Context: an optimization exercise on an open-source flow, tuned for small area, a short achievable clock period and few clock cycles per item. The choices shown serve that exercise and are no tape-out recipe. RTL that was checked went through simulation tests only; none was proved equivalent to the original. Some runs may be left out. An edit can pass the tests and still lose a function that they never use. Only the layout flow was run in runs 2 to 9; the RTL was not checked for function there.

### flow/run.sh
#!/bin/bash
# synth_recipe.tcl (not shown) runs the flow's synth.tcl, then flattens the netlist and writes it again
# the make line also repeats each setting of config.mk as NAME=value (left out here)
make -C /OpenROAD-flow-scripts/flow DESIGN_CONFIG=/design/flow/config.mk WORK_HOME=/design/flow/orfs CLKGATE_MAP_FILE= SYNTH_SCRIPT=/design/flow/synth_recipe.tcl finish
### flow/config.mk
export PLATFORM = sky130hd
export DESIGN_NAME = cordic_multiply
export DESIGN_NICKNAME = cordic_multiply
export VERILOG_FILES = /design/flow/design.v
export SDC_FILE = /design/flow/constraint.sdc
export NUM_CORES = 4
export LEC_CHECK = 0
export CAP_MARGIN = 20
export CORE_MARGIN = 2
export CORE_UTILIZATION = 40
export SLEW_MARGIN = 20
### flow/constraint.sdc
create_clock -name core_clock -period 7.0 [get_ports {clk}]
set_input_delay 1.4000 -clock core_clock [delete_from_list [all_inputs] [get_ports {clk}]]
set_output_delay 1.4000 -clock core_clock [all_outputs]
set_load 0.01 [all_outputs]
### flow/design.v
module cordic_multiply #(
    parameter WL = 16,
    parameter FL = 14,
    parameter N_ITER = 15
)(
    input  wire                 clk,
    input  wire                 rst_n,
    input  wire                 start,
    input  wire signed [WL-1:0] in1,
    input  wire signed [WL-1:0] in2,
    output reg  signed [WL-1:0] out,
    output reg                  done
);
    wire [14:0] dir = {~in2[15], in2[14:1]};    
    wire signed [16:0] x = {in1[15], in1};
    reg  signed [16:0] y;
    integer k;
    always @(*) begin
        y = 17'sd0;
        for (k = 0; k < 15; k = k + 1)
            if (dir[14-k]) y = y + (x >>> k);
            else           y = y - (x >>> k);
    end
    always @(posedge clk)
        out <= y[16:1];
    always @(posedge clk or negedge rst_n)
        if (!rst_n) done <= 1'b0;
        else        done <= start;
endmodule
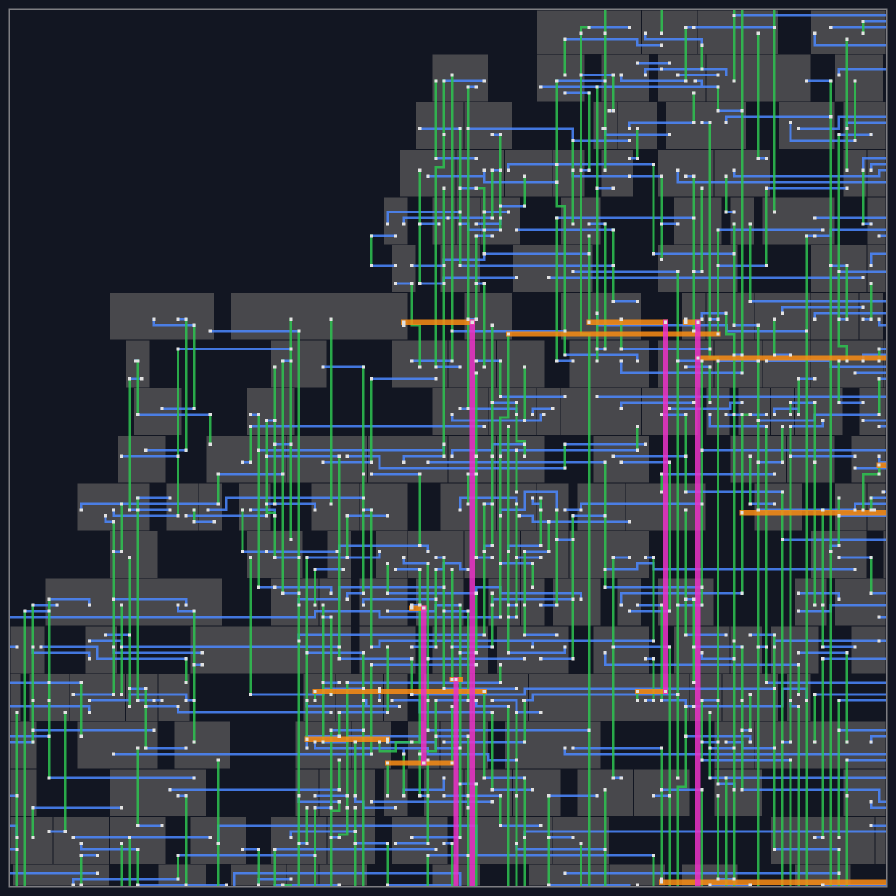
Figure 1: run 1, close-up of the layout.
Region (21, 113) to (71, 163) um. Cells in grey, sequential cells in the stronger grey; small squares are vias.
metal 2 -> green
metal 3 -> orange
metal 4 -> magenta
metal 1 -> blue
cells with their middle in the window = 171
sequential cells in the window = 0
most frequent = buf_4 (37), xnor2_1 (28), nor2_1 (14)

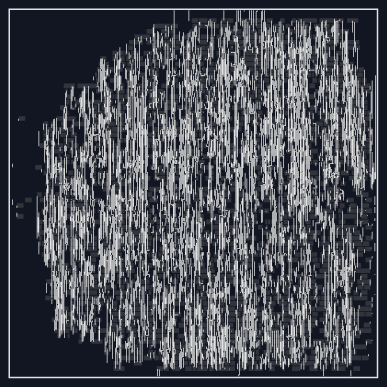
Figure 2: run 1, signal wires on met2.
Scale: 2 px per um. Cells faint in the background.
wire length on this layer = 22.7 mm
nets with wire on the layer = 2333
detailed-route via count: 15000
WL final: 47600 um

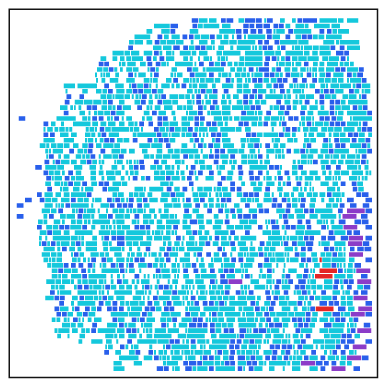
Figure 3: run 1, placed cells, one colour a class.
Scale: 2 px per um.
remaining buffers and delay cells -> blue  # cells 671, share of their area 26%
combinational and other logic -> cyan  # cells 1667, share of their area 72%
clock drivers and dummy loads -> red  # cells 4, share of their area 0.39%
sequential cells -> purple  # cells 17, share of their area 1.7%

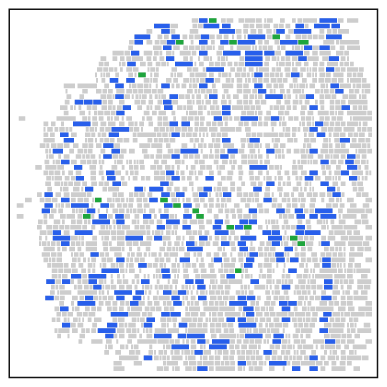
Figure 4: run 1, logic cells by family.
Scale: 2 px per um.
mux cells -> green  # cells 17
fa/ha/maj cells -> blue  # cells 276, where widely spread
leading cell type in the layout, fill and taps excluded: buf_4
Post-Layout Cell Count: 2761

==> impl_metrics.toml, run 1 <==
[run_status]
status = "complete, but fails checks"
so.violations = "negative setup slack"

[grt]
grt_pass1_vias = 14800
grt-ovfl-total = 0
antenna_found_initial = 1

[sta]
fin_crit_sh = 2.04
setup_violations = 16
min_period_ns = 14.30
timing.fmax_mhz = 69.9
setup_ws_ns = -7.30
rsz0062_at_grt = "true"

[worst_setup_path]
path_common_cell = "ha_1"
critPathMaxStageDelay_ns = 0.43
worstPathMaxFanout = 5
crit_path_start_kind = "input pin"

[synthesis]
synth.cell_area_sq_um = 12900
ys_types = 76

[placed_design]
post_dp_cell_area_sq_um = 18100
dp_cells = 2670

[finish]
fin_area_sq_um = 20600
antenna_cells = 0
drive_gt1_frac = 0.423
area_growth_pct = 60.3

[drt]
wl_per_cell_um = 17.2
route.met3.wl_um = 2350
wl_met1_um = 21600

[cts]
cts.path.max_buffers = 2
cts_root_buffer = "clkbuf_16"

[floorplanning]
die_y_um = 183
core_sq_um = 31600
Testbench counts for the RTL of run 1, summed over its fixed seeds: cycles 1,608, items 1,600.
run 1: sequential cells by signal, summed over array words and instances, names as in the netlist:
name	count
out	16
done	1
run 1: metal layers:
layer,global-route usage,up-vias
met5,0,-
met4,0.0614,2
met3,0.0222,77
met2,0.460,371
met1,0.358,7105
li1,-,7445
run 1: cell usage in the layout (no fill, tap or decap), types with 34 or more instances in the layout:
| master | synthesis | final |
|---|---|---|
| ha_1 | 262 | 203 |
| clkdlybuf4s50_1 | 0 | 41 |
| o21bai_1 | 53 | 44 |
| o21ai_0 | 62 | 40 |
| nor2_1 | 143 | 123 |
| a21oi_2 | 2 | 77 |
| inv_1 | 124 | 111 |
| a21o_1 | 39 | 39 |
| xnor2_2 | 0 | 37 |
| a21oi_1 | 226 | 142 |
| xnor2_1 | 295 | 250 |
| nand2_1 | 73 | 68 |
| xor2_1 | 39 | 34 |
| buf_4 | 1 | 598 |
| ha_4 | 0 | 39 |
run 1: kinds of logic (layout without fill, tap and decap cells):
kind of cell / count (synthesis) / after routing / share of synthesized area
compound gates: 543 / 543 / 0.266
simple gates: 360 / 360 / 0.129
xor+xnor: 338 / 338 / 0.234
fa+ha+maj: 276 / 276 / 0.276
buf+inv: 178 / 808 / 0.0526
mux: 17 / 17 / 0.0146
flops: 17 / 17 / 0.0268
run 1: per-stage QoR:
stage	hold slack (ns)
floorplan	1.10
global placement	1.55
detailed placement	1.55
CTS	1.30
global route	1.31
finish	1.30
run 1: Yosys cell counts, drive strengths merged, types with 31 or more instances:
master | number | area (sq um)
a31oi | 34 | 213
xor2 | 39 | 342
ha | 262 | 3280
nor2 | 143 | 537
nand3 | 33 | 165
a21oi | 228 | 1150
nand2 | 73 | 274
o21bai | 53 | 398
xnor2 | 295 | 2580
o21ai | 63 | 315
a21o | 40 | 302
inv | 127 | 477
clkbuf | 31 | 118
run 1: final cells by class:
cell class,instances,area [sq um],share of cell area
inverters,133,517,0.0250
multi-input cells,1534,13900,0.675
clock buffers,4,78.8,0.00382
flip-flops and latches,17,345,0.0167
repair buffers,671,5260,0.255
well taps,402,503,0.0244
run 1: what timing repair did:
action                                  in CTS  in global routing
setup buffers                               61                 26
endpoints found under the setup margin      16                 16
gates resized for setup                    231                126
pin swaps                                  169                110
run 1: worst max path at each step:
stage / to / slack (ns) / cells past startpoint
2_1_floorplan: out[15] / -6.58 / 71
3_3_place_gp: out[15] / -7.81 / 72
3_5_place_dp: out[15] / -8.11 / 69
4_1_cts: out[15] / -7.07 / 71
5_1_grt: out[15] / -7.90 / 75
6_report: out[15] / -7.30 / 73
run 1: worst max-delay path: cells and delay by family:
kind                     cells  cell delay, ns
adder cells (fa/ha/maj)     15            4.55
AO/OA/AOI/OAI               22            3.33
XOR/XNOR                    14            2.19
AND/OR/NAND/NOR             12            1.74
buffers and inverters        9            0.93
multiplexers                 1            0.30
## Run 2: files that changed since run 1, shown whole
==> flow/design.v <==
module cordic_multiply #(
    parameter WL = 16,
    parameter FL = 14,
    parameter N_ITER = 15
)(
    input  wire                 clk,
    input  wire                 rst_n,
    input  wire                 start,
    input  wire signed [WL-1:0] in1,
    input  wire signed [WL-1:0] in2,
    output reg  signed [WL-1:0] out,
    output reg                  done
);
    wire w1 = in2[15] & ~in1[0];
    wire w2 = in2[15] & ~in1[1];
    wire w3 = in2[15] & ~in1[2];
    wire w4 = in2[15] & ~in1[3];
    wire w5 = in2[15] & ~in1[4];
    wire w6 = in2[15] & ~in1[5];
    wire w7 = in2[15] & ~in1[6];
    wire w8 = in2[15] & ~in1[7];
    wire w9 = in2[15] & ~in1[8];
    wire w10 = in2[15] & ~in1[9];
    wire w11 = in2[15] & ~in1[10];
    wire w12 = in2[15] & ~in1[11];
    wire w13 = in2[15] & ~in1[12];
    wire w14 = in2[15] & ~in1[13];
    wire w15 = in2[15] & ~in1[14];
    wire w16 = in2[15] & ~in1[15];
    wire w17 = in2[14] & in1[1];
    wire w18 = in2[14] & in1[2];
    wire w19 = in2[14] & in1[3];
    wire w20 = in2[14] & in1[4];
    wire w21 = in2[14] & in1[5];
    wire w22 = in2[14] & in1[6];
    wire w23 = in2[14] & in1[7];
    wire w24 = in2[14] & in1[8];
    wire w25 = in2[14] & in1[9];
    wire w26 = in2[14] & in1[10];
    wire w27 = in2[14] & in1[11];
    wire w28 = in2[14] & in1[12];
    wire w29 = in2[14] & in1[13];
    wire w30 = in2[14] & in1[14];
    wire w31 = in2[14] & in1[15];
    wire w32 = in2[13] & in1[2];
    wire w33 = in2[13] & in1[3];
    wire w34 = in2[13] & in1[4];
    wire w35 = in2[13] & in1[5];
    wire w36 = in2[13] & in1[6];
    wire w37 = in2[13] & in1[7];
    wire w38 = in2[13] & in1[8];
    wire w39 = in2[13] & in1[9];
    wire w40 = in2[13] & in1[10];
    wire w41 = in2[13] & in1[11];
    wire w42 = in2[13] & in1[12];
    wire w43 = in2[13] & in1[13];
    wire w44 = in2[13] & in1[14];
    wire w45 = in2[13] & in1[15];
    wire w46 = in2[12] & in1[3];
    wire w47 = in2[12] & in1[4];
    wire w48 = in2[12] & in1[5];
    wire w49 = in2[12] & in1[6];
    wire w50 = in2[12] & in1[7];
    wire w51 = in2[12] & in1[8];
    wire w52 = in2[12] & in1[9];
    wire w53 = in2[12] & in1[10];
    wire w54 = in2[12] & in1[11];
    wire w55 = in2[12] & in1[12];
    wire w56 = in2[12] & in1[13];
    wire w57 = in2[12] & in1[14];
    wire w58 = in2[12] & in1[15];
    wire w59 = in2[11] & in1[4];
    wire w60 = in2[11] & in1[5];
    wire w61 = in2[11] & in1[6];
    wire w62 = in2[11] & in1[7];
    wire w63 = in2[11] & in1[8];
    wire w64 = in2[11] & in1[9];
    wire w65 = in2[11] & in1[10];
    wire w66 = in2[11] & in1[11];
    wire w67 = in2[11] & in1[12];
    wire w68 = in2[11] & in1[13];
    wire w69 = in2[11] & in1[14];
    wire w70 = in2[11] & in1[15];
    wire w71 = in2[10] & in1[5];
    wire w72 = in2[10] & in1[6];
    wire w73 = in2[10] & in1[7];
    wire w74 = in2[10] & in1[8];
    wire w75 = in2[10] & in1[9];
    wire w76 = in2[10] & in1[10];
    wire w77 = in2[10] & in1[11];
    wire w78 = in2[10] & in1[12];
    wire w79 = in2[10] & in1[13];
    wire w80 = in2[10] & in1[14];
    wire w81 = in2[10] & in1[15];
    wire w82 = in2[9] & in1[6];
    wire w83 = in2[9] & in1[7];
    wire w84 = in2[9] & in1[8];
    wire w85 = in2[9] & in1[9];
    wire w86 = in2[9] & in1[10];
    wire w87 = in2[9] & in1[11];
    wire w88 = in2[9] & in1[12];
    wire w89 = in2[9] & in1[13];
    wire w90 = in2[9] & in1[14];
    wire w91 = in2[9] & in1[15];
    wire w92 = in2[8] & in1[7];
    wire w93 = in2[8] & in1[8];
    wire w94 = in2[8] & in1[9];
    wire w95 = in2[8] & in1[10];
    wire w96 = in2[8] & in1[11];
    wire w97 = in2[8] & in1[12];
    wire w98 = in2[8] & in1[13];
    wire w99 = in2[8] & in1[14];
    wire w100 = in2[8] & in1[15];
    wire w101 = in2[7] & in1[8];
    wire w102 = in2[7] & in1[9];
    wire w103 = in2[7] & in1[10];
    wire w104 = in2[7] & in1[11];
    wire w105 = in2[7] & in1[12];
    wire w106 = in2[7] & in1[13];
    wire w107 = in2[7] & in1[14];
    wire w108 = in2[7] & in1[15];
    wire w109 = in2[6] & in1[9];
    wire w110 = in2[6] & in1[10];
    wire w111 = in2[6] & in1[11];
    wire w112 = in2[6] & in1[12];
    wire w113 = in2[6] & in1[13];
    wire w114 = in2[6] & in1[14];
    wire w115 = in2[6] & in1[15];
    wire w116 = in2[5] & in1[10];
    wire w117 = in2[5] & in1[11];
    wire w118 = in2[5] & in1[12];
    wire w119 = in2[5] & in1[13];
    wire w120 = in2[5] & in1[14];
    wire w121 = in2[5] & in1[15];
    wire w122 = in2[4] & in1[11];
    wire w123 = in2[4] & in1[12];
    wire w124 = in2[4] & in1[13];
    wire w125 = in2[4] & in1[14];
    wire w126 = in2[4] & in1[15];
    wire w127 = in2[3] & in1[12];
    wire w128 = in2[3] & in1[13];
    wire w129 = in2[3] & in1[14];
    wire w130 = in2[3] & in1[15];
    wire w131 = in2[2] & in1[13];
    wire w132 = in2[2] & in1[14];
    wire w133 = in2[2] & in1[15];
    wire w134 = in2[1] & in1[14];
    wire w135 = in2[1] & in1[15];
    wire s136 = in1[0] ^ in1[1] ^ in1[2];
    wire c136 = (in1[0] & in1[1]) | (in1[0] & in1[2]) | (in1[1] & in1[2]);
    wire s137 = ~in1[15] ^ in2[15] ^ 1'b1;
    wire c137 = (~in1[15] & in2[15]) | (~in1[15] & 1'b1) | (in2[15] & 1'b1);
    wire s138 = w1 ^ w17 ^ w32;
    wire c138 = (w1 & w17) | (w1 & w32) | (w17 & w32);
    wire s139 = w46 ^ w59 ^ w71;
    wire c139 = (w46 & w59) | (w46 & w71) | (w59 & w71);
    wire s140 = w2 ^ w18 ^ w33;
    wire c140 = (w2 & w18) | (w2 & w33) | (w18 & w33);
    wire s141 = w47 ^ w60 ^ w72;
    wire c141 = (w47 & w60) | (w47 & w72) | (w60 & w72);
    wire s142 = w83 ^ w93;
    wire c142 = w83 & w93;
    wire s143 = w3 ^ w19 ^ w34;
    wire c143 = (w3 & w19) | (w3 & w34) | (w19 & w34);
    wire s144 = w48 ^ w61 ^ w73;
    wire c144 = (w48 & w61) | (w48 & w73) | (w61 & w73);
    wire s145 = w4 ^ w20 ^ w35;
    wire c145 = (w4 & w20) | (w4 & w35) | (w20 & w35);
    wire s146 = in1[3] ^ in1[4] ^ in1[5];
    wire c146 = (in1[3] & in1[4]) | (in1[3] & in1[5]) | (in1[4] & in1[5]);
    wire s147 = in1[6] ^ in1[7] ^ in1[8];
    wire c147 = (in1[6] & in1[7]) | (in1[6] & in1[8]) | (in1[7] & in1[8]);
    wire s148 = w82 ^ w92 ^ w101;
    wire c148 = (w82 & w92) | (w82 & w101) | (w92 & w101);
    wire s149 = w109 ^ w116 ^ w122;
    wire c149 = (w109 & w116) | (w109 & w122) | (w116 & w122);
    wire s150 = w127 ^ w131 ^ w134;
    wire c150 = (w127 & w131) | (w127 & w134) | (w131 & w134);
    wire s151 = w102 ^ w110 ^ w117;
    wire c151 = (w102 & w110) | (w102 & w117) | (w110 & w117);
    wire s152 = w123 ^ w128 ^ w132;
    wire c152 = (w123 & w128) | (w123 & w132) | (w128 & w132);
    wire s153 = ~w135 ^ c137 ^ s142;
    wire c153 = (~w135 & c137) | (~w135 & s142) | (c137 & s142);
    wire s154 = s140 ^ s141;
    wire c154 = s140 & s141;
    wire s155 = w84 ^ w94 ^ w103;
    wire c155 = (w84 & w94) | (w84 & w103) | (w94 & w103);
    wire s156 = w111 ^ w118 ^ w124;
    wire c156 = (w111 & w118) | (w111 & w124) | (w118 & w124);
    wire s157 = w129 ^ ~w133 ^ c142;
    wire c157 = (w129 & ~w133) | (w129 & c142) | (~w133 & c142);
    wire s158 = s143 ^ s144 ^ c140;
    wire c158 = (s143 & s144) | (s143 & c140) | (s144 & c140);
    wire s159 = w49 ^ w62 ^ w74;
    wire c159 = (w49 & w62) | (w49 & w74) | (w62 & w74);
    wire s160 = w85 ^ w95 ^ w104;
    wire c160 = (w85 & w95) | (w85 & w104) | (w95 & w104);
    wire s161 = w112 ^ w119 ^ w125;
    wire c161 = (w112 & w119) | (w112 & w125) | (w119 & w125);
    wire s162 = ~w130 ^ s145 ^ c143;
    wire c162 = (~w130 & s145) | (~w130 & c143) | (s145 & c143);
    wire s163 = w5 ^ w21 ^ w36;
    wire c163 = (w5 & w21) | (w5 & w36) | (w21 & w36);
    wire s164 = w50 ^ w63 ^ w75;
    wire c164 = (w50 & w63) | (w50 & w75) | (w63 & w75);
    wire s165 = w86 ^ w96 ^ w105;
    wire c165 = (w86 & w96) | (w86 & w105) | (w96 & w105);
    wire s166 = w113 ^ w120 ^ ~w126;
    wire c166 = (w113 & w120) | (w113 & ~w126) | (w120 & ~w126);
    wire s167 = w6 ^ w22 ^ w37;
    wire c167 = (w6 & w22) | (w6 & w37) | (w22 & w37);
    wire s168 = w51 ^ w64 ^ w76;
    wire c168 = (w51 & w64) | (w51 & w76) | (w64 & w76);
    wire s169 = w87 ^ w97 ^ w106;
    wire c169 = (w87 & w97) | (w87 & w106) | (w97 & w106);
    wire s170 = w7 ^ w23 ^ w38;
    wire c170 = (w7 & w23) | (w7 & w38) | (w23 & w38);
    wire s171 = w52 ^ w65 ^ w77;
    wire c171 = (w52 & w65) | (w52 & w77) | (w65 & w77);
    wire s172 = w8 ^ w24 ^ w39;
    wire c172 = (w8 & w24) | (w8 & w39) | (w24 & w39);
    wire s173 = in1[9] ^ in1[10] ^ in1[11];
    wire c173 = (in1[9] & in1[10]) | (in1[9] & in1[11]) | (in1[10] & in1[11]);
    wire s174 = in1[12] ^ in1[13];
    wire c174 = in1[12] & in1[13];
    wire s175 = s137 ^ c136 ^ c146;
    wire c175 = (s137 & c136) | (s137 & c146) | (c136 & c146);
    wire s176 = c147 ^ s138 ^ s139;
    wire c176 = (c147 & s138) | (c147 & s139) | (s138 & s139);
    wire s177 = s148 ^ s149;
    wire c177 = s148 & s149;
    wire s178 = c138 ^ c139 ^ s151;
    wire c178 = (c138 & c139) | (c138 & s151) | (c139 & s151);
    wire s179 = s152 ^ c148 ^ c149;
    wire c179 = (s152 & c148) | (s152 & c149) | (c148 & c149);
    wire s180 = c150 ^ s153 ^ s154;
    wire c180 = (c150 & s153) | (c150 & s154) | (s153 & s154);
    wire s181 = c141 ^ s155 ^ s156;
    wire c181 = (c141 & s155) | (c141 & s156) | (s155 & s156);
    wire s182 = c151 ^ c152 ^ s157;
    wire c182 = (c151 & c152) | (c151 & s157) | (c152 & s157);
    wire s183 = c153 ^ c154 ^ s158;
    wire c183 = (c153 & c154) | (c153 & s158) | (c154 & s158);
    wire s184 = c144 ^ s159 ^ s160;
    wire c184 = (c144 & s159) | (c144 & s160) | (s159 & s160);
    wire s185 = s161 ^ c155 ^ c156;
    wire c185 = (s161 & c155) | (s161 & c156) | (c155 & c156);
    wire s186 = c157 ^ s162 ^ c158;
    wire c186 = (c157 & s162) | (c157 & c158) | (s162 & c158);
    wire s187 = c145 ^ s163 ^ s164;
    wire c187 = (c145 & s163) | (c145 & s164) | (s163 & s164);
    wire s188 = s165 ^ s166 ^ c159;
    wire c188 = (s165 & s166) | (s165 & c159) | (s166 & c159);
    wire s189 = c160 ^ c161 ^ c162;
    wire c189 = (c160 & c161) | (c160 & c162) | (c161 & c162);
    wire s190 = w114 ^ ~w121 ^ s167;
    wire c190 = (w114 & ~w121) | (w114 & s167) | (~w121 & s167);
    wire s191 = s168 ^ s169 ^ c163;
    wire c191 = (s168 & s169) | (s168 & c163) | (s169 & c163);
    wire s192 = c164 ^ c165 ^ c166;
    wire c192 = (c164 & c165) | (c164 & c166) | (c165 & c166);
    wire s193 = w88 ^ w98 ^ w107;
    wire c193 = (w88 & w98) | (w88 & w107) | (w98 & w107);
    wire s194 = ~w115 ^ s170 ^ s171;
    wire c194 = (~w115 & s170) | (~w115 & s171) | (s170 & s171);
    wire s195 = c167 ^ c168 ^ c169;
    wire c195 = (c167 & c168) | (c167 & c169) | (c168 & c169);
    wire s196 = w53 ^ w66 ^ w78;
    wire c196 = (w53 & w66) | (w53 & w78) | (w66 & w78);
    wire s197 = w89 ^ w99 ^ ~w108;
    wire c197 = (w89 & w99) | (w89 & ~w108) | (w99 & ~w108);
    wire s198 = s172 ^ c170 ^ c171;
    wire c198 = (s172 & c170) | (s172 & c171) | (c170 & c171);
    wire s199 = w9 ^ w25 ^ w40;
    wire c199 = (w9 & w25) | (w9 & w40) | (w25 & w40);
    wire s200 = w54 ^ w67 ^ w79;
    wire c200 = (w54 & w67) | (w54 & w79) | (w67 & w79);
    wire s201 = w90 ^ ~w100 ^ c172;
    wire c201 = (w90 & ~w100) | (w90 & c172) | (~w100 & c172);
    wire s202 = w10 ^ w26 ^ w41;
    wire c202 = (w10 & w26) | (w10 & w41) | (w26 & w41);
    wire s203 = w55 ^ w68 ^ w80;
    wire c203 = (w55 & w68) | (w55 & w80) | (w68 & w80);
    wire s204 = w11 ^ w27 ^ w42;
    wire c204 = (w11 & w27) | (w11 & w42) | (w27 & w42);
    wire s205 = in1[14] ^ s174 ^ s136;
    wire c205 = (in1[14] & s174) | (in1[14] & s136) | (s174 & s136);
    wire s206 = c174 ^ c173 ^ s150;
    wire c206 = (c174 & c173) | (c174 & s150) | (c173 & s150);
    wire s207 = s175 ^ s177;
    wire c207 = s175 & s177;
    wire s208 = c175 ^ c177 ^ s178;
    wire c208 = (c175 & c177) | (c175 & s178) | (c177 & s178);
    wire s209 = s179 ^ c176 ^ s180;
    wire c209 = (s179 & c176) | (s179 & s180) | (c176 & s180);
    wire s210 = s181 ^ c178 ^ c179;
    wire c210 = (s181 & c178) | (s181 & c179) | (c178 & c179);
    wire s211 = s182 ^ c180 ^ s183;
    wire c211 = (s182 & c180) | (s182 & s183) | (c180 & s183);
    wire s212 = s184 ^ s185 ^ c181;
    wire c212 = (s184 & s185) | (s184 & c181) | (s185 & c181);
    wire s213 = c182 ^ s186 ^ c183;
    wire c213 = (c182 & s186) | (c182 & c183) | (s186 & c183);
    wire s214 = s187 ^ s188 ^ c184;
    wire c214 = (s187 & s188) | (s187 & c184) | (s188 & c184);
    wire s215 = c185 ^ s189 ^ c186;
    wire c215 = (c185 & s189) | (c185 & c186) | (s189 & c186);
    wire s216 = s190 ^ s191 ^ s192;
    wire c216 = (s190 & s191) | (s190 & s192) | (s191 & s192);
    wire s217 = c187 ^ c188 ^ c189;
    wire c217 = (c187 & c188) | (c187 & c189) | (c188 & c189);
    wire s218 = s193 ^ s194 ^ s195;
    wire c218 = (s193 & s194) | (s193 & s195) | (s194 & s195);
    wire s219 = c190 ^ c191 ^ c192;
    wire c219 = (c190 & c191) | (c190 & c192) | (c191 & c192);
    wire s220 = s196 ^ s197 ^ c193;
    wire c220 = (s196 & s197) | (s196 & c193) | (s197 & c193);
    wire s221 = s198 ^ c194 ^ c195;
    wire c221 = (s198 & c194) | (s198 & c195) | (c194 & c195);
    wire s222 = s199 ^ s200 ^ c196;
    wire c222 = (s199 & s200) | (s199 & c196) | (s200 & c196);
    wire s223 = c197 ^ s201 ^ c198;
    wire c223 = (c197 & s201) | (c197 & c198) | (s201 & c198);
    wire s224 = ~w91 ^ s202 ^ s203;
    wire c224 = (~w91 & s202) | (~w91 & s203) | (s202 & s203);
    wire s225 = c199 ^ c200 ^ c201;
    wire c225 = (c199 & c200) | (c199 & c201) | (c200 & c201);
    wire s226 = w56 ^ w69 ^ ~w81;
    wire c226 = (w56 & w69) | (w56 & ~w81) | (w69 & ~w81);
    wire s227 = s204 ^ c202 ^ c203;
    wire c227 = (s204 & c202) | (s204 & c203) | (c202 & c203);
    wire s228 = w12 ^ w28 ^ w43;
    wire c228 = (w12 & w28) | (w12 & w43) | (w28 & w43);
    wire s229 = w57 ^ ~w70 ^ c204;
    wire c229 = (w57 & ~w70) | (w57 & c204) | (~w70 & c204);
    wire s230 = w13 ^ w29 ^ w44;
    wire c230 = (w13 & w29) | (w13 & w44) | (w29 & w44);
    wire s231 = s146 ^ s147;
    wire c231 = s146 & s147;
    wire s232 = c205 ^ s176 ^ s206;
    wire c232 = (c205 & s176) | (c205 & s206) | (s176 & s206);
    wire s233 = c206 ^ c207 ^ s208;
    wire c233 = (c206 & c207) | (c206 & s208) | (c207 & s208);
    wire s234 = s210 ^ c208 ^ c209;
    wire c234 = (s210 & c208) | (s210 & c209) | (c208 & c209);
    wire s235 = s212 ^ c210 ^ s213;
    wire c235 = (s212 & c210) | (s212 & s213) | (c210 & s213);
    wire s236 = s214 ^ c212 ^ s215;
    wire c236 = (s214 & c212) | (s214 & s215) | (c212 & s215);
    wire s237 = s216 ^ c214 ^ s217;
    wire c237 = (s216 & c214) | (s216 & s217) | (c214 & s217);
    wire s238 = s218 ^ s219 ^ c216;
    wire c238 = (s218 & s219) | (s218 & c216) | (s219 & c216);
    wire s239 = s220 ^ s221 ^ c218;
    wire c239 = (s220 & s221) | (s220 & c218) | (s221 & c218);
    wire s240 = s222 ^ c220 ^ s223;
    wire c240 = (s222 & c220) | (s222 & s223) | (c220 & s223);
    wire s241 = s224 ^ c222 ^ s225;
    wire c241 = (s224 & c222) | (s224 & s225) | (c222 & s225);
    wire s242 = s226 ^ s227 ^ c224;
    wire c242 = (s226 & s227) | (s226 & c224) | (s227 & c224);
    wire s243 = s228 ^ c226 ^ s229;
    wire c243 = (s228 & c226) | (s228 & s229) | (c226 & s229);
    wire s244 = ~w58 ^ s230 ^ c228;
    wire c244 = (~w58 & s230) | (~w58 & c228) | (s230 & c228);
    wire s245 = w14 ^ w30 ^ ~w45;
    wire c245 = (w14 & w30) | (w14 & ~w45) | (w30 & ~w45);
    wire s246 = s173 ^ s231;
    wire c246 = s173 & s231;
    wire s247 = c231 ^ s207 ^ s232;
    wire c247 = (c231 & s207) | (c231 & s232) | (s207 & s232);
    wire s248 = c232 ^ s209 ^ s233;
    wire c248 = (c232 & s209) | (c232 & s233) | (s209 & s233);
    wire s249 = s211 ^ c233 ^ s234;
    wire c249 = (s211 & c233) | (s211 & s234) | (c233 & s234);
    wire s250 = c211 ^ c234 ^ s235;
    wire c250 = (c211 & c234) | (c211 & s235) | (c234 & s235);
    wire s251 = c213 ^ s236 ^ c235;
    wire c251 = (c213 & s236) | (c213 & c235) | (s236 & c235);
    wire s252 = c215 ^ s237 ^ c236;
    wire c252 = (c215 & s237) | (c215 & c236) | (s237 & c236);
    wire s253 = c217 ^ s238 ^ c237;
    wire c253 = (c217 & s238) | (c217 & c237) | (s238 & c237);
    wire s254 = c219 ^ s239 ^ c238;
    wire c254 = (c219 & s239) | (c219 & c238) | (s239 & c238);
    wire s255 = c221 ^ s240 ^ c239;
    wire c255 = (c221 & s240) | (c221 & c239) | (s240 & c239);
    wire s256 = c223 ^ s241 ^ c240;
    wire c256 = (c223 & s241) | (c223 & c240) | (s241 & c240);
    wire s257 = c225 ^ s242 ^ c241;
    wire c257 = (c225 & s242) | (c225 & c241) | (s242 & c241);
    wire s258 = c227 ^ s243 ^ c242;
    wire c258 = (c227 & s243) | (c227 & c242) | (s243 & c242);
    wire s259 = c229 ^ s244 ^ c243;
    wire c259 = (c229 & s244) | (c229 & c243) | (s244 & c243);
    wire s260 = c230 ^ s245 ^ c244;
    wire c260 = (c230 & s245) | (c230 & c244) | (s245 & c244);
    wire s261 = w15 ^ ~w31 ^ c245;
    wire c261 = (w15 & ~w31) | (w15 & c245) | (~w31 & c245);
    wire s262 = 1'b1 ^ w16;
    wire c262 = 1'b1 & w16;
    wire [16:0] ya = {s262, s261, s260, s259, s258, s257, s256, s255, s254, s253, s252, s251, s250, s249, s248, s247, s205};
    wire [16:0] yb = {c261, c260, c259, c258, c257, c256, c255, c254, c253, c252, c251, c250, c249, c248, c247, c246, s246};
    wire [16:0] y = ya + yb;
    always @(posedge clk)
        out <= y[16:1];
    always @(posedge clk or negedge rst_n)
        if (!rst_n) done <= 1'b0;
        else        done <= start;
endmodule
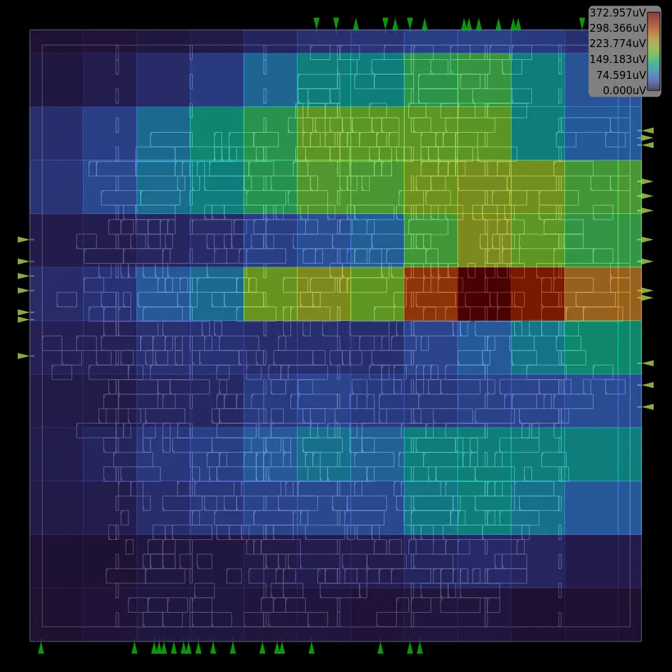
Figure 5: run 2, supply voltage drop heat map.

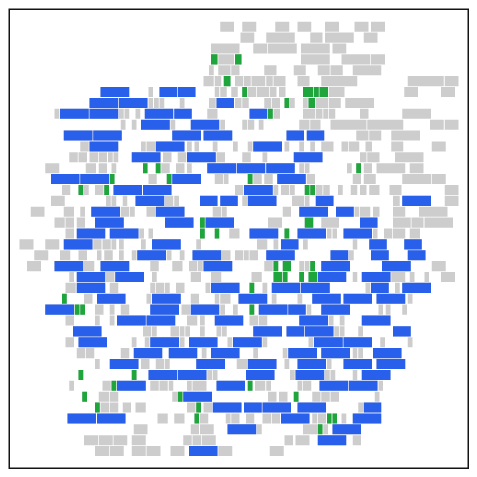
Figure 6: run 2, logic cells by family.
Scale: 4 px per um.
nand cells -> green  # cells 50
fa/ha/maj cells -> blue  # cells 143
Post-Layout Cell Count: 732
multi-input combinational area share: 0.692

==> impl_metrics.toml, run 2 <==
[worst_setup_path]
critPathMaxStageDelay_ns = 0.59
crit_path_start_kind = "input pin"
path_common_cell = "fa_1"

[finish]
area_growth_pct = 17.6
layout_common_cells = "134 x inv_1, 119 x fa_1, 86 x and2_1"
top_regs = "out (16), done (1)"
layout_commonest_cell = "inv_1"
antenna_cells = 0
regMostFlops = "out"
largest_register_ffs = 16

[placed_design]
dp_cells = 728
post_dp_cell_area_sq_um = 5650

[synthesis]
synth_top_area_cell = "fa_1"
ys_types = 41
synthDominantCellAreaShare = 0.489
synth_common_cells = "134 x inv_1, 119 x fa_1, 86 x and2_1, 40 x nand2_1, 24 x ha_1"
yosysMostFrequentCell = "inv_1"
synthTopCellsByArea = "fa_1 49%, and2_1 11%, inv_1 10%"

[grt]
grt_pass1_vias = 3852
grt-ovfl-total = 0

[cts]
cts.path.max_buffers = 2
cts_root_buffer = "clkbuf_16"
cts_resized = 0

[sta]
setup_violations = 0
timing.fmax_mhz = 154
setup_ws_ns = 0.520

[floorplanning]
die_y_um = 114

[run_status]
status = "finished clean"
-- run 2: layout make-up --
type	instances	area, sq um
flip-flops and latches	17	345
clock buffers	3	75.1
multi-input cells	360	3970
fillers	1141	6230
clock inverters	1	5.00
well taps	147	184
inverters	134	503
repair buffers	70	651
-- run 2: how the worst max path moves through the flow --
stage	from	endpoint	slack, ns	cells past startpoint
CTS	in1[4]	out[14]	0.48	16
global route	in2[13]	out[12]	0.26	16
floorplan	in2[15]	out[10]	0.95	17
detailed placement	in1[4]	out[10]	0.26	16
finish	in2[13]	out[14]	0.52	16
global placement	in1[4]	out[10]	0.28	16
-- run 2: critical path, delay by kind of cell --
family | cells | cell delay, ns
simple gates | 3 | 0.65
buf+inv | 3 | 0.65
compound gates | 2 | 0.33
xor+xnor | 1 | 0.15
fa+ha+maj | 7 | 3.42
-- run 2: metal layers --
metal,track usage,share of wire,routed length (um),up-vias
li1,-,-,-,1652
met1,0.271,0.44,5210,1786
met2,0.338,0.49,5830,116
met3,0.0196,0.053,634,18
met4,0.0463,0.024,284,0
met5,0,0,0,-
-- run 2: cell families (layout without fill, tap and decap cells) --
family                   count (synthesis)  count (layout)  share of synthesized area
XOR/XNOR                                14              14                     0.0252
AND/OR/NAND/NOR                        158             158                      0.175
buffers and inverters                  148             208                      0.115
adder cells (fa/ha/maj)                143             143                      0.551
AO/OA/AOI/OAI                           45              45                     0.0632
flip-flops                              17              17                     0.0709
--- run 3 (changed files replaced; the others as in run 2) ---
==> flow/design.v <==
module cordic_multiply #(
    parameter WL = 16,
    parameter FL = 14,
    parameter N_ITER = 15
)(
    input  wire                 clk,
    input  wire                 rst_n,
    input  wire                 start,
    input  wire signed [WL-1:0] in1,
    input  wire signed [WL-1:0] in2,
    output reg  signed [WL-1:0] out,
    output reg                  done
);
    wire p1 = ~(in1[0]);
    wire p2 = ~(in1[1]);
    wire p3 = ~(in1[2]);
    wire p4 = ~(in1[3]);
    wire p5 = ~(in1[4]);
    wire p6 = ~(in1[5]);
    wire p7 = ~(in1[6]);
    wire p8 = ~(in1[7]);
    wire p9 = ~(in1[8]);
    wire p10 = ~(in1[9]);
    wire p11 = ~(in1[10]);
    wire p12 = ~(in1[11]);
    wire p13 = ~(in1[12]);
    wire p14 = ~(in1[13]);
    wire p15 = ~(in1[14]);
    wire p16 = ~(~(in1[15]));
    wire p17 = ~(in2[15] & ~in1[0]);
    wire p18 = ~(in2[15]);
    wire p19 = ~(in2[14] & in1[1]);
    wire p20 = ~(in2[13] & in1[2]);
    wire p21 = ~(in2[12] & in1[3]);
    wire p22 = ~(in2[11] & in1[4]);
    wire p23 = ~(in2[10] & in1[5]);
    wire p24 = ~(in2[9] & in1[6]);
    wire p25 = ~(in2[8] & in1[7]);
    wire p26 = ~(in2[7] & in1[8]);
    wire p27 = ~(in2[6] & in1[9]);
    wire p28 = ~(in2[5] & in1[10]);
    wire p29 = ~(in2[4] & in1[11]);
    wire p30 = ~(in2[3] & in1[12]);
    wire p31 = ~(in2[2] & in1[13]);
    wire p32 = ~(~(in2[1] & in1[14]));
    wire p33 = ~(in2[15] & ~in1[1]);
    wire p34 = ~(in2[14] & in1[2]);
    wire p35 = ~(in2[13] & in1[3]);
    wire p36 = ~(in2[12] & in1[4]);
    wire p37 = ~(in2[11] & in1[5]);
    wire p38 = ~(in2[10] & in1[6]);
    wire p39 = ~(in2[9] & in1[7]);
    wire p40 = ~(in2[8] & in1[8]);
    wire p41 = ~(in2[7] & in1[9]);
    wire p42 = ~(in2[6] & in1[10]);
    wire p43 = ~(in2[5] & in1[11]);
    wire p44 = ~(in2[4] & in1[12]);
    wire p45 = ~(in2[3] & in1[13]);
    wire p46 = ~(in2[2] & in1[14]);
    wire p47 = ~(~(in2[1] & in1[15]));
    wire p48 = ~(in2[1] & in1[14]);
    wire p49 = ~(in2[15] & ~in1[2]);
    wire p50 = ~(in2[14] & in1[3]);
    wire p51 = ~(in2[13] & in1[4]);
    wire p52 = ~(in2[12] & in1[5]);
    wire p53 = ~(in2[11] & in1[6]);
    wire p54 = ~(in2[10] & in1[7]);
    wire p55 = ~(in2[9] & in1[8]);
    wire p56 = ~(in2[8] & in1[9]);
    wire p57 = ~(in2[7] & in1[10]);
    wire p58 = ~(in2[6] & in1[11]);
    wire p59 = ~(in2[5] & in1[12]);
    wire p60 = ~(in2[4] & in1[13]);
    wire p61 = ~(in2[3] & in1[14]);
    wire p62 = ~(~(in2[2] & in1[15]));
    wire p63 = ~(in2[15] & ~in1[3]);
    wire p64 = ~(in2[14] & in1[4]);
    wire p65 = ~(in2[13] & in1[5]);
    wire p66 = ~(in2[12] & in1[6]);
    wire p67 = ~(in2[11] & in1[7]);
    wire p68 = ~(in2[10] & in1[8]);
    wire p69 = ~(in2[9] & in1[9]);
    wire p70 = ~(in2[8] & in1[10]);
    wire p71 = ~(in2[7] & in1[11]);
    wire p72 = ~(in2[6] & in1[12]);
    wire p73 = ~(in2[5] & in1[13]);
    wire p74 = ~(in2[4] & in1[14]);
    wire p75 = ~(~(in2[3] & in1[15]));
    wire p76 = ~(in2[15] & ~in1[4]);
    wire p77 = ~(in2[14] & in1[5]);
    wire p78 = ~(in2[13] & in1[6]);
    wire p79 = ~(in2[12] & in1[7]);
    wire p80 = ~(in2[11] & in1[8]);
    wire p81 = ~(in2[10] & in1[9]);
    wire p82 = ~(in2[9] & in1[10]);
    wire p83 = ~(in2[8] & in1[11]);
    wire p84 = ~(in2[7] & in1[12]);
    wire p85 = ~(in2[6] & in1[13]);
    wire p86 = ~(in2[5] & in1[14]);
    wire p87 = ~(~(in2[4] & in1[15]));
    wire p88 = ~(in2[15] & ~in1[5]);
    wire p89 = ~(in2[14] & in1[6]);
    wire p90 = ~(in2[13] & in1[7]);
    wire p91 = ~(in2[12] & in1[8]);
    wire p92 = ~(in2[11] & in1[9]);
    wire p93 = ~(in2[10] & in1[10]);
    wire p94 = ~(in2[9] & in1[11]);
    wire p95 = ~(in2[8] & in1[12]);
    wire p96 = ~(in2[7] & in1[13]);
    wire p97 = ~(in2[6] & in1[14]);
    wire p98 = ~(~(in2[5] & in1[15]));
    wire p99 = ~(in2[15] & ~in1[6]);
    wire p100 = ~(in2[14] & in1[7]);
    wire p101 = ~(in2[13] & in1[8]);
    wire p102 = ~(in2[12] & in1[9]);
    wire p103 = ~(in2[11] & in1[10]);
    wire p104 = ~(in2[10] & in1[11]);
    wire p105 = ~(in2[9] & in1[12]);
    wire p106 = ~(in2[8] & in1[13]);
    wire p107 = ~(in2[7] & in1[14]);
    wire p108 = ~(~(in2[6] & in1[15]));
    wire p109 = ~(in2[15] & ~in1[7]);
    wire p110 = ~(in2[14] & in1[8]);
    wire p111 = ~(in2[13] & in1[9]);
    wire p112 = ~(in2[12] & in1[10]);
    wire p113 = ~(in2[11] & in1[11]);
    wire p114 = ~(in2[10] & in1[12]);
    wire p115 = ~(in2[9] & in1[13]);
    wire p116 = ~(in2[8] & in1[14]);
    wire p117 = ~(~(in2[7] & in1[15]));
    wire p118 = ~(in2[15] & ~in1[8]);
    wire p119 = ~(in2[14] & in1[9]);
    wire p120 = ~(in2[13] & in1[10]);
    wire p121 = ~(in2[12] & in1[11]);
    wire p122 = ~(in2[11] & in1[12]);
    wire p123 = ~(in2[10] & in1[13]);
    wire p124 = ~(in2[9] & in1[14]);
    wire p125 = ~(~(in2[8] & in1[15]));
    wire p126 = ~(in2[15] & ~in1[9]);
    wire p127 = ~(in2[14] & in1[10]);
    wire p128 = ~(in2[13] & in1[11]);
    wire p129 = ~(in2[12] & in1[12]);
    wire p130 = ~(in2[11] & in1[13]);
    wire p131 = ~(in2[10] & in1[14]);
    wire p132 = ~(~(in2[9] & in1[15]));
    wire p133 = ~(in2[15] & ~in1[10]);
    wire p134 = ~(in2[14] & in1[11]);
    wire p135 = ~(in2[13] & in1[12]);
    wire p136 = ~(in2[12] & in1[13]);
    wire p137 = ~(in2[11] & in1[14]);
    wire p138 = ~(~(in2[10] & in1[15]));
    wire p139 = ~(in2[15] & ~in1[11]);
    wire p140 = ~(in2[14] & in1[12]);
    wire p141 = ~(in2[13] & in1[13]);
    wire p142 = ~(in2[12] & in1[14]);
    wire p143 = ~(~(in2[11] & in1[15]));
    wire p144 = ~(in2[15] & ~in1[12]);
    wire p145 = ~(in2[14] & in1[13]);
    wire p146 = ~(in2[13] & in1[14]);
    wire p147 = ~(~(in2[12] & in1[15]));
    wire p148 = ~(in2[15] & ~in1[13]);
    wire p149 = ~(in2[14] & in1[14]);
    wire p150 = ~(~(in2[13] & in1[15]));
    wire p151 = ~(in2[15] & ~in1[14]);
    wire p152 = ~(~(in2[14] & in1[15]));
    wire p153 = ~(in2[15] & ~in1[15]);
    wire p154 = ~(1'b1);
    wire s155, c156;
    cm_fa us155 (.a(p1), .b(p2), .ci(p3), .s(s155), .co(c156));
    wire s157, c158;
    cm_fa us157 (.a(p16), .b(p17), .ci(p18), .s(s157), .co(c158));
    wire s159, c160;
    cm_fa us159 (.a(p19), .b(p20), .ci(p21), .s(s159), .co(c160));
    wire s161, c162;
    cm_han us161 (.a(p22), .b(p23), .s(s161), .co(c162));
    wire s163, c164;
    cm_fa us163 (.a(p33), .b(p34), .ci(p35), .s(s163), .co(c164));
    wire s165, c166;
    cm_fa us165 (.a(p36), .b(p37), .ci(p38), .s(s165), .co(c166));
    wire s167, c168;
    cm_fa us167 (.a(p39), .b(p40), .ci(p41), .s(s167), .co(c168));
    wire s169, c170;
    cm_fa us169 (.a(p49), .b(p50), .ci(p51), .s(s169), .co(c170));
    wire s171, c172;
    cm_fa us171 (.a(p52), .b(p53), .ci(p54), .s(s171), .co(c172));
    wire s173, c174;
    cm_fa us173 (.a(p63), .b(p64), .ci(p65), .s(s173), .co(c174));
    wire s175, c176;
    cm_fa us175 (.a(p4), .b(p5), .ci(p6), .s(s175), .co(c176));
    wire s177, c178;
    cm_fa us177 (.a(p7), .b(p8), .ci(p9), .s(s177), .co(c178));
    wire s179, c180;
    cm_fa us179 (.a(p24), .b(p25), .ci(p26), .s(s179), .co(c180));
    wire s181, c182;
    cm_fa us181 (.a(p27), .b(p28), .ci(p29), .s(s181), .co(c182));
    wire s183, c184;
    cm_fa us183 (.a(p30), .b(p31), .ci(p32), .s(s183), .co(c184));
    wire s185, c186;
    cm_fa us185 (.a(p42), .b(p43), .ci(p44), .s(s185), .co(c186));
    wire s187, c188;
    cm_fa us187 (.a(p45), .b(p46), .ci(p47), .s(s187), .co(c188));
    wire s189, c190;
    cm_fa us189 (.a(p48), .b(c162), .ci(s163), .s(s189), .co(c190));
    wire s191, c192;
    cm_han us191 (.a(s165), .b(s167), .s(s191), .co(c192));
    wire s193, c194;
    cm_fa us193 (.a(p55), .b(p56), .ci(p57), .s(s193), .co(c194));
    wire s195, c196;
    cm_fa us195 (.a(p58), .b(p59), .ci(p60), .s(s195), .co(c196));
    wire s197, c198;
    cm_fa us197 (.a(p61), .b(p62), .ci(s169), .s(s197), .co(c198));
    wire s199, c200;
    cm_fa us199 (.a(s171), .b(c164), .ci(c166), .s(s199), .co(c200));
    wire s201, c202;
    cm_fa us201 (.a(p66), .b(p67), .ci(p68), .s(s201), .co(c202));
    wire s203, c204;
    cm_fa us203 (.a(p69), .b(p70), .ci(p71), .s(s203), .co(c204));
    wire s205, c206;
    cm_fa us205 (.a(p72), .b(p73), .ci(p74), .s(s205), .co(c206));
    wire s207, c208;
    cm_fa us207 (.a(p75), .b(s173), .ci(c170), .s(s207), .co(c208));
    wire s209, c210;
    cm_fa us209 (.a(p76), .b(p77), .ci(p78), .s(s209), .co(c210));
    wire s211, c212;
    cm_fa us211 (.a(p79), .b(p80), .ci(p81), .s(s211), .co(c212));
    wire s213, c214;
    cm_fa us213 (.a(p82), .b(p83), .ci(p84), .s(s213), .co(c214));
    wire s215, c216;
    cm_fa us215 (.a(p85), .b(p86), .ci(p87), .s(s215), .co(c216));
    wire s217, c218;
    cm_fa us217 (.a(p88), .b(p89), .ci(p90), .s(s217), .co(c218));
    wire s219, c220;
    cm_fa us219 (.a(p91), .b(p92), .ci(p93), .s(s219), .co(c220));
    wire s221, c222;
    cm_fa us221 (.a(p94), .b(p95), .ci(p96), .s(s221), .co(c222));
    wire s223, c224;
    cm_fa us223 (.a(p99), .b(p100), .ci(p101), .s(s223), .co(c224));
    wire s225, c226;
    cm_fa us225 (.a(p102), .b(p103), .ci(p104), .s(s225), .co(c226));
    wire s227, c228;
    cm_fa us227 (.a(p109), .b(p110), .ci(p111), .s(s227), .co(c228));
    wire s229, c230;
    cm_fa us229 (.a(p10), .b(p11), .ci(p12), .s(s229), .co(c230));
    wire s231, c232;
    cm_han us231 (.a(p13), .b(p14), .s(s231), .co(c232));
    wire s233, c234;
    cm_fa us233 (.a(c156), .b(c176), .ci(c178), .s(s233), .co(c234));
    wire s235, c236;
    cm_fa us235 (.a(s161), .b(s157), .ci(s159), .s(s235), .co(c236));
    wire s237, c238;
    cm_han us237 (.a(s179), .b(s181), .s(s237), .co(c238));
    wire s239, c240;
    cm_fa us239 (.a(c158), .b(c160), .ci(s185), .s(s239), .co(c240));
    wire s241, c242;
    cm_fa us241 (.a(s187), .b(c180), .ci(c182), .s(s241), .co(c242));
    wire s243, c244;
    cm_fa us243 (.a(c184), .b(s191), .ci(s189), .s(s243), .co(c244));
    wire s245, c246;
    cm_fa us245 (.a(c168), .b(s193), .ci(s195), .s(s245), .co(c246));
    wire s247, c248;
    cm_fa us247 (.a(c186), .b(c188), .ci(c192), .s(s247), .co(c248));
    wire s249, c250;
    cm_fa us249 (.a(s197), .b(s199), .ci(c190), .s(s249), .co(c250));
    wire s251, c252;
    cm_fa us251 (.a(c172), .b(s201), .ci(s203), .s(s251), .co(c252));
    wire s253, c254;
    cm_fa us253 (.a(s205), .b(c194), .ci(c196), .s(s253), .co(c254));
    wire s255, c256;
    cm_fa us255 (.a(s207), .b(c198), .ci(c200), .s(s255), .co(c256));
    wire s257, c258;
    cm_fa us257 (.a(c174), .b(s209), .ci(s211), .s(s257), .co(c258));
    wire s259, c260;
    cm_fa us259 (.a(s213), .b(s215), .ci(c202), .s(s259), .co(c260));
    wire s261, c262;
    cm_fa us261 (.a(c204), .b(c206), .ci(c208), .s(s261), .co(c262));
    wire s263, c264;
    cm_fa us263 (.a(p97), .b(p98), .ci(s217), .s(s263), .co(c264));
    wire s265, c266;
    cm_fa us265 (.a(s219), .b(s221), .ci(c210), .s(s265), .co(c266));
    wire s267, c268;
    cm_fa us267 (.a(c212), .b(c214), .ci(c216), .s(s267), .co(c268));
    wire s269, c270;
    cm_fa us269 (.a(p105), .b(p106), .ci(p107), .s(s269), .co(c270));
    wire s271, c272;
    cm_fa us271 (.a(p108), .b(s223), .ci(s225), .s(s271), .co(c272));
    wire s273, c274;
    cm_fa us273 (.a(c218), .b(c220), .ci(c222), .s(s273), .co(c274));
    wire s275, c276;
    cm_fa us275 (.a(p112), .b(p113), .ci(p114), .s(s275), .co(c276));
    wire s277, c278;
    cm_fa us277 (.a(p115), .b(p116), .ci(p117), .s(s277), .co(c278));
    wire s279, c280;
    cm_fa us279 (.a(s227), .b(c224), .ci(c226), .s(s279), .co(c280));
    wire s281, c282;
    cm_fa us281 (.a(p118), .b(p119), .ci(p120), .s(s281), .co(c282));
    wire s283, c284;
    cm_fa us283 (.a(p121), .b(p122), .ci(p123), .s(s283), .co(c284));
    wire s285, c286;
    cm_fa us285 (.a(p124), .b(p125), .ci(c228), .s(s285), .co(c286));
    wire s287, c288;
    cm_fa us287 (.a(p126), .b(p127), .ci(p128), .s(s287), .co(c288));
    wire s289, c290;
    cm_fa us289 (.a(p129), .b(p130), .ci(p131), .s(s289), .co(c290));
    wire s291, c292;
    cm_fa us291 (.a(p133), .b(p134), .ci(p135), .s(s291), .co(c292));
    wire s293, c294;
    cm_fa us293 (.a(p15), .b(s231), .ci(s155), .s(s293), .co(c294));
    wire s295, c296;
    cm_fa us295 (.a(c232), .b(c230), .ci(s183), .s(s295), .co(c296));
    wire s297, c298;
    cm_han us297 (.a(s233), .b(s237), .s(s297), .co(c298));
    wire s299, c300;
    cm_fa us299 (.a(c234), .b(c238), .ci(s239), .s(s299), .co(c300));
    wire s301, c302;
    cm_fa us301 (.a(s241), .b(c236), .ci(s243), .s(s301), .co(c302));
    wire s303, c304;
    cm_fa us303 (.a(s245), .b(c240), .ci(c242), .s(s303), .co(c304));
    wire s305, c306;
    cm_fa us305 (.a(s247), .b(s249), .ci(c244), .s(s305), .co(c306));
    wire s307, c308;
    cm_fa us307 (.a(s251), .b(s253), .ci(c246), .s(s307), .co(c308));
    wire s309, c310;
    cm_fa us309 (.a(c248), .b(s255), .ci(c250), .s(s309), .co(c310));
    wire s311, c312;
    cm_fa us311 (.a(s257), .b(s259), .ci(c252), .s(s311), .co(c312));
    wire s313, c314;
    cm_fa us313 (.a(c254), .b(s261), .ci(c256), .s(s313), .co(c314));
    wire s315, c316;
    cm_fa us315 (.a(s263), .b(s265), .ci(s267), .s(s315), .co(c316));
    wire s317, c318;
    cm_fa us317 (.a(c258), .b(c260), .ci(c262), .s(s317), .co(c318));
    wire s319, c320;
    cm_fa us319 (.a(s269), .b(s271), .ci(s273), .s(s319), .co(c320));
    wire s321, c322;
    cm_fa us321 (.a(c264), .b(c266), .ci(c268), .s(s321), .co(c322));
    wire s323, c324;
    cm_fa us323 (.a(s275), .b(s277), .ci(c270), .s(s323), .co(c324));
    wire s325, c326;
    cm_fa us325 (.a(s279), .b(c272), .ci(c274), .s(s325), .co(c326));
    wire s327, c328;
    cm_fa us327 (.a(s281), .b(s283), .ci(c276), .s(s327), .co(c328));
    wire s329, c330;
    cm_fa us329 (.a(c278), .b(s285), .ci(c280), .s(s329), .co(c330));
    wire s331, c332;
    cm_fa us331 (.a(p132), .b(s287), .ci(s289), .s(s331), .co(c332));
    wire s333, c334;
    cm_fa us333 (.a(c282), .b(c284), .ci(c286), .s(s333), .co(c334));
    wire s335, c336;
    cm_fa us335 (.a(p136), .b(p137), .ci(p138), .s(s335), .co(c336));
    wire s337, c338;
    cm_fa us337 (.a(s291), .b(c288), .ci(c290), .s(s337), .co(c338));
    wire s339, c340;
    cm_fa us339 (.a(p139), .b(p140), .ci(p141), .s(s339), .co(c340));
    wire s341, c342;
    cm_fa us341 (.a(p142), .b(p143), .ci(c292), .s(s341), .co(c342));
    wire s343, c344;
    cm_fa us343 (.a(p144), .b(p145), .ci(p146), .s(s343), .co(c344));
    wire s345, c346;
    cm_han us345 (.a(s175), .b(s177), .s(s345), .co(c346));
    wire s347, c348;
    cm_fa us347 (.a(c294), .b(s235), .ci(s295), .s(s347), .co(c348));
    wire s349, c350;
    cm_fa us349 (.a(c296), .b(c298), .ci(s299), .s(s349), .co(c350));
    wire s351, c352;
    cm_fa us351 (.a(s303), .b(c300), .ci(s305), .s(s351), .co(c352));
    wire s353, c354;
    cm_fa us353 (.a(s307), .b(c304), .ci(s309), .s(s353), .co(c354));
    wire s355, c356;
    cm_fa us355 (.a(s311), .b(c308), .ci(s313), .s(s355), .co(c356));
    wire s357, c358;
    cm_fa us357 (.a(s315), .b(c312), .ci(s317), .s(s357), .co(c358));
    wire s359, c360;
    cm_fa us359 (.a(s319), .b(s321), .ci(c316), .s(s359), .co(c360));
    wire s361, c362;
    cm_fa us361 (.a(s323), .b(s325), .ci(c320), .s(s361), .co(c362));
    wire s363, c364;
    cm_fa us363 (.a(s327), .b(c324), .ci(s329), .s(s363), .co(c364));
    wire s365, c366;
    cm_fa us365 (.a(s331), .b(c328), .ci(s333), .s(s365), .co(c366));
    wire s367, c368;
    cm_fa us367 (.a(s335), .b(s337), .ci(c332), .s(s367), .co(c368));
    wire s369, c370;
    cm_fa us369 (.a(s339), .b(c336), .ci(s341), .s(s369), .co(c370));
    wire s371, c372;
    cm_fa us371 (.a(p147), .b(s343), .ci(c340), .s(s371), .co(c372));
    wire s373, c374;
    cm_fa us373 (.a(p148), .b(p149), .ci(p150), .s(s373), .co(c374));
    wire s375, c376;
    cm_han us375 (.a(s229), .b(s345), .s(s375), .co(c376));
    wire s377, c378;
    cm_fa us377 (.a(c346), .b(s297), .ci(s347), .s(s377), .co(c378));
    wire s379, c380;
    cm_fa us379 (.a(c348), .b(s301), .ci(s349), .s(s379), .co(c380));
    wire s381, c382;
    cm_fa us381 (.a(c302), .b(c350), .ci(s351), .s(s381), .co(c382));
    wire s383, c384;
    cm_fa us383 (.a(c306), .b(s353), .ci(c352), .s(s383), .co(c384));
    wire s385, c386;
    cm_fa us385 (.a(c310), .b(s355), .ci(c354), .s(s385), .co(c386));
    wire s387, c388;
    cm_fa us387 (.a(c314), .b(s357), .ci(c356), .s(s387), .co(c388));
    wire s389, c390;
    cm_fa us389 (.a(c318), .b(s359), .ci(c358), .s(s389), .co(c390));
    wire s391, c392;
    cm_fa us391 (.a(c322), .b(s361), .ci(c360), .s(s391), .co(c392));
    wire s393, c394;
    cm_fa us393 (.a(c326), .b(s363), .ci(c362), .s(s393), .co(c394));
    wire s395, c396;
    cm_fa us395 (.a(c330), .b(s365), .ci(c364), .s(s395), .co(c396));
    wire s397, c398;
    cm_fa us397 (.a(c334), .b(s367), .ci(c366), .s(s397), .co(c398));
    wire s399, c400;
    cm_fa us399 (.a(c338), .b(s369), .ci(c368), .s(s399), .co(c400));
    wire s401, c402;
    cm_fa us401 (.a(c342), .b(s371), .ci(c370), .s(s401), .co(c402));
    wire s403, c404;
    cm_fa us403 (.a(c344), .b(s373), .ci(c372), .s(s403), .co(c404));
    wire s405, c406;
    cm_fa us405 (.a(p151), .b(p152), .ci(c374), .s(s405), .co(c406));
    wire s407, c408;
    cm_han us407 (.a(p153), .b(p154), .s(s407), .co(c408));
    wire [16:0] ya = {s407, s405, s403, s401, s399, s397, s395, s393, s391, s389, s387, s385, s383, s381, s379, s377, s293};
    wire [16:0] yb = {c406, c404, c402, c400, c398, c396, c394, c392, c390, c388, c386, c384, c382, c380, c378, c376, s375};
    wire [16:0] yn = ya + yb + 17'd1;
    wire [16:0] y = ~yn;
    always @(posedge clk)
        out <= y[16:1];
    always @(posedge clk or negedge rst_n)
        if (!rst_n) done <= 1'b0;
        else        done <= start;
endmodule
module cm_han (
    input  wire a,
    input  wire b,
    output wire s,
    output wire co
);
    assign s  = ~(a ^ b);
    assign co = a | b;
endmodule
module cm_fa (
    input  wire a,
    input  wire b,
    input  wire ci,
    output wire s,
    output wire co
);
    assign s  = a ^ b ^ ci;
    assign co = (a & b) | (a & ci) | (b & ci);
endmodule
==> flow/config.mk <==
export PLATFORM = sky130hd
export DESIGN_NAME = cordic_multiply
export DESIGN_NICKNAME = cordic_multiply
export VERILOG_FILES = /design/flow/design.v
export SDC_FILE = /design/flow/constraint.sdc
export NUM_CORES = 4
export LEC_CHECK = 0
export CAP_MARGIN = 20
export CORE_MARGIN = 2
export CORE_UTILIZATION = 40
export CTS_BUF_LIST = sky130_fd_sc_hd__clkbuf_4
export SLEW_MARGIN = 20
export SYNTH_HIERARCHICAL = 1
export SYNTH_MINIMUM_KEEP_SIZE = 0
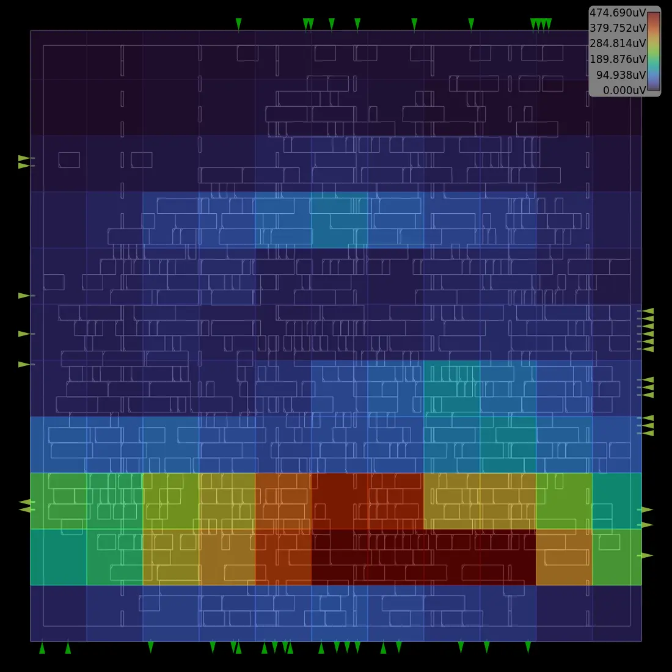
Figure 7: run 3, supply voltage drop heat map.

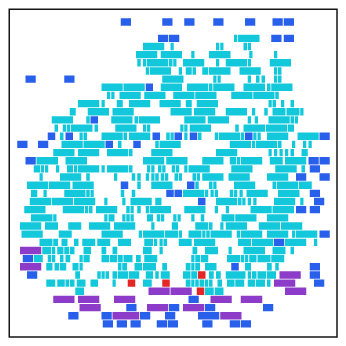
Figure 8: run 3, placed cells, one colour a class.
Scale: 3 px per um.
clock drivers and dummy loads -> red  # cells 4, share of their area 0.60%
remaining buffers and delay cells -> blue  # cells 67, share of their area 13%
sequential cells -> purple  # cells 17, share of their area 6.9%
combinational and other logic -> cyan  # cells 416, share of their area 80%

==> impl_metrics.toml, run 3 <==
[run_status]
status = "finished clean"

[grt]
busiest_layer = "met2"
met3_usage = 0.0257
antenna_found_initial = 0
grt-ovfl-total = 0
grtUsageMet2 = 0.345
grt_first_pass_wirelength_um = 18300
gr-usage-met1 = 0.284
grt_pass1_vias = 3632
grt_max_degree = 18

[worst_setup_path]
critical_path_class = "input pin to register"
crit_path_start_kind = "input pin"
worstPathMaxFanout = 17
end_kind = "register"

[drt]
drtAntennaViolNets = 0
wl_per_cell_um = 16.4
vias = 3200
dr.pass1.iters = 5
viasPerCell = 4.97
drc = 0
wirelength_um = 10600

[cts]
clock_sinks = 17
cts.path.max_buffers = 2
cts_resized = 0
path_clk_slew_ns = 0.09
postCtsSetupBuffers = 0
cts_root_buffer = "clkbuf_4"
numCtsBuffers = 3
cts_tree = "yes"

[floorplanning]
io_pins = 52
core_sq_um = 10800
rows = 38
die-width_um = 109
die_y_um = 109

[synthesis]
yosysWarnings = 7
syn-instance-count = 451
synth.cell_area_sq_um = 4390

[sta]
rsz0062_at_grt = "false"
timing.fmax_mhz = 154
fin_crit_sh = 0.930
tightest_slew_ns = 0.507
setup_violations = 0
hold_viol = 0
min_period_ns = 6.51

[finish]
top_regs = "out (16), done (1)"
layout_commonest_cell = "nand2_1"
regMostFlops = "out"
largest_register_ffs = 16
layout_common_cells = "130 x nand2_1, 120 x fa_1, 56 x inv_1"
antenna_cells = 0
area_growth_pct = 17.7
drive_gt1_frac = 0.0536

[flow_run]
max_cap_violations = 0

[placed_design]
routabilityCongestion = 0.860
run 3: path summary, 6_finish.rpt:
check,start,to,slack (ns),cells after the start
max in group asynchronous,rst_n,done,5.66,1
min,rst_n,done,1.24,1
max,in2[15],out[15],0.49,15
min in group core_clock,start,done,1.55,1
run 3: metrics by stage:
step | hold slack [ns] | instances | setup WS, ns | instance area (sq um)
after floorplan | 1.10 | 451 | 0.747 | 4390
after global placement | 1.55 | 640 | 0.173 | 5130
after detailed placement | 1.55 | 640 | 0.167 | 5130
after CTS | 1.23 | 644 | 0.471 | 5160
after global routing | 1.22 | 644 | 0.242 | 5160
final | 1.24 | 644 | 0.489 | 5160
run 3: critical path, cell delays in order:
cell	delay (ns)
clkdlybuf4s50_1	0.51
buf_12	0.15
nand2_1	0.09
fa_1	0.56
fa_1	0.44
fa_1	0.52
fa_1	0.54
fa_1	0.44
fa_1	0.41
ha_1	0.40
and4_4	0.23
a21boi_4	0.15
o31ai_1	0.47
o211ai_1	0.21
xnor2_1	0.17
run 3: metal layers:
metal | vias to the layer above | part of all wire
met5 | - | 0
met4 | 0 | 0.019
met2 | 66 | 0.50
li1 | 1481 | -
met3 | 12 | 0.034
met1 | 1641 | 0.45
run 3: area by class of cell:
cell class	count	area [sq um]
repair buffers	67	641
well taps	140	175
inverters	56	210
multi-input cells	360	3760
flip-flops and latches	17	345
clock buffers	4	30.0
fillers	1021	5630
==> run 4: a larger rewrite; changed files in full <==
removed: flow/run.sh
==> flow/design.v <==
module cordic_multiply #(
    parameter WL = 16,
    parameter FL = 14,
    parameter N_ITER = 15
)(
    input  wire                 clk,
    input  wire                 rst_n,
    input  wire                 start,
    input  wire signed [WL-1:0] in1,
    input  wire signed [WL-1:0] in2,
    output wire signed [WL-1:0] out,
    output reg                  done
);
    reg  [16:0] ya_r, yb_r;
    wire p1 = ~(in1[0]);
    wire p2 = ~(in1[1]);
    wire p3 = ~(in1[2]);
    wire p4 = ~(in1[3]);
    wire p5 = ~(in1[4]);
    wire p6 = ~(in1[5]);
    wire p7 = ~(in1[6]);
    wire p8 = ~(in1[7]);
    wire p9 = ~(in1[8]);
    wire p10 = ~(in1[9]);
    wire p11 = ~(in1[10]);
    wire p12 = ~(in1[11]);
    wire p13 = ~(in1[12]);
    wire p14 = ~(in1[13]);
    wire p15 = ~(in1[14]);
    wire p16 = ~(~(in1[15]));
    wire p17 = ~(in2[15] & ~in1[0]);
    wire p18 = ~(in2[15]);
    wire p19 = ~(in2[14] & in1[1]);
    wire p20 = ~(in2[13] & in1[2]);
    wire p21 = ~(in2[12] & in1[3]);
    wire p22 = ~(in2[11] & in1[4]);
    wire p23 = ~(in2[10] & in1[5]);
    wire p24 = ~(in2[9] & in1[6]);
    wire p25 = ~(in2[8] & in1[7]);
    wire p26 = ~(in2[7] & in1[8]);
    wire p27 = ~(in2[6] & in1[9]);
    wire p28 = ~(in2[5] & in1[10]);
    wire p29 = ~(in2[4] & in1[11]);
    wire p30 = ~(in2[3] & in1[12]);
    wire p31 = ~(in2[2] & in1[13]);
    wire p32 = ~(~(in2[1] & in1[14]));
    wire p33 = ~(in2[15] & ~in1[1]);
    wire p34 = ~(in2[14] & in1[2]);
    wire p35 = ~(in2[13] & in1[3]);
    wire p36 = ~(in2[12] & in1[4]);
    wire p37 = ~(in2[11] & in1[5]);
    wire p38 = ~(in2[10] & in1[6]);
    wire p39 = ~(in2[9] & in1[7]);
    wire p40 = ~(in2[8] & in1[8]);
    wire p41 = ~(in2[7] & in1[9]);
    wire p42 = ~(in2[6] & in1[10]);
    wire p43 = ~(in2[5] & in1[11]);
    wire p44 = ~(in2[4] & in1[12]);
    wire p45 = ~(in2[3] & in1[13]);
    wire p46 = ~(in2[2] & in1[14]);
    wire p47 = ~(~(in2[1] & in1[15]));
    wire p48 = ~(in2[1] & in1[14]);
    wire p49 = ~(in2[15] & ~in1[2]);
    wire p50 = ~(in2[14] & in1[3]);
    wire p51 = ~(in2[13] & in1[4]);
    wire p52 = ~(in2[12] & in1[5]);
    wire p53 = ~(in2[11] & in1[6]);
    wire p54 = ~(in2[10] & in1[7]);
    wire p55 = ~(in2[9] & in1[8]);
    wire p56 = ~(in2[8] & in1[9]);
    wire p57 = ~(in2[7] & in1[10]);
    wire p58 = ~(in2[6] & in1[11]);
    wire p59 = ~(in2[5] & in1[12]);
    wire p60 = ~(in2[4] & in1[13]);
    wire p61 = ~(in2[3] & in1[14]);
    wire p62 = ~(~(in2[2] & in1[15]));
    wire p63 = ~(in2[15] & ~in1[3]);
    wire p64 = ~(in2[14] & in1[4]);
    wire p65 = ~(in2[13] & in1[5]);
    wire p66 = ~(in2[12] & in1[6]);
    wire p67 = ~(in2[11] & in1[7]);
    wire p68 = ~(in2[10] & in1[8]);
    wire p69 = ~(in2[9] & in1[9]);
    wire p70 = ~(in2[8] & in1[10]);
    wire p71 = ~(in2[7] & in1[11]);
    wire p72 = ~(in2[6] & in1[12]);
    wire p73 = ~(in2[5] & in1[13]);
    wire p74 = ~(in2[4] & in1[14]);
    wire p75 = ~(~(in2[3] & in1[15]));
    wire p76 = ~(in2[15] & ~in1[4]);
    wire p77 = ~(in2[14] & in1[5]);
    wire p78 = ~(in2[13] & in1[6]);
    wire p79 = ~(in2[12] & in1[7]);
    wire p80 = ~(in2[11] & in1[8]);
    wire p81 = ~(in2[10] & in1[9]);
    wire p82 = ~(in2[9] & in1[10]);
    wire p83 = ~(in2[8] & in1[11]);
    wire p84 = ~(in2[7] & in1[12]);
    wire p85 = ~(in2[6] & in1[13]);
    wire p86 = ~(in2[5] & in1[14]);
    wire p87 = ~(~(in2[4] & in1[15]));
    wire p88 = ~(in2[15] & ~in1[5]);
    wire p89 = ~(in2[14] & in1[6]);
    wire p90 = ~(in2[13] & in1[7]);
    wire p91 = ~(in2[12] & in1[8]);
    wire p92 = ~(in2[11] & in1[9]);
    wire p93 = ~(in2[10] & in1[10]);
    wire p94 = ~(in2[9] & in1[11]);
    wire p95 = ~(in2[8] & in1[12]);
    wire p96 = ~(in2[7] & in1[13]);
    wire p97 = ~(in2[6] & in1[14]);
    wire p98 = ~(~(in2[5] & in1[15]));
    wire p99 = ~(in2[15] & ~in1[6]);
    wire p100 = ~(in2[14] & in1[7]);
    wire p101 = ~(in2[13] & in1[8]);
    wire p102 = ~(in2[12] & in1[9]);
    wire p103 = ~(in2[11] & in1[10]);
    wire p104 = ~(in2[10] & in1[11]);
    wire p105 = ~(in2[9] & in1[12]);
    wire p106 = ~(in2[8] & in1[13]);
    wire p107 = ~(in2[7] & in1[14]);
    wire p108 = ~(~(in2[6] & in1[15]));
    wire p109 = ~(in2[15] & ~in1[7]);
    wire p110 = ~(in2[14] & in1[8]);
    wire p111 = ~(in2[13] & in1[9]);
    wire p112 = ~(in2[12] & in1[10]);
    wire p113 = ~(in2[11] & in1[11]);
    wire p114 = ~(in2[10] & in1[12]);
    wire p115 = ~(in2[9] & in1[13]);
    wire p116 = ~(in2[8] & in1[14]);
    wire p117 = ~(~(in2[7] & in1[15]));
    wire p118 = ~(in2[15] & ~in1[8]);
    wire p119 = ~(in2[14] & in1[9]);
    wire p120 = ~(in2[13] & in1[10]);
    wire p121 = ~(in2[12] & in1[11]);
    wire p122 = ~(in2[11] & in1[12]);
    wire p123 = ~(in2[10] & in1[13]);
    wire p124 = ~(in2[9] & in1[14]);
    wire p125 = ~(~(in2[8] & in1[15]));
    wire p126 = ~(in2[15] & ~in1[9]);
    wire p127 = ~(in2[14] & in1[10]);
    wire p128 = ~(in2[13] & in1[11]);
    wire p129 = ~(in2[12] & in1[12]);
    wire p130 = ~(in2[11] & in1[13]);
    wire p131 = ~(in2[10] & in1[14]);
    wire p132 = ~(~(in2[9] & in1[15]));
    wire p133 = ~(in2[15] & ~in1[10]);
    wire p134 = ~(in2[14] & in1[11]);
    wire p135 = ~(in2[13] & in1[12]);
    wire p136 = ~(in2[12] & in1[13]);
    wire p137 = ~(in2[11] & in1[14]);
    wire p138 = ~(~(in2[10] & in1[15]));
    wire p139 = ~(in2[15] & ~in1[11]);
    wire p140 = ~(in2[14] & in1[12]);
    wire p141 = ~(in2[13] & in1[13]);
    wire p142 = ~(in2[12] & in1[14]);
    wire p143 = ~(~(in2[11] & in1[15]));
    wire p144 = ~(in2[15] & ~in1[12]);
    wire p145 = ~(in2[14] & in1[13]);
    wire p146 = ~(in2[13] & in1[14]);
    wire p147 = ~(~(in2[12] & in1[15]));
    wire p148 = ~(in2[15] & ~in1[13]);
    wire p149 = ~(in2[14] & in1[14]);
    wire p150 = ~(~(in2[13] & in1[15]));
    wire p151 = ~(in2[15] & ~in1[14]);
    wire p152 = ~(~(in2[14] & in1[15]));
    wire p153 = ~(in2[15] & ~in1[15]);
    wire p154 = ~(1'b1);
    wire s155, c156;
    cm_fa us155 (.a(p1), .b(p2), .ci(p3), .s(s155), .co(c156));
    wire s157, c158;
    cm_fa us157 (.a(p16), .b(p17), .ci(p18), .s(s157), .co(c158));
    wire s159, c160;
    cm_fa us159 (.a(p19), .b(p20), .ci(p21), .s(s159), .co(c160));
    wire s161, c162;
    cm_fa us161 (.a(p22), .b(p23), .ci(p24), .s(s161), .co(c162));
    wire s163, c164;
    cm_fa us163 (.a(p33), .b(p34), .ci(p35), .s(s163), .co(c164));
    wire s165, c166;
    cm_fa us165 (.a(p36), .b(p37), .ci(p38), .s(s165), .co(c166));
    wire s167, c168;
    cm_fa us167 (.a(p39), .b(p40), .ci(p41), .s(s167), .co(c168));
    wire s169, c170;
    cm_fa us169 (.a(p49), .b(p50), .ci(p51), .s(s169), .co(c170));
    wire s171, c172;
    cm_fa us171 (.a(p52), .b(p53), .ci(p54), .s(s171), .co(c172));
    wire s173, c174;
    cm_fa us173 (.a(p63), .b(p64), .ci(p65), .s(s173), .co(c174));
    wire s175, c176;
    cm_fa us175 (.a(p4), .b(p5), .ci(p6), .s(s175), .co(c176));
    wire s177, c178;
    cm_fa us177 (.a(p7), .b(p8), .ci(p9), .s(s177), .co(c178));
    wire s179, c180;
    cm_fa us179 (.a(p25), .b(p26), .ci(p27), .s(s179), .co(c180));
    wire s181, c182;
    cm_fa us181 (.a(p28), .b(p29), .ci(p30), .s(s181), .co(c182));
    wire s183, c184;
    cm_fa us183 (.a(p31), .b(p32), .ci(c156), .s(s183), .co(c184));
    wire s185, c186;
    cm_fa us185 (.a(p42), .b(p43), .ci(p44), .s(s185), .co(c186));
    wire s187, c188;
    cm_fa us187 (.a(p45), .b(p46), .ci(p47), .s(s187), .co(c188));
    wire s189, c190;
    cm_fa us189 (.a(p48), .b(s163), .ci(s165), .s(s189), .co(c190));
    wire s191, c192;
    cm_fa us191 (.a(s167), .b(c158), .ci(c160), .s(s191), .co(c192));
    wire s193, c194;
    cm_fa us193 (.a(p55), .b(p56), .ci(p57), .s(s193), .co(c194));
    wire s195, c196;
    cm_fa us195 (.a(p58), .b(p59), .ci(p60), .s(s195), .co(c196));
    wire s197, c198;
    cm_fa us197 (.a(p61), .b(p62), .ci(s169), .s(s197), .co(c198));
    wire s199, c200;
    cm_fa us199 (.a(s171), .b(c164), .ci(c166), .s(s199), .co(c200));
    wire s201, c202;
    cm_fa us201 (.a(p66), .b(p67), .ci(p68), .s(s201), .co(c202));
    wire s203, c204;
    cm_fa us203 (.a(p69), .b(p70), .ci(p71), .s(s203), .co(c204));
    wire s205, c206;
    cm_fa us205 (.a(p72), .b(p73), .ci(p74), .s(s205), .co(c206));
    wire s207, c208;
    cm_fa us207 (.a(p75), .b(s173), .ci(c170), .s(s207), .co(c208));
    wire s209, c210;
    cm_fa us209 (.a(p76), .b(p77), .ci(p78), .s(s209), .co(c210));
    wire s211, c212;
    cm_fa us211 (.a(p79), .b(p80), .ci(p81), .s(s211), .co(c212));
    wire s213, c214;
    cm_fa us213 (.a(p82), .b(p83), .ci(p84), .s(s213), .co(c214));
    wire s215, c216;
    cm_fa us215 (.a(p85), .b(p86), .ci(p87), .s(s215), .co(c216));
    wire s217, c218;
    cm_fa us217 (.a(p88), .b(p89), .ci(p90), .s(s217), .co(c218));
    wire s219, c220;
    cm_fa us219 (.a(p91), .b(p92), .ci(p93), .s(s219), .co(c220));
    wire s221, c222;
    cm_fa us221 (.a(p94), .b(p95), .ci(p96), .s(s221), .co(c222));
    wire s223, c224;
    cm_fa us223 (.a(p99), .b(p100), .ci(p101), .s(s223), .co(c224));
    wire s225, c226;
    cm_fa us225 (.a(p102), .b(p103), .ci(p104), .s(s225), .co(c226));
    wire s227, c228;
    cm_fa us227 (.a(p109), .b(p110), .ci(p111), .s(s227), .co(c228));
    wire s229, c230;
    cm_fa us229 (.a(p10), .b(p11), .ci(p12), .s(s229), .co(c230));
    wire s231, c232;
    cm_fa us231 (.a(p13), .b(p14), .ci(p15), .s(s231), .co(c232));
    wire s233, c234;
    cm_fa us233 (.a(c176), .b(c178), .ci(s157), .s(s233), .co(c234));
    wire s235, c236;
    cm_fa us235 (.a(s159), .b(s161), .ci(s179), .s(s235), .co(c236));
    wire s237, c238;
    cm_fa us237 (.a(c162), .b(s185), .ci(s187), .s(s237), .co(c238));
    wire s239, c240;
    cm_fa us239 (.a(c180), .b(c182), .ci(c184), .s(s239), .co(c240));
    wire s241, c242;
    cm_fa us241 (.a(c168), .b(s193), .ci(s195), .s(s241), .co(c242));
    wire s243, c244;
    cm_fa us243 (.a(c186), .b(c188), .ci(s197), .s(s243), .co(c244));
    wire s245, c246;
    cm_fa us245 (.a(s199), .b(c190), .ci(c192), .s(s245), .co(c246));
    wire s247, c248;
    cm_fa us247 (.a(c172), .b(s201), .ci(s203), .s(s247), .co(c248));
    wire s249, c250;
    cm_fa us249 (.a(s205), .b(c194), .ci(c196), .s(s249), .co(c250));
    wire s251, c252;
    cm_fa us251 (.a(s207), .b(c198), .ci(c200), .s(s251), .co(c252));
    wire s253, c254;
    cm_fa us253 (.a(c174), .b(s209), .ci(s211), .s(s253), .co(c254));
    wire s255, c256;
    cm_fa us255 (.a(s213), .b(s215), .ci(c202), .s(s255), .co(c256));
    wire s257, c258;
    cm_fa us257 (.a(c204), .b(c206), .ci(c208), .s(s257), .co(c258));
    wire s259, c260;
    cm_fa us259 (.a(p97), .b(p98), .ci(s217), .s(s259), .co(c260));
    wire s261, c262;
    cm_fa us261 (.a(s219), .b(s221), .ci(c210), .s(s261), .co(c262));
    wire s263, c264;
    cm_fa us263 (.a(c212), .b(c214), .ci(c216), .s(s263), .co(c264));
    wire s265, c266;
    cm_fa us265 (.a(p105), .b(p106), .ci(p107), .s(s265), .co(c266));
    wire s267, c268;
    cm_fa us267 (.a(p108), .b(s223), .ci(s225), .s(s267), .co(c268));
    wire s269, c270;
    cm_fa us269 (.a(c218), .b(c220), .ci(c222), .s(s269), .co(c270));
    wire s271, c272;
    cm_fa us271 (.a(p112), .b(p113), .ci(p114), .s(s271), .co(c272));
    wire s273, c274;
    cm_fa us273 (.a(p115), .b(p116), .ci(p117), .s(s273), .co(c274));
    wire s275, c276;
    cm_fa us275 (.a(s227), .b(c224), .ci(c226), .s(s275), .co(c276));
    wire s277, c278;
    cm_fa us277 (.a(p118), .b(p119), .ci(p120), .s(s277), .co(c278));
    wire s279, c280;
    cm_fa us279 (.a(p121), .b(p122), .ci(p123), .s(s279), .co(c280));
    wire s281, c282;
    cm_fa us281 (.a(p124), .b(p125), .ci(c228), .s(s281), .co(c282));
    wire s283, c284;
    cm_fa us283 (.a(p126), .b(p127), .ci(p128), .s(s283), .co(c284));
    wire s285, c286;
    cm_fa us285 (.a(p129), .b(p130), .ci(p131), .s(s285), .co(c286));
    wire s287, c288;
    cm_fa us287 (.a(p133), .b(p134), .ci(p135), .s(s287), .co(c288));
    wire s289, c290;
    cm_fa us289 (.a(s155), .b(s175), .ci(s177), .s(s289), .co(c290));
    wire s291, c292;
    cm_fa us291 (.a(c230), .b(c232), .ci(s181), .s(s291), .co(c292));
    wire s293, c294;
    cm_fa us293 (.a(s183), .b(s233), .ci(s235), .s(s293), .co(c294));
    wire s295, c296;
    cm_fa us295 (.a(s189), .b(s191), .ci(s237), .s(s295), .co(c296));
    wire s297, c298;
    cm_fa us297 (.a(c234), .b(c236), .ci(s239), .s(s297), .co(c298));
    wire s299, c300;
    cm_fa us299 (.a(s241), .b(c238), .ci(c240), .s(s299), .co(c300));
    wire s301, c302;
    cm_han us301 (.a(s243), .b(s245), .s(s301), .co(c302));
    wire s303, c304;
    cm_fa us303 (.a(s247), .b(s249), .ci(c242), .s(s303), .co(c304));
    wire s305, c306;
    cm_fa us305 (.a(s251), .b(c244), .ci(c246), .s(s305), .co(c306));
    wire s307, c308;
    cm_fa us307 (.a(s253), .b(s255), .ci(c248), .s(s307), .co(c308));
    wire s309, c310;
    cm_fa us309 (.a(c250), .b(s257), .ci(c252), .s(s309), .co(c310));
    wire s311, c312;
    cm_fa us311 (.a(s259), .b(s261), .ci(s263), .s(s311), .co(c312));
    wire s313, c314;
    cm_fa us313 (.a(c254), .b(c256), .ci(c258), .s(s313), .co(c314));
    wire s315, c316;
    cm_fa us315 (.a(s265), .b(s267), .ci(s269), .s(s315), .co(c316));
    wire s317, c318;
    cm_fa us317 (.a(c260), .b(c262), .ci(c264), .s(s317), .co(c318));
    wire s319, c320;
    cm_fa us319 (.a(s271), .b(s273), .ci(c266), .s(s319), .co(c320));
    wire s321, c322;
    cm_fa us321 (.a(s275), .b(c268), .ci(c270), .s(s321), .co(c322));
    wire s323, c324;
    cm_fa us323 (.a(s277), .b(s279), .ci(c272), .s(s323), .co(c324));
    wire s325, c326;
    cm_fa us325 (.a(c274), .b(s281), .ci(c276), .s(s325), .co(c326));
    wire s327, c328;
    cm_fa us327 (.a(p132), .b(s283), .ci(s285), .s(s327), .co(c328));
    wire s329, c330;
    cm_fa us329 (.a(c278), .b(c280), .ci(c282), .s(s329), .co(c330));
    wire s331, c332;
    cm_fa us331 (.a(p136), .b(p137), .ci(p138), .s(s331), .co(c332));
    wire s333, c334;
    cm_fa us333 (.a(s287), .b(c284), .ci(c286), .s(s333), .co(c334));
    wire s335, c336;
    cm_fa us335 (.a(p139), .b(p140), .ci(p141), .s(s335), .co(c336));
    wire s337, c338;
    cm_fa us337 (.a(p142), .b(p143), .ci(c288), .s(s337), .co(c338));
    wire s339, c340;
    cm_fa us339 (.a(p144), .b(p145), .ci(p146), .s(s339), .co(c340));
    wire s341, c342;
    cm_fa us341 (.a(c292), .b(s295), .ci(c294), .s(s341), .co(c342));
    wire s343, c344;
    cm_fa us343 (.a(c296), .b(s299), .ci(c298), .s(s343), .co(c344));
    wire s345, c346;
    cm_fa us345 (.a(s303), .b(c300), .ci(c302), .s(s345), .co(c346));
    wire s347, c348;
    cm_fa us347 (.a(s307), .b(c304), .ci(s309), .s(s347), .co(c348));
    wire s349, c350;
    cm_fa us349 (.a(s311), .b(c308), .ci(s313), .s(s349), .co(c350));
    wire s351, c352;
    cm_fa us351 (.a(s315), .b(s317), .ci(c312), .s(s351), .co(c352));
    wire s353, c354;
    cm_fa us353 (.a(s319), .b(s321), .ci(c316), .s(s353), .co(c354));
    wire s355, c356;
    cm_fa us355 (.a(s323), .b(c320), .ci(s325), .s(s355), .co(c356));
    wire s357, c358;
    cm_fa us357 (.a(s327), .b(c324), .ci(s329), .s(s357), .co(c358));
    wire s359, c360;
    cm_fa us359 (.a(s331), .b(s333), .ci(c328), .s(s359), .co(c360));
    wire s361, c362;
    cm_fa us361 (.a(s335), .b(c332), .ci(s337), .s(s361), .co(c362));
    wire s363, c364;
    cm_fa us363 (.a(p147), .b(s339), .ci(c336), .s(s363), .co(c364));
    wire s365, c366;
    cm_fa us365 (.a(p148), .b(p149), .ci(p150), .s(s365), .co(c366));
    wire s367, c368;
    cm_fa us367 (.a(s229), .b(s231), .ci(s289), .s(s367), .co(c368));
    wire s369, c370;
    cm_fa us369 (.a(c290), .b(s291), .ci(s293), .s(s369), .co(c370));
    wire s371, c372;
    cm_han us371 (.a(s297), .b(s341), .s(s371), .co(c372));
    wire s373, c374;
    cm_fa us373 (.a(s301), .b(c342), .ci(s343), .s(s373), .co(c374));
    wire s375, c376;
    cm_fa us375 (.a(s305), .b(c344), .ci(s345), .s(s375), .co(c376));
    wire s377, c378;
    cm_fa us377 (.a(c306), .b(c346), .ci(s347), .s(s377), .co(c378));
    wire s379, c380;
    cm_fa us379 (.a(c310), .b(s349), .ci(c348), .s(s379), .co(c380));
    wire s381, c382;
    cm_fa us381 (.a(c314), .b(s351), .ci(c350), .s(s381), .co(c382));
    wire s383, c384;
    cm_fa us383 (.a(c318), .b(s353), .ci(c352), .s(s383), .co(c384));
    wire s385, c386;
    cm_fa us385 (.a(c322), .b(s355), .ci(c354), .s(s385), .co(c386));
    wire s387, c388;
    cm_fa us387 (.a(c326), .b(s357), .ci(c356), .s(s387), .co(c388));
    wire s389, c390;
    cm_fa us389 (.a(c330), .b(s359), .ci(c358), .s(s389), .co(c390));
    wire s391, c392;
    cm_fa us391 (.a(c334), .b(s361), .ci(c360), .s(s391), .co(c392));
    wire s393, c394;
    cm_fa us393 (.a(c338), .b(s363), .ci(c362), .s(s393), .co(c394));
    wire s395, c396;
    cm_fa us395 (.a(c340), .b(s365), .ci(c364), .s(s395), .co(c396));
    wire s397, c398;
    cm_fa us397 (.a(p151), .b(p152), .ci(c366), .s(s397), .co(c398));
    wire s399, c400;
    cm_han us399 (.a(p153), .b(p154), .s(s399), .co(c400));
    wire [16:0] ya = {s399, s397, s395, s393, s391, s389, s387, s385, s383, s381, s379, s377, s375, s373, s371, s369, s367};
    wire [16:0] yb = {c398, c396, c394, c392, c390, c388, c386, c384, c382, c380, c378, c376, c374, c372, c370, c368, 1'b1};
    always @(posedge clk) begin
        ya_r <= ya;
        yb_r <= yb;
    end
    wire [16:0] yn = ya_r + yb_r + 17'd1;
    assign out = ~yn[16:1];
    always @(posedge clk or negedge rst_n)
        if (!rst_n) done <= 1'b0;
        else        done <= start;
endmodule
module cm_han (
    input  wire a,
    input  wire b,
    output wire s,
    output wire co
);
    assign s  = ~(a ^ b);
    assign co = a | b;
endmodule
module cm_fa (
    input  wire a,
    input  wire b,
    input  wire ci,
    output wire s,
    output wire co
);
    assign s  = a ^ b ^ ci;
    assign co = (a & b) | (a & ci) | (b & ci);
endmodule
==> flow/flow/run.sh <==
#!/bin/bash
# Layout flow: the standard flow (standard.sh, unchanged synthesis and
# steps), except that the port buffers are the platform's smallest buffer
# (buf_1) instead of the default pick; repair_design still resizes them where
# a load needs it.  The full output goes to standard.log in this folder.
set -euo pipefail
export BUFFER_PORTS_ARGS="-buffer_cell sky130_fd_sc_hd__buf_1"
bash standard.sh > standard.log 2>&1
==> flow/standard.sh <==
#!/bin/bash
# synth_recipe.tcl (not shown) runs the flow's synth.tcl, then flattens the netlist and writes it again
# the make line also repeats each setting of config.mk as NAME=value (left out here)
make -C /OpenROAD-flow-scripts/flow DESIGN_CONFIG=/design/flow/config.mk WORK_HOME=/design/flow/orfs CLKGATE_MAP_FILE= SYNTH_SCRIPT=/design/flow/synth_recipe.tcl "${@:-finish}"
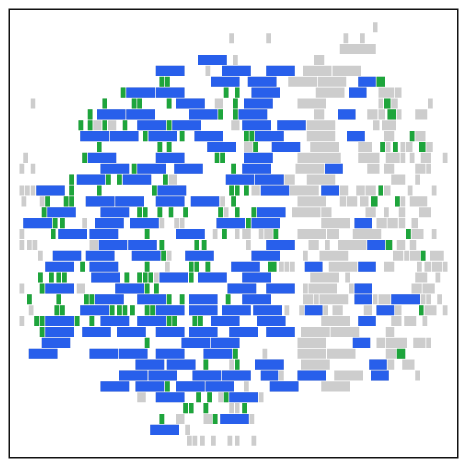
Figure 9: run 4, logic cells by family.
Scale: 4 px per um.
nand cells -> green  # cells 136
fa/ha/maj cells -> blue  # cells 140
leading cell type in the layout, fill and taps excluded: nand2_1
Post-Layout Cell Count: 628
multi-input combinational area share: 0.751

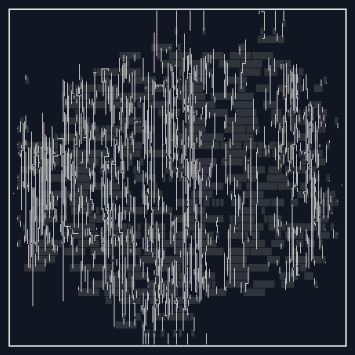
Figure 10: run 4, signal wires on met2.
Scale: 3 px per um. Cells faint in the background.
GRT met2 Usage: 0.301
WL final: 10900 um

==> impl_metrics.toml, run 4 <==
[run_status]
status = "finished clean"

[drt]
dr.pass1.iters = 4
highest_layer = "met4"
wl_met2_um = 5170
vias = 3202
wl_met1_um = 4900
drtAntennaViolNets = 0
drc = 0

[cts]
cts_tree = "yes"
postCtsSetupBuffers = 0
cts_resized = 0

[floorplanning]
io_pins = 52
die-width_um = 112
core_sq_um = 11400

[grt]
grt-ovfl-total = 0
grt_max_degree = 18

[synthesis]
syn-instance-count = 447

[worst_setup_path]
worstPathMaxFanout = 15
slowest_stage = "fa_1"
crit_end = "ya_r[5]"
critical_path_class = "input pin to register"
critPathMaxStageDelay_ns = 0.59

[sta]
hold_viol = 0
timing.fmax_mhz = 206
setup_violations = 0

[flow_run]
max_cap_violations = 0

[finish]
layout_common_cells = "128 x nand2_1, 121 x fa_1, 50 x buf_1"
## run 4: changes by cell type in the layout (fill, tap and decap cells not counted), sizes merged, moves of 3 or more
cell / delta
buf: +34
clkdlybuf4s50: -50
xnor2: -7
xor2: +3
ha: -4
a21o: +4
inv: -21
dfxtp: +16
a21oi: -6
## run 4: how the worst min path moves through the flow
stage / from / endpoint / slack, ns / cells past startpoint
final: rst_n / done / 0.82 / 1
after floorplan: rst_n / done / 1.10 / 0
after CTS: rst_n / done / 0.80 / 1
after global routing: rst_n / done / 0.80 / 1
after global placement: rst_n / done / 1.16 / 1
after detailed placement: rst_n / done / 1.17 / 1
## run 4: layout make-up
cell class                 count  area (sq um)
timing repair buffer          51           195
sequential                    33           666
inverter                      35           131
clock buffer                   6          45.0
fill                        1119          6360
clock inverter                 2          33.8
tap                          143           179
multi-input combinational    358          3760
## run 4: per-layer routing
metal,track usage,vias to the layer above
met5,0,-
met4,0.0593,0
met3,0.0120,8
met2,0.301,123
met1,0.272,1615
li1,-,1456
## run 4: critical path: cells and delay by family
kind                     cells  cell delay [ns]
adder cells (fa/ha/maj)      6             2.92
buffers and inverters        1             0.57
AND/OR/NAND/NOR              1             0.16
## run 4: per-stage QoR
stage          cells  hold slack, ns  setup WS [ns]
3_3_place_gp     620            1.16           1.82
3_5_place_dp     620            1.17           1.77
4_1_cts          628           0.799           2.13
5_1_grt          628           0.803           2.02
6_report         628           0.823           2.14
2_1_floorplan    447            1.10           2.36
## Run 5: what changed since run 4
--- a/flow/config.mk
+++ b/flow/config.mk
@@ -9,6 +9,7 @@
 export CORE_MARGIN = 2
 export CORE_UTILIZATION = 40
 export CTS_BUF_LIST = sky130_fd_sc_hd__clkbuf_4
+export SETUP_SLACK_MARGIN = 2.5
 export SLEW_MARGIN = 20
 export SYNTH_HIERARCHICAL = 1
 export SYNTH_MINIMUM_KEEP_SIZE = 0
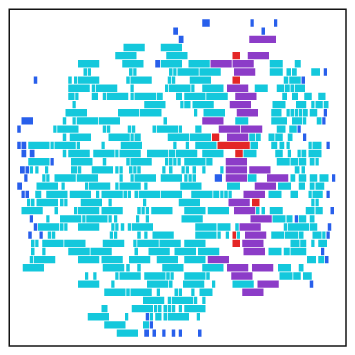
Figure 11: run 5, placed cells, one colour a class.
Scale: 3 px per um.
clock drivers and dummy loads -> red  # cells 8, share of their area 1.6%
remaining buffers and delay cells -> blue  # cells 50, share of their area 4.4%
sequential cells -> purple  # cells 33, share of their area 14%
combinational and other logic -> cyan  # cells 393, share of their area 80%

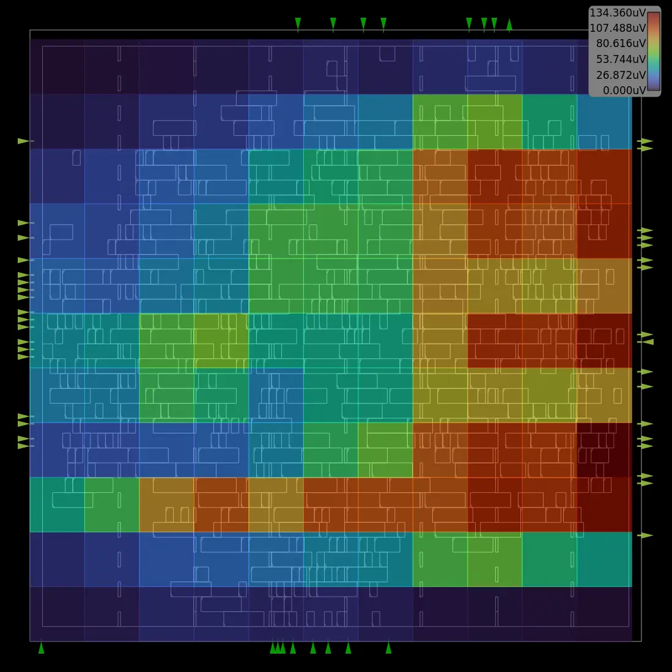
Figure 12: run 5, supply voltage drop heat map.

==> impl_metrics.toml, run 5 <==
[grt]
busiest_layer = "met2"
grt_max_degree = 18
antenna_found_initial = 0
grt_first_pass_wirelength_um = 18600
gr-usage-met1 = 0.270
met3_usage = 0.0267
grt_pass1_vias = 3606

[drt]
drc = 0
wirelength_um = 11000
vias = 3244
wl_per_cell_um = 17.6
drtAntennaViolNets = 0

[finish]
area_growth_pct = 8.30
stdcell_count = 627
drive_gt1_frac = 0.0517
antenna_cells = 0
nFillCells = 1112

[worst_setup_path]
critical_path_class = "input pin to register"
crit_path_start_kind = "input pin"
worstPathMaxFanout = 5
cp-startpoint = "in1[4]"
end_kind = "register"

[sta]
hold_viol = 0
tightest_slew_ns = 0.548
fin_crit_sh = 0.635
timing.fmax_mhz = 225
setup_violations = 0
rsz0062_at_grt = "true"

[floorplanning]
die_y_um = 112
rows = 39
core_sq_um = 11400
io_pins = 52

[flow_run]
max_cap_violations = 0

[cts]
cts.path.max_buffers = 2
numCtsBuffers = 5
cts_tree = "yes"
postCtsSetupBuffers = 0
cts_root_buffer = "clkbuf_4"
path_clk_slew_ns = 0.09
clock_sinks = 33
cts_resized = 11

[synthesis]
synth.cell_area_sq_um = 4650
yosysWarnings = 7

[run_status]
status = "finished clean"

[placed_design]
dp_cells = 619
routabilityCongestion = 0.849
[run 5: per-layer routing]
layer	share of wire	routed length [um]
met3	0.061	669
met2	0.47	5190
met5	0	0
met4	0.013	138
met1	0.46	5020
[run 5: stage by stage]
| stage | area [sq um] | hold WS (ns) | util | setup slack [ns] |
|---|---|---|---|---|
| floorplan | 4650 | 1.10 | - | 2.47 |
| global placement | 4930 | 1.16 | 0.433 | 1.85 |
| detailed placement | 4930 | 1.17 | 0.433 | 1.76 |
| CTS | 5020 | 0.809 | 0.442 | 2.48 |
| global route | 5030 | 0.798 | 0.443 | 2.47 |
| finish | 5030 | 0.823 | 0.443 | 2.55 |
[run 5: worst paths after layout]
kind	end	slack [ns]
setup / recovery	ya_r[5]	2.55
hold / removal	done	0.82
max in group asynchronous	done	6.08
min in group core_clock	done	1.17
[run 5: critical path, stage by stage]
cell and delay (ns):
buf_1 0.27, nand2_1 0.13, fa_1 0.53, fa_1 0.44, fa_1 0.45, fa_1 0.46
fa_1 0.54, fa_1 0.42
[run 5: area by class of cell]
cell class,instances,area [sq um],area share
Multi-Input combinational cell,358,3760,0.748
Sequential cell,33,666,0.132
Timing Repair Buffer,50,214,0.0425
Tap cell,143,179,0.0356
Inverter,35,131,0.0261
Clock buffer,6,45.0,0.00895
Clock inverter,2,33.8,0.00671
## Run 6: what changed since run 5
--- a/flow/config.mk
+++ b/flow/config.mk
@@ -7,9 +7,8 @@
 export LEC_CHECK = 0
 export CAP_MARGIN = 20
 export CORE_MARGIN = 2
-export CORE_UTILIZATION = 40
+export CORE_UTILIZATION = 65
 export CTS_BUF_LIST = sky130_fd_sc_hd__clkbuf_4
-export SETUP_SLACK_MARGIN = 2.5
 export SLEW_MARGIN = 20
 export SYNTH_HIERARCHICAL = 1
 export SYNTH_MINIMUM_KEEP_SIZE = 0
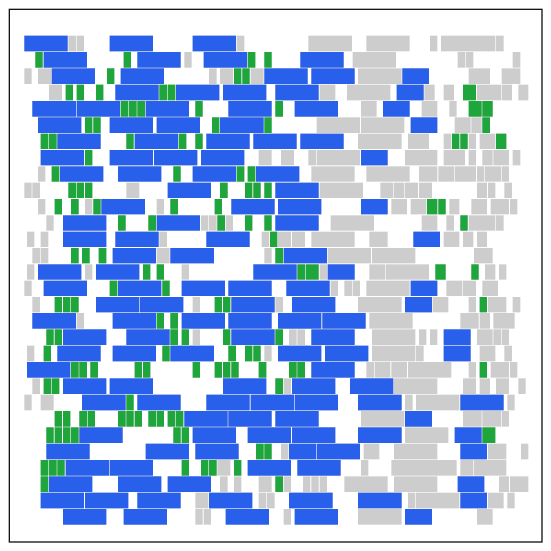
Figure 13: run 6, logic cells by family.
Scale: 6 px per um.
multi-input combinational area share: 0.761
Post-Layout Cell Count: 580

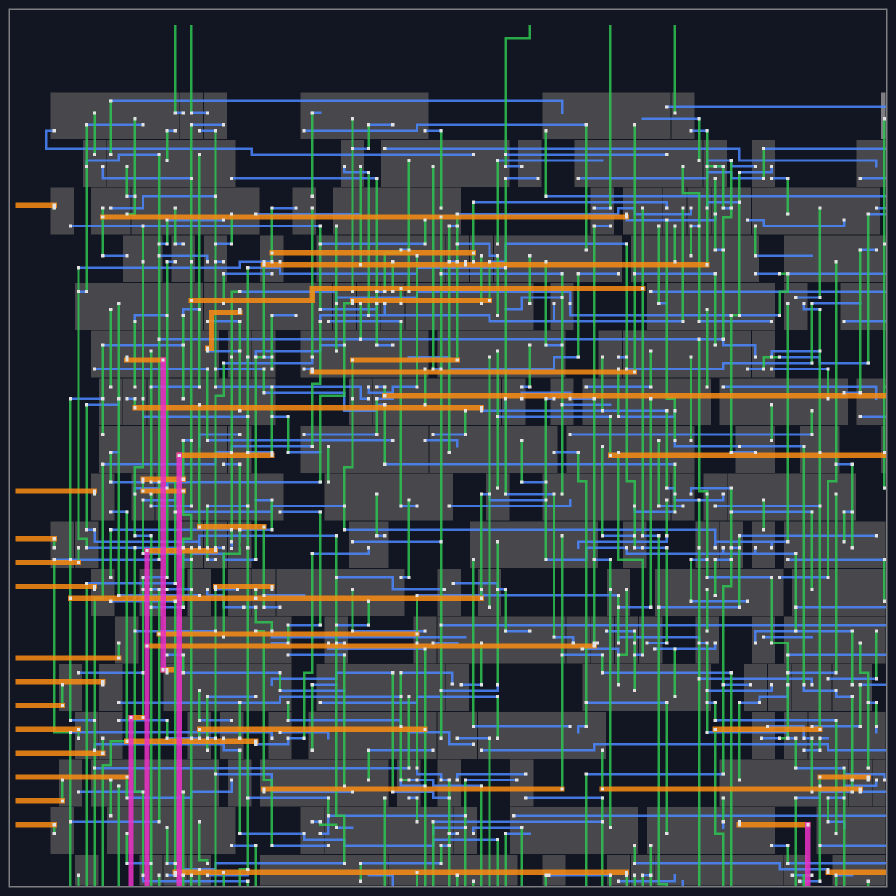
Figure 14: run 6, close-up of the layout.
Region (0, 39) to (50, 89) um. Cells in grey, sequential cells in the stronger grey; small squares are vias.
metal 3 -> orange
metal 4 -> magenta
metal 2 -> green
metal 1 -> blue
cells with their middle in the window = 161
most frequent = nand2_1 (63), fa_1 (58), buf_1 (19)
sequential cells in the window = 0

==> impl_metrics.toml, run 6 <==
[drt]
viasPerCell = 5.57
drc = 0
wirelength_um = 10300
dr.pass1.iters = 4
drtAntennaViolNets = 0
wl_per_cell_um = 17.7
vias = 3230

[sta]
tightest_slew_ns = 0.841
setup_violations = 0
hold_viol = 0
timing.fmax_mhz = 204
rsz0062_at_grt = "false"
min_period_ns = 4.89
fin_crit_sh = 0.699
slew_headroom = 0.439

[finish]
layout_commonest_cell = "nand2_1"
top_regs = "ya_r (16), yb_r (16), done (1)"
antenna_cells = 0
nets = 658
layout_common_cells = "128 x nand2_1, 121 x fa_1, 50 x buf_1"
drive_gt1_frac = 0.0269
final_util = 0.720
area_growth_pct = 6.46
nFillCells = 550

[synthesis]
syn-instance-count = 447
synth.cell_area_sq_um = 4650
yosysWarnings = 7

[flow_run]
max_cap_violations = 0

[grt]
grt_max_degree = 18
grt_first_pass_wirelength_um = 16800
grt-ovfl-total = 0
grt_pass1_vias = 3461
antenna_found_initial = 0

[worst_setup_path]
crit_path_start_kind = "input pin"
end_kind = "register"
critical_path_class = "input pin to register"
crit_required_ns = 7.19
cp-startpoint = "in2[15]"
worstPathMaxFanout = 17

[cts]
numCtsBuffers = 5
postCtsSetupBuffers = 0
clock_sinks = 33
cts.path.max_buffers = 2
cts_tree = "yes"
cts_root_buffer = "clkbuf_4"
path_clk_slew_ns = 0.10
cts_resized = 0
htree_levels = 2

[placed_design]
routabilityCongestion = 0.911
dp_cells = 572

[floorplanning]
rows = 30
die_y_um = 88.5
core_sq_um = 6870
die-width_um = 88.5
io_pins = 52

[run_status]
status = "finished clean"
## run 6: worst paths after layout
path	endpoint	slack (ns)	cells after the start
min in group core_clock	done	1.17	1
max in group asynchronous	done	6.09	1
worst max-delay path	ya_r[5]	2.11	8
worst min-delay path	done	0.81	1
## run 6: area by class of cell
| class | count | area [sq um] | share of cell area |
|---|---|---|---|
| clock buffer | 6 | 45.0 | 0.00911 |
| clock inverter | 2 | 33.8 | 0.00683 |
| inverter | 35 | 131 | 0.0266 |
| multi-input combinational | 358 | 3760 | 0.761 |
| sequential | 33 | 666 | 0.135 |
| tap | 96 | 120 | 0.0243 |
| timing repair buffer | 50 | 188 | 0.0379 |
## run 6: layer usage
| metal | vias to the layer above | wire length [um] | GRT usage |
|---|---|---|---|
| met3 | 17 | 720 | 0.0364 |
| met4 | 0 | 213 | 0.0895 |
| met5 | - | 0 | 0 |
| met2 | 148 | 5050 | 0.498 |
| li1 | 1461 | - | - |
| met1 | 1604 | 4300 | 0.403 |
## run 6: through the flow
step / cell area [sq um] / hold slack (ns) / setup slack, ns
after global routing: 4950 / 0.802 / 1.98
after floorplan: 4650 / 1.10 / 2.36
final: 4950 / 0.814 / 2.11
after CTS: 4950 / 0.804 / 2.13
after detailed placement: 4870 / 1.17 / 1.79
after global placement: 4870 / 1.16 / 1.84
## run 6: worst max-delay path, cell delays in order
cell     delay [ns]
buf_1          0.55
nand2_1        0.18
fa_1           0.62
fa_1           0.46
fa_1           0.45
fa_1           0.45
fa_1           0.53
fa_1           0.43
## Run 7: what changed since run 6
--- a/flow/config.mk
+++ b/flow/config.mk
@@ -7,8 +7,9 @@
 export LEC_CHECK = 0
 export CAP_MARGIN = 20
 export CORE_MARGIN = 2
-export CORE_UTILIZATION = 65
+export CORE_UTILIZATION = 40
 export CTS_BUF_LIST = sky130_fd_sc_hd__clkbuf_4
+export SETUP_SLACK_MARGIN = 4.0
 export SLEW_MARGIN = 20
 export SYNTH_HIERARCHICAL = 1
 export SYNTH_MINIMUM_KEEP_SIZE = 0
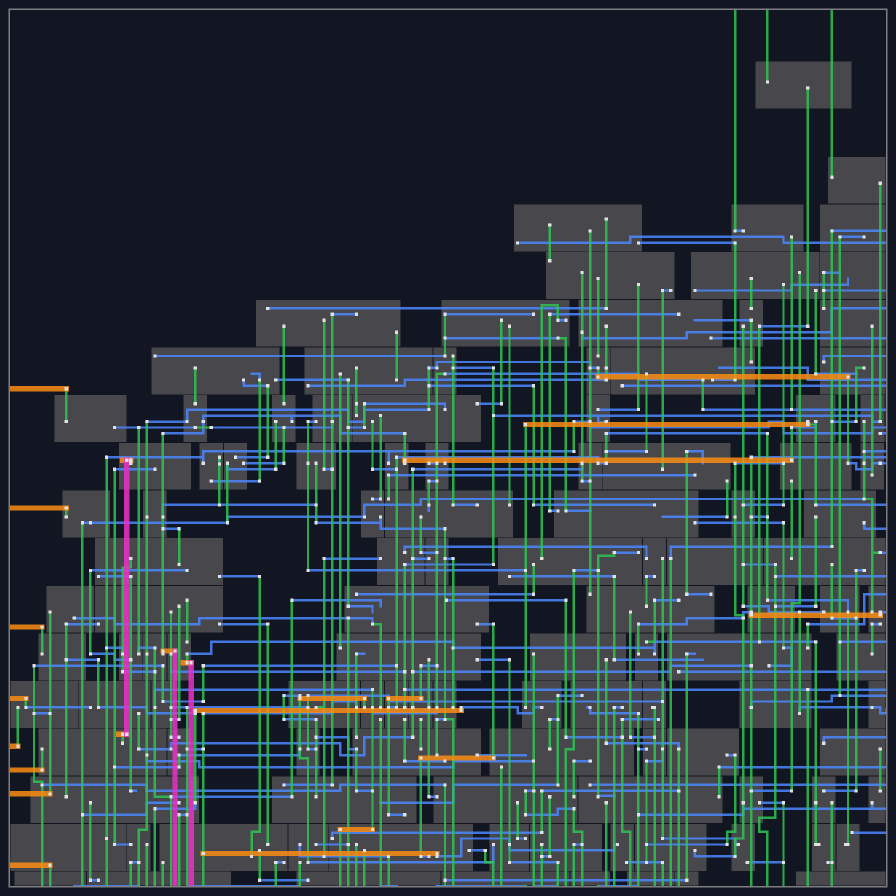
Figure 15: run 7, close-up of the layout.
Region (3, 59) to (53, 109) um. Cells in grey, sequential cells in the stronger grey; small squares are vias.

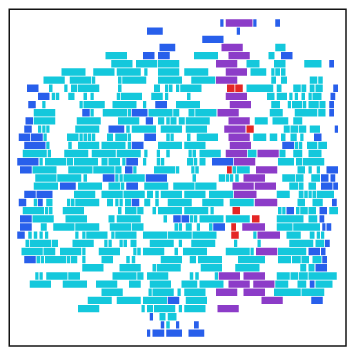
Figure 16: run 7, placed cells, one colour a class.
Scale: 3 px per um.
remaining buffers and delay cells -> blue  # cells 81, share of their area 13%
clock drivers and dummy loads -> red  # cells 8, share of their area 0.94%
combinational and other logic -> cyan  # cells 393, share of their area 75%
sequential cells -> purple  # cells 33, share of their area 11%

==> impl_metrics.toml, run 7 <==
[sta]
fin_crit_sh = 0.599
setup_ws_ns = 2.81
rsz0062_at_grt = "true"
setup_violations = 0
timing.fmax_mhz = 239
min_period_ns = 4.19
hold_viol = 0
hold-worst-slack_ns = 0.827

[worst_setup_path]
slowest_stage = "fa_1"
crit_path_start_kind = "input pin"
cp_cell_sequence = "buf_8, buf_6, inv_1, nand2_1, fa_2, fa_1, fa_2, fa_1, fa_1"
crit_buf_inv = 3
path_common_cell = "fa_1"
cp-startpoint = "in1[4]"
crit_required_ns = 7.20
critPathMaxStageDelay_ns = 0.60
critical_path.top_delay_family = "adder cells"
critical_path_class = "input pin to register"
worstPathMaxFanout = 4

[finish]
area_growth_pct = 29.8
layout_common_cells = "102 x nand2_1, 66 x fa_1, 55 x fa_2"
top_regs = "ya_r (16), yb_r (16), done (1)"
layout_commonest_cell = "nand2_1"
nFillCells = 1016
nets = 689
seqCellArea_sq_um = 671
antenna_cells = 0

[cts]
cts_root_buffer = "clkbuf_4"
cts_tree = "yes"
htree_levels = 2
cts.path.max_buffers = 2
numCtsBuffers = 5
clock_sinks = 33
path_clk_slew_ns = 0.09

[run_status]
status = "finished clean"

[synthesis]
yosysWarnings = 7
syn-instance-count = 447
synth.cell_area_sq_um = 4650

[floorplanning]
rows = 39
core_sq_um = 11400
die_y_um = 112
die-width_um = 112
io_pins = 52

[drt]
wl_per_cell_um = 17.8
viasPerCell = 5.14
wirelength_um = 11700
drtAntennaViolNets = 0
drc = 0
vias = 3381

[grt]
grt_max_degree = 18
grt_first_pass_wirelength_um = 19300
antenna_found_initial = 0
grt_pass1_vias = 3853

[placed_design]
post_dp_cell_area_sq_um = 5140
routabilityCongestion = 0.829

[flow_run]
max_cap_violations = 0
## run 7: changes by cell type in the layout (fill, tap and decap cells not counted), sizes merged
cell and delta:
buf +30, clkbuf +1, clkinv +1, bufinv -1
## run 7: final cells by class
class | count | area share
clock buffers | 6 | 0.00747
flip-flops and latches | 33 | 0.111
clock inverters | 2 | 0.00166
multi-input cells | 358 | 0.701
repair buffers | 81 | 0.125
well taps | 143 | 0.0297
inverters | 35 | 0.0234
## run 7: what timing repair did
action / CTS / global route
pin swaps: 40 / 39
endpoints found under the setup margin: 42 / 42
resized for setup: 156 / 55
buffers inserted: 22 / 8
## run 7: metal layers
metal | up-vias | global-route usage | routed length [um]
li1 | 1523 | - | -
met2 | 112 | 0.321 | 5700
met3 | 16 | 0.0201 | 525
met4 | 0 | 0.0601 | 209
met1 | 1730 | 0.280 | 5290
met5 | - | 0 | 0
## run 7: per-stage QoR
step	std cells	util
2_1_floorplan	447	-
3_3_place_gp	620	0.452
3_5_place_dp	620	0.452
4_1_cts	650	0.508
5_1_grt	658	0.531
6_report	658	0.531
## run 7: final timing paths
kind                       endpoint  slack (ns)  cells after the start
max in group asynchronous      done        6.08                      1
worst min-delay path           done        0.83                      1
worst max-delay path        ya_r[5]        2.81                      9
min in group core_clock        done        1.18                      1
## Run 8: what changed since run 7
--- a/flow/config.mk
+++ b/flow/config.mk
@@ -9,7 +9,7 @@
 export CORE_MARGIN = 2
 export CORE_UTILIZATION = 40
 export CTS_BUF_LIST = sky130_fd_sc_hd__clkbuf_4
-export SETUP_SLACK_MARGIN = 4.0
+export SETUP_SLACK_MARGIN = 3.0
 export SLEW_MARGIN = 20
 export SYNTH_HIERARCHICAL = 1
 export SYNTH_MINIMUM_KEEP_SIZE = 0
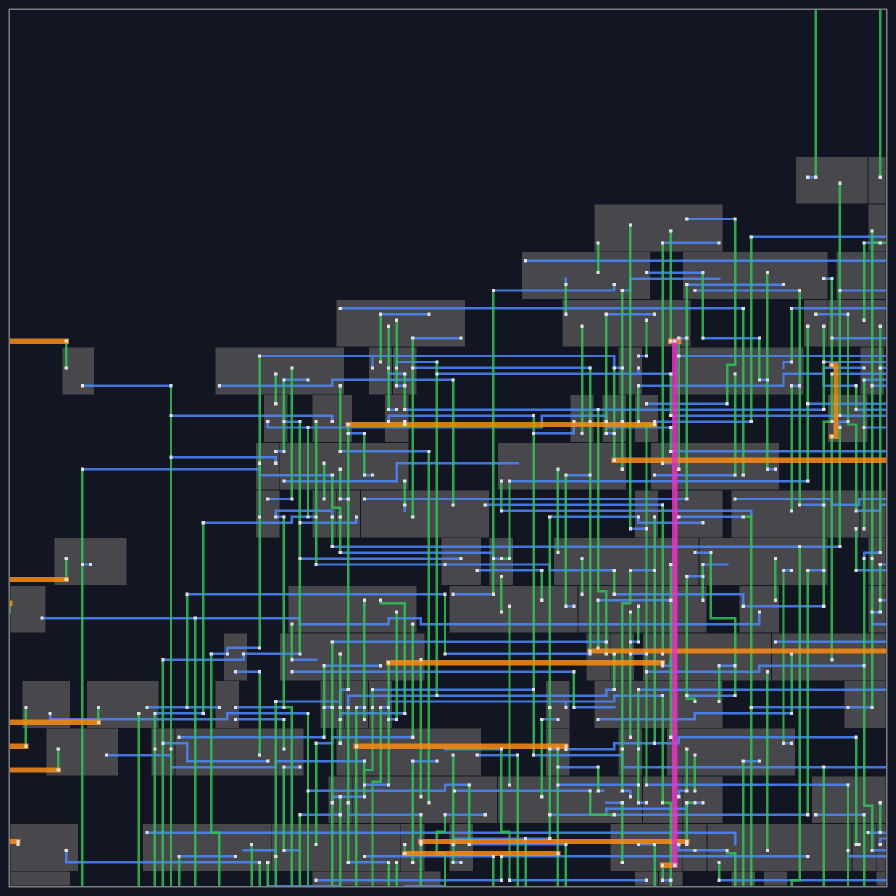
Figure 17: run 8, close-up of the layout.
Region (3, 59) to (53, 109) um. Cells in grey, sequential cells in the stronger grey; small squares are vias.
metal 3 -> orange
metal 2 -> green
metal 4 -> magenta
metal 1 -> blue
sequential cells in the window = 0
cells with their middle in the window = 80
most frequent = nand2_1 (32), fa_1 (23), fa_2 (7)

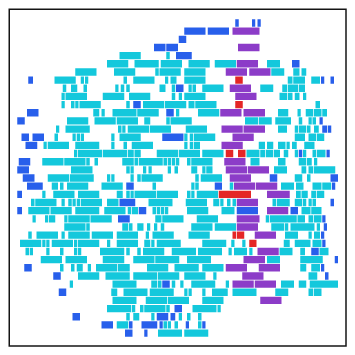
Figure 18: run 8, placed cells, one colour a class.
Scale: 3 px per um.
final instance area: 5540 sq um
row count: 39
Seq/total area: 0.121
Post-Route Utilization: 0.487

==> impl_metrics.toml, run 8 <==
[sta]
min_period_ns = 4.18
fin_crit_sh = 0.597
rsz0062_at_grt = "true"
setup_violations = 0
hold_viol = 0
timing.fmax_mhz = 239

[cts]
cts_tree = "yes"
path_clk_slew_ns = 0.09
htree_levels = 2
numCtsBuffers = 5
cts.path.max_buffers = 2
cts_root_buffer = "clkbuf_4"

[drt]
wl_per_cell_um = 17.6
drtAntennaViolNets = 0
viasPerCell = 5.07
dr.pass1.iters = 4
vias = 3270
drc = 0
wirelength_um = 11400

[worst_setup_path]
worstPathMaxFanout = 3
critical_path_class = "input pin to register"
crit_path_start_kind = "input pin"
crit_required_ns = 7.20
end_kind = "register"

[finish]
area_growth_pct = 19.2
antenna_cells = 0
layout_commonest_cell = "nand2_1"
top_regs = "ya_r (16), yb_r (16), done (1)"
nets = 676
drive_gt1_frac = 0.227
nFillCells = 1075
layout_common_cells = "116 x nand2_1, 90 x fa_1, 31 x fa_2"

[grt]
antenna_found_initial = 0
busiest_layer = "met2"
grt-ovfl-total = 0
grt_first_pass_wirelength_um = 18700
grtUsageMet2 = 0.319
met3_usage = 0.0201
grt_max_degree = 17
gr-usage-met1 = 0.268
grt_pass1_vias = 3680

[floorplanning]
core_sq_um = 11400
die-width_um = 112
die_y_um = 112
io_pins = 52

[synthesis]
syn-instance-count = 447
yosysWarnings = 7
synth.cell_area_sq_um = 4650
syn_area_per_cell_sq_um = 10.4

[run_status]
status = "finished clean"

[placed_design]
routabilityCongestion = 0.862

[flow_run]
max_cap_violations = 0
[run 8: cell type report]
class,count,area (sq um),area share
clock inverter,2,33.8,0.00610
inverter,35,134,0.0242
timing repair buffer,68,533,0.0962
clock buffer,6,45.0,0.00813
multi-input combinational,358,3950,0.712
sequential,33,668,0.121
tap,143,179,0.0323
[run 8: path summary, 6_finish.rpt]
kind	end	slack (ns)	cells after the start	startpoint
setup / recovery	ya_r[5]	2.82	9	in1[3]
hold / removal	done	0.82	1	rst_n
max in group asynchronous	done	6.08	1	rst_n
min in group core_clock	done	1.17	1	start
[run 8: layer usage]
layer  vias to the layer above  share of wire
met4                         0          0.015
met2                       102           0.50
met1                      1668           0.43
li1                       1490              -
met3                        10          0.055
met5                         -              0
[run 8: repair_timing]
action                     in CTS  in global routing
hold buffers                    0                  0
setup endpoints to repair      23                 18
resized for setup              96                 24
setup buffers                  14                  4
pin swaps                      20                 16
[run 8: metrics by stage]
stage | utilization | area [sq um] | worst slack [ns] | cells
after floorplan | - | 4890 | 2.64 | 447
after global placement | 0.440 | 5000 | 1.89 | 619
after detailed placement | 0.440 | 5000 | 1.84 | 619
after CTS | 0.477 | 5430 | 2.81 | 641
after global routing | 0.487 | 5540 | 2.80 | 645
final | 0.487 | 5540 | 2.82 | 645
[run 8: critical path, cell delays in order]
cell     delay (ns)
buf_8          0.11
inv_4          0.04
nand2_2        0.04
fa_1           0.48
fa_2           0.37
fa_1           0.52
fa_1           0.44
fa_2           0.56
fa_2           0.43
## Run 9: what changed since run 8
--- a/flow/flow/run.sh
+++ b/flow/flow/run.sh
@@ -4,5 +4,5 @@
 # (buf_1) instead of the default pick; repair_design still resizes them where
 # a load needs it.  The full output goes to standard.log in this folder.
 set -euo pipefail
-export BUFFER_PORTS_ARGS="-buffer_cell sky130_fd_sc_hd__buf_1"
+export BUFFER_PORTS_ARGS="-buffer_cell sky130_fd_sc_hd__buf_2"
 bash standard.sh > standard.log 2>&1
--- a/flow/config.mk
+++ b/flow/config.mk
@@ -9,7 +9,6 @@
 export CORE_MARGIN = 2
 export CORE_UTILIZATION = 40
 export CTS_BUF_LIST = sky130_fd_sc_hd__clkbuf_4
-export SETUP_SLACK_MARGIN = 3.0
 export SLEW_MARGIN = 20
 export SYNTH_HIERARCHICAL = 1
 export SYNTH_MINIMUM_KEEP_SIZE = 0
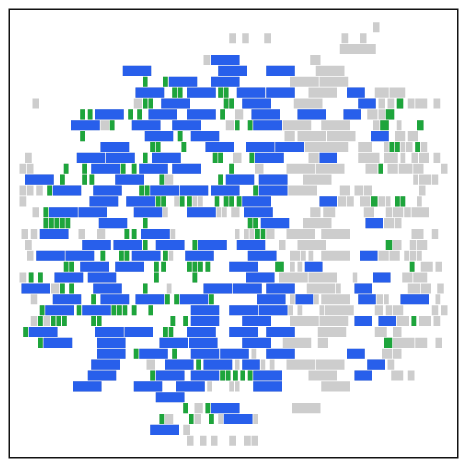
Figure 19: run 9, logic cells by family.
Scale: 4 px per um.
multi-input combinational area share: 0.742
Post-Layout Cell Count: 627

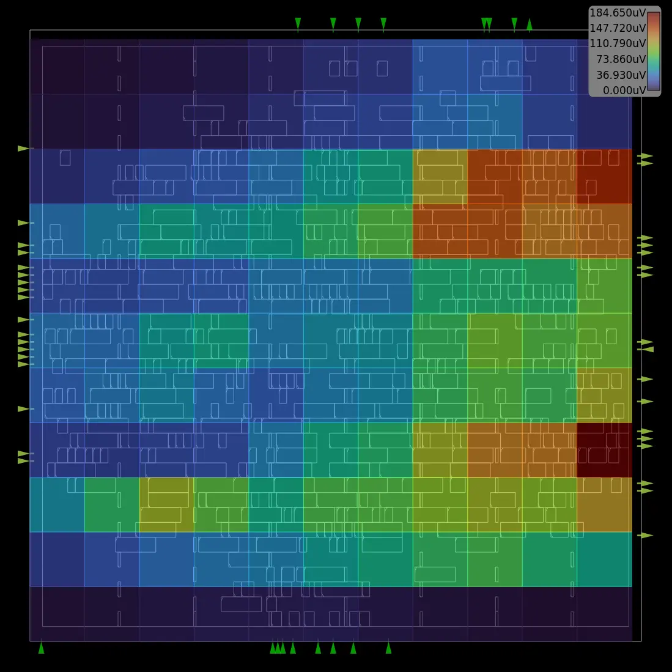
Figure 20: run 9, supply voltage drop heat map.

==> impl_metrics.toml, run 9 <==
[cts]
numCtsBuffers = 5
cts_tree = "yes"
htree_levels = 2
postCtsSetupBuffers = 0
clock_sinks = 33

[grt]
grtUsageMet2 = 0.309
grt_max_degree = 18
antenna_found_initial = 0
grt_first_pass_wirelength_um = 18600

[finish]
fin_area_sq_um = 5070
final_util = 0.446
top_regs = "ya_r (16), yb_r (16), done (1)"
nets = 658

[floorplanning]
die_y_um = 112
die-width_um = 112
rows = 39

[synthesis]
yosysWarnings = 7
syn_area_per_cell_sq_um = 10.4
synth.cell_area_sq_um = 4650

[sta]
setup_violations = 0
hold_viol = 0
rsz0062_at_grt = "false"

[drt]
viasPerCell = 5.18
vias = 3249
dr.pass1.iters = 4

[run_status]
status = "finished clean"

[placed_design]
routabilityCongestion = 0.859
## run 9: routing by layer
| layer | up-vias | share of wire |
|---|---|---|
| li1 | 1460 | - |
| met1 | 1651 | 0.45 |
| met2 | 123 | 0.47 |
| met3 | 15 | 0.060 |
| met4 | 0 | 0.015 |
| met5 | - | 0 |
## run 9: final cells by class
class	count	area (sq um)
fillers	1094	6300
multi-input cells	358	3760
flip-flops and latches	33	666
repair buffers	50	250
well taps	143	179
inverters	35	131
clock buffers	6	45.0
clock inverters	2	33.8
## run 9: worst max-delay path, cell delays in order
cell     delay [ns]
buf_2          0.29
nand2_1        0.14
fa_1           0.59
fa_1           0.46
fa_1           0.45
fa_1           0.45
fa_1           0.55
fa_1           0.43
## run 9: metrics by stage
stage,std cells,worst slack (ns),hold WS [ns]
final,627,2.45,0.824
after global routing,627,2.33,0.792
after CTS,627,2.45,0.803
after detailed placement,619,2.09,1.18
after global placement,619,2.13,1.17
after floorplan,447,2.36,1.10
## run 9: worst max-delay path by stage
stage,from,to,slack [ns],cells past startpoint
floorplan,in2[14],ya_r[5],2.36,8
global placement,in2[15],ya_r[5],2.13,8
detailed placement,in2[15],ya_r[5],2.09,8
CTS,in2[15],ya_r[5],2.45,8
global route,in2[15],ya_r[5],2.33,8
finish,in2[15],ya_r[5],2.45,8
## Run 10: what changed since run 9
--- a/flow/design.v
+++ b/flow/design.v
@@ -8,10 +8,9 @@
     input  wire                 start,
     input  wire signed [WL-1:0] in1,
     input  wire signed [WL-1:0] in2,
-    output wire signed [WL-1:0] out,
+    output reg  signed [WL-1:0] out,
     output reg                  done
 );
-    reg  [16:0] ya_r, yb_r;
     wire p1 = ~(in1[0]);
     wire p2 = ~(in1[1]);
     wire p3 = ~(in1[2]);
@@ -414,12 +413,10 @@
     cm_han us399 (.a(p153), .b(p154), .s(s399), .co(c400));
     wire [16:0] ya = {s399, s397, s395, s393, s391, s389, s387, s385, s383, s381, s379, s377, s375, s373, s371, s369, s367};
     wire [16:0] yb = {c398, c396, c394, c392, c390, c388, c386, c384, c382, c380, c378, c376, c374, c372, c370, c368, 1'b1};
-    always @(posedge clk) begin
-        ya_r <= ya;
-        yb_r <= yb;
-    end
-    wire [16:0] yn = ya_r + yb_r + 17'd1;
-    assign out = ~yn[16:1];
+    wire [16:0] yn = ya + yb + 17'd1;
+    wire [16:0] y = ~yn;
+    always @(posedge clk)
+        out <= y[16:1];
     always @(posedge clk or negedge rst_n)
         if (!rst_n) done <= 1'b0;
         else        done <= start;
--- a/flow/flow/run.sh
+++ b/flow/flow/run.sh
@@ -4,5 +4,5 @@
 # (buf_1) instead of the default pick; repair_design still resizes them where
 # a load needs it.  The full output goes to standard.log in this folder.
 set -euo pipefail
-export BUFFER_PORTS_ARGS="-buffer_cell sky130_fd_sc_hd__buf_2"
+export BUFFER_PORTS_ARGS="-buffer_cell sky130_fd_sc_hd__buf_1"
 bash standard.sh > standard.log 2>&1
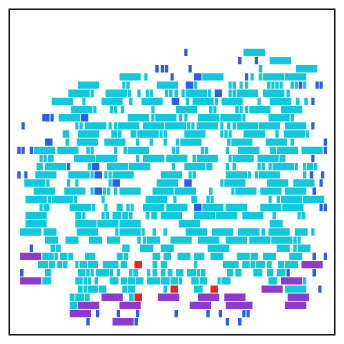
Figure 21: run 10, placed cells, one colour a class.
Scale: 3 px per um.
row count: 37
final instance area: 4720 sq um
Seq/total area: 0.0731
Post-Route Utilization: 0.454
area of the core: 10400 sq um

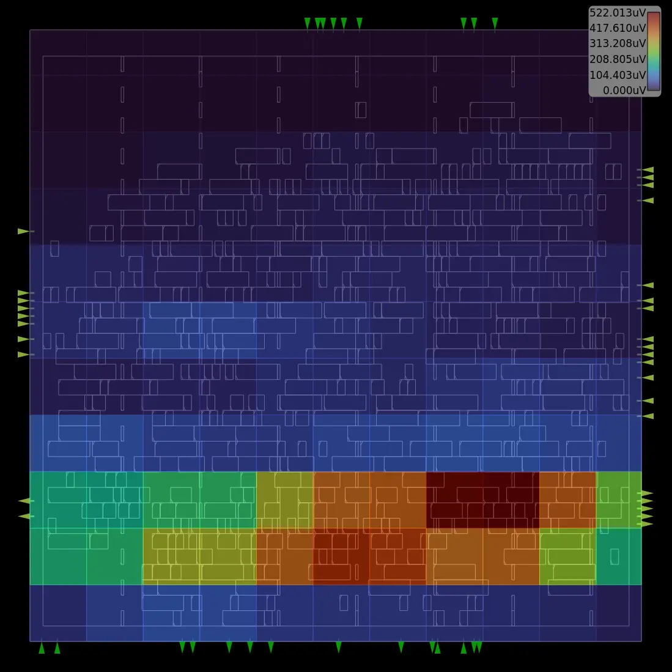
Figure 22: run 10, supply voltage drop heat map.

==> impl_metrics.toml, run 10 <==
[drt]
wl_per_cell_um = 16.4
drc = 0
dr.pass1.iters = 5
viasPerCell = 5.15
vias = 3156
drtAntennaViolNets = 0

[cts]
cts_root_buffer = "clkbuf_4"
numCtsBuffers = 3
cts_resized = 0
cts.path.max_buffers = 2
cts_hold_buf = 0
path_clk_slew_ns = 0.10
clock_sinks = 17
htree_levels = 1

[floorplanning]
die_y_um = 108
die-width_um = 108
io_pins = 52

[grt]
antenna_found_initial = 0
grt_max_degree = 13
grt_first_pass_wirelength_um = 16700
grt-ovfl-total = 0
grt_pass1_vias = 3373

[finish]
antenna_cells = 0
layout_commonest_cell = "nand2_1"
nFillCells = 1036
top_regs = "out (16), done (1)"
regMostFlops = "out"
area_growth_pct = 9.23
nets = 653
layout_common_cells = "128 x nand2_1, 121 x fa_1, 50 x buf_1"

[synthesis]
syn_area_per_cell_sq_um = 10.0
synth.cell_area_sq_um = 4330
yosysWarnings = 7
syn-instance-count = 431

[sta]
slew_headroom = 0.599
setup_violations = 0
fin_crit_sh = 0.879
timing.fmax_mhz = 162
hold-worst-slack_ns = 0.863
hold_viol = 0
rsz0062_at_grt = "false"

[worst_setup_path]
end_kind = "register"
crit_required_ns = 7.22
critical_path_class = "input pin to register"

[run_status]
status = "finished clean"

[placed_design]
routabilityCongestion = 0.849
Testbench counts for the RTL of run 10, summed over its fixed seeds: cycles 1,608, items 1,600.
-- run 10: worst paths after layout --
check | startpoint | end | cells past startpoint
worst max-delay path | in2[15] | out[14] | 14
worst min-delay path | rst_n | done | 1
max in group asynchronous | rst_n | done | 1
min in group core_clock | start | done | 1
-- run 10: worst max-delay path, cell delays in order --
cell and delay [ns]:
buf_1 0.23, nand2_1 0.12, fa_1 0.58, fa_1 0.45
fa_1 0.48, fa_1 0.46, fa_1 0.51, fa_1 0.41
ha_1 0.35, a21o_1 0.22, a221oi_2 0.43, o22ai_2 0.23
a221oi_2 0.34, xor2_1 0.17
-- run 10: final cells by class --
class / instances / area (sq um) / share of cell area
timing repair buffer: 63 / 285 / 0.0604
sequential: 17 / 345 / 0.0731
tap: 136 / 170 / 0.0360
inverter: 35 / 131 / 0.0278
multi-input combinational: 358 / 3760 / 0.796
clock buffer: 4 / 30.0 / 0.00636
-- run 10: per-layer routing --
metal | global-route usage | wire [um] | up-vias
li1 | - | - | 1430
met1 | 0.260 | 4360 | 1636
met2 | 0.311 | 4920 | 76
met3 | 0.0295 | 527 | 14
met4 | 0.0403 | 221 | 0
met5 | 0 | 0 | -
-- run 10: through the flow --
| step | worst slack, ns | utilization | std cells | area, sq um |
|---|---|---|---|---|
| floorplan | 0.887 | - | 431 | 4330 |
| global placement | 0.562 | 0.451 | 609 | 4690 |
| detailed placement | 0.520 | 0.451 | 609 | 4690 |
| CTS | 0.821 | 0.454 | 613 | 4720 |
| global route | 0.613 | 0.454 | 613 | 4720 |
| finish | 0.845 | 0.454 | 613 | 4720 |

-- afterwards: timing with drivers on the ports --
In the flow no input, the clock included, has a driving cell. The finished layouts below were timed again as built, in two steps. Step 1: set_driving_cell puts a clkbuf_16 on clk and a buf_2 on each other input, an assumption about the parent block. Step 2 also shifts input and output timing later by t, the mid clock arrival at the registers, as if the neighbouring blocks saw the same clock. Slacks: no drivers / after step 1 / after step 2; pairs: no drivers / after step 1.
run	t, ns	setup slack, ns	hold WS [ns]	worst register clock-pin slew, ns	cell pins on the clock port's net
run 1	0.279	-7.304 / -7.340 / -7.620	1.297 / 1.288 / 1.568	0.06 / 0.06	1
run 2	0.269	0.520 / 0.503 / 0.234	1.297 / 1.293 / 1.562	0.05 / 0.05	1
run 3	0.308	0.489 / 0.486 / 0.178	1.242 / 1.247 / 1.555	0.10 / 0.10	1
run 4	0.336	2.138 / 2.134 / 1.798	0.823 / 0.824 / 1.160	0.09 / 0.09	1
run 5	0.340	2.552 / 2.544 / 2.204	0.823 / 0.822 / 1.162	0.09 / 0.09	1
run 6	0.338	2.109 / 2.110 / 1.772	0.814 / 0.813 / 1.151	0.10 / 0.10	1
run 7	0.333	2.808 / 2.744 / 2.411	0.827 / 0.830 / 1.162	0.09 / 0.09	1
run 8	0.333	2.820 / 2.771 / 2.438	0.825 / 0.824 / 1.157	0.09 / 0.09	1
run 9	0.352	2.446 / 2.413 / 2.061	0.824 / 0.820 / 1.172	0.09 / 0.09	1
run 10	0.307	0.845 / 0.824 / 0.516	0.863 / 0.861 / 1.168	0.10 / 0.10	1
The setup slack of run 7, which loses most, moves by -0.064 ns with the drivers and by -0.397 ns with both steps.
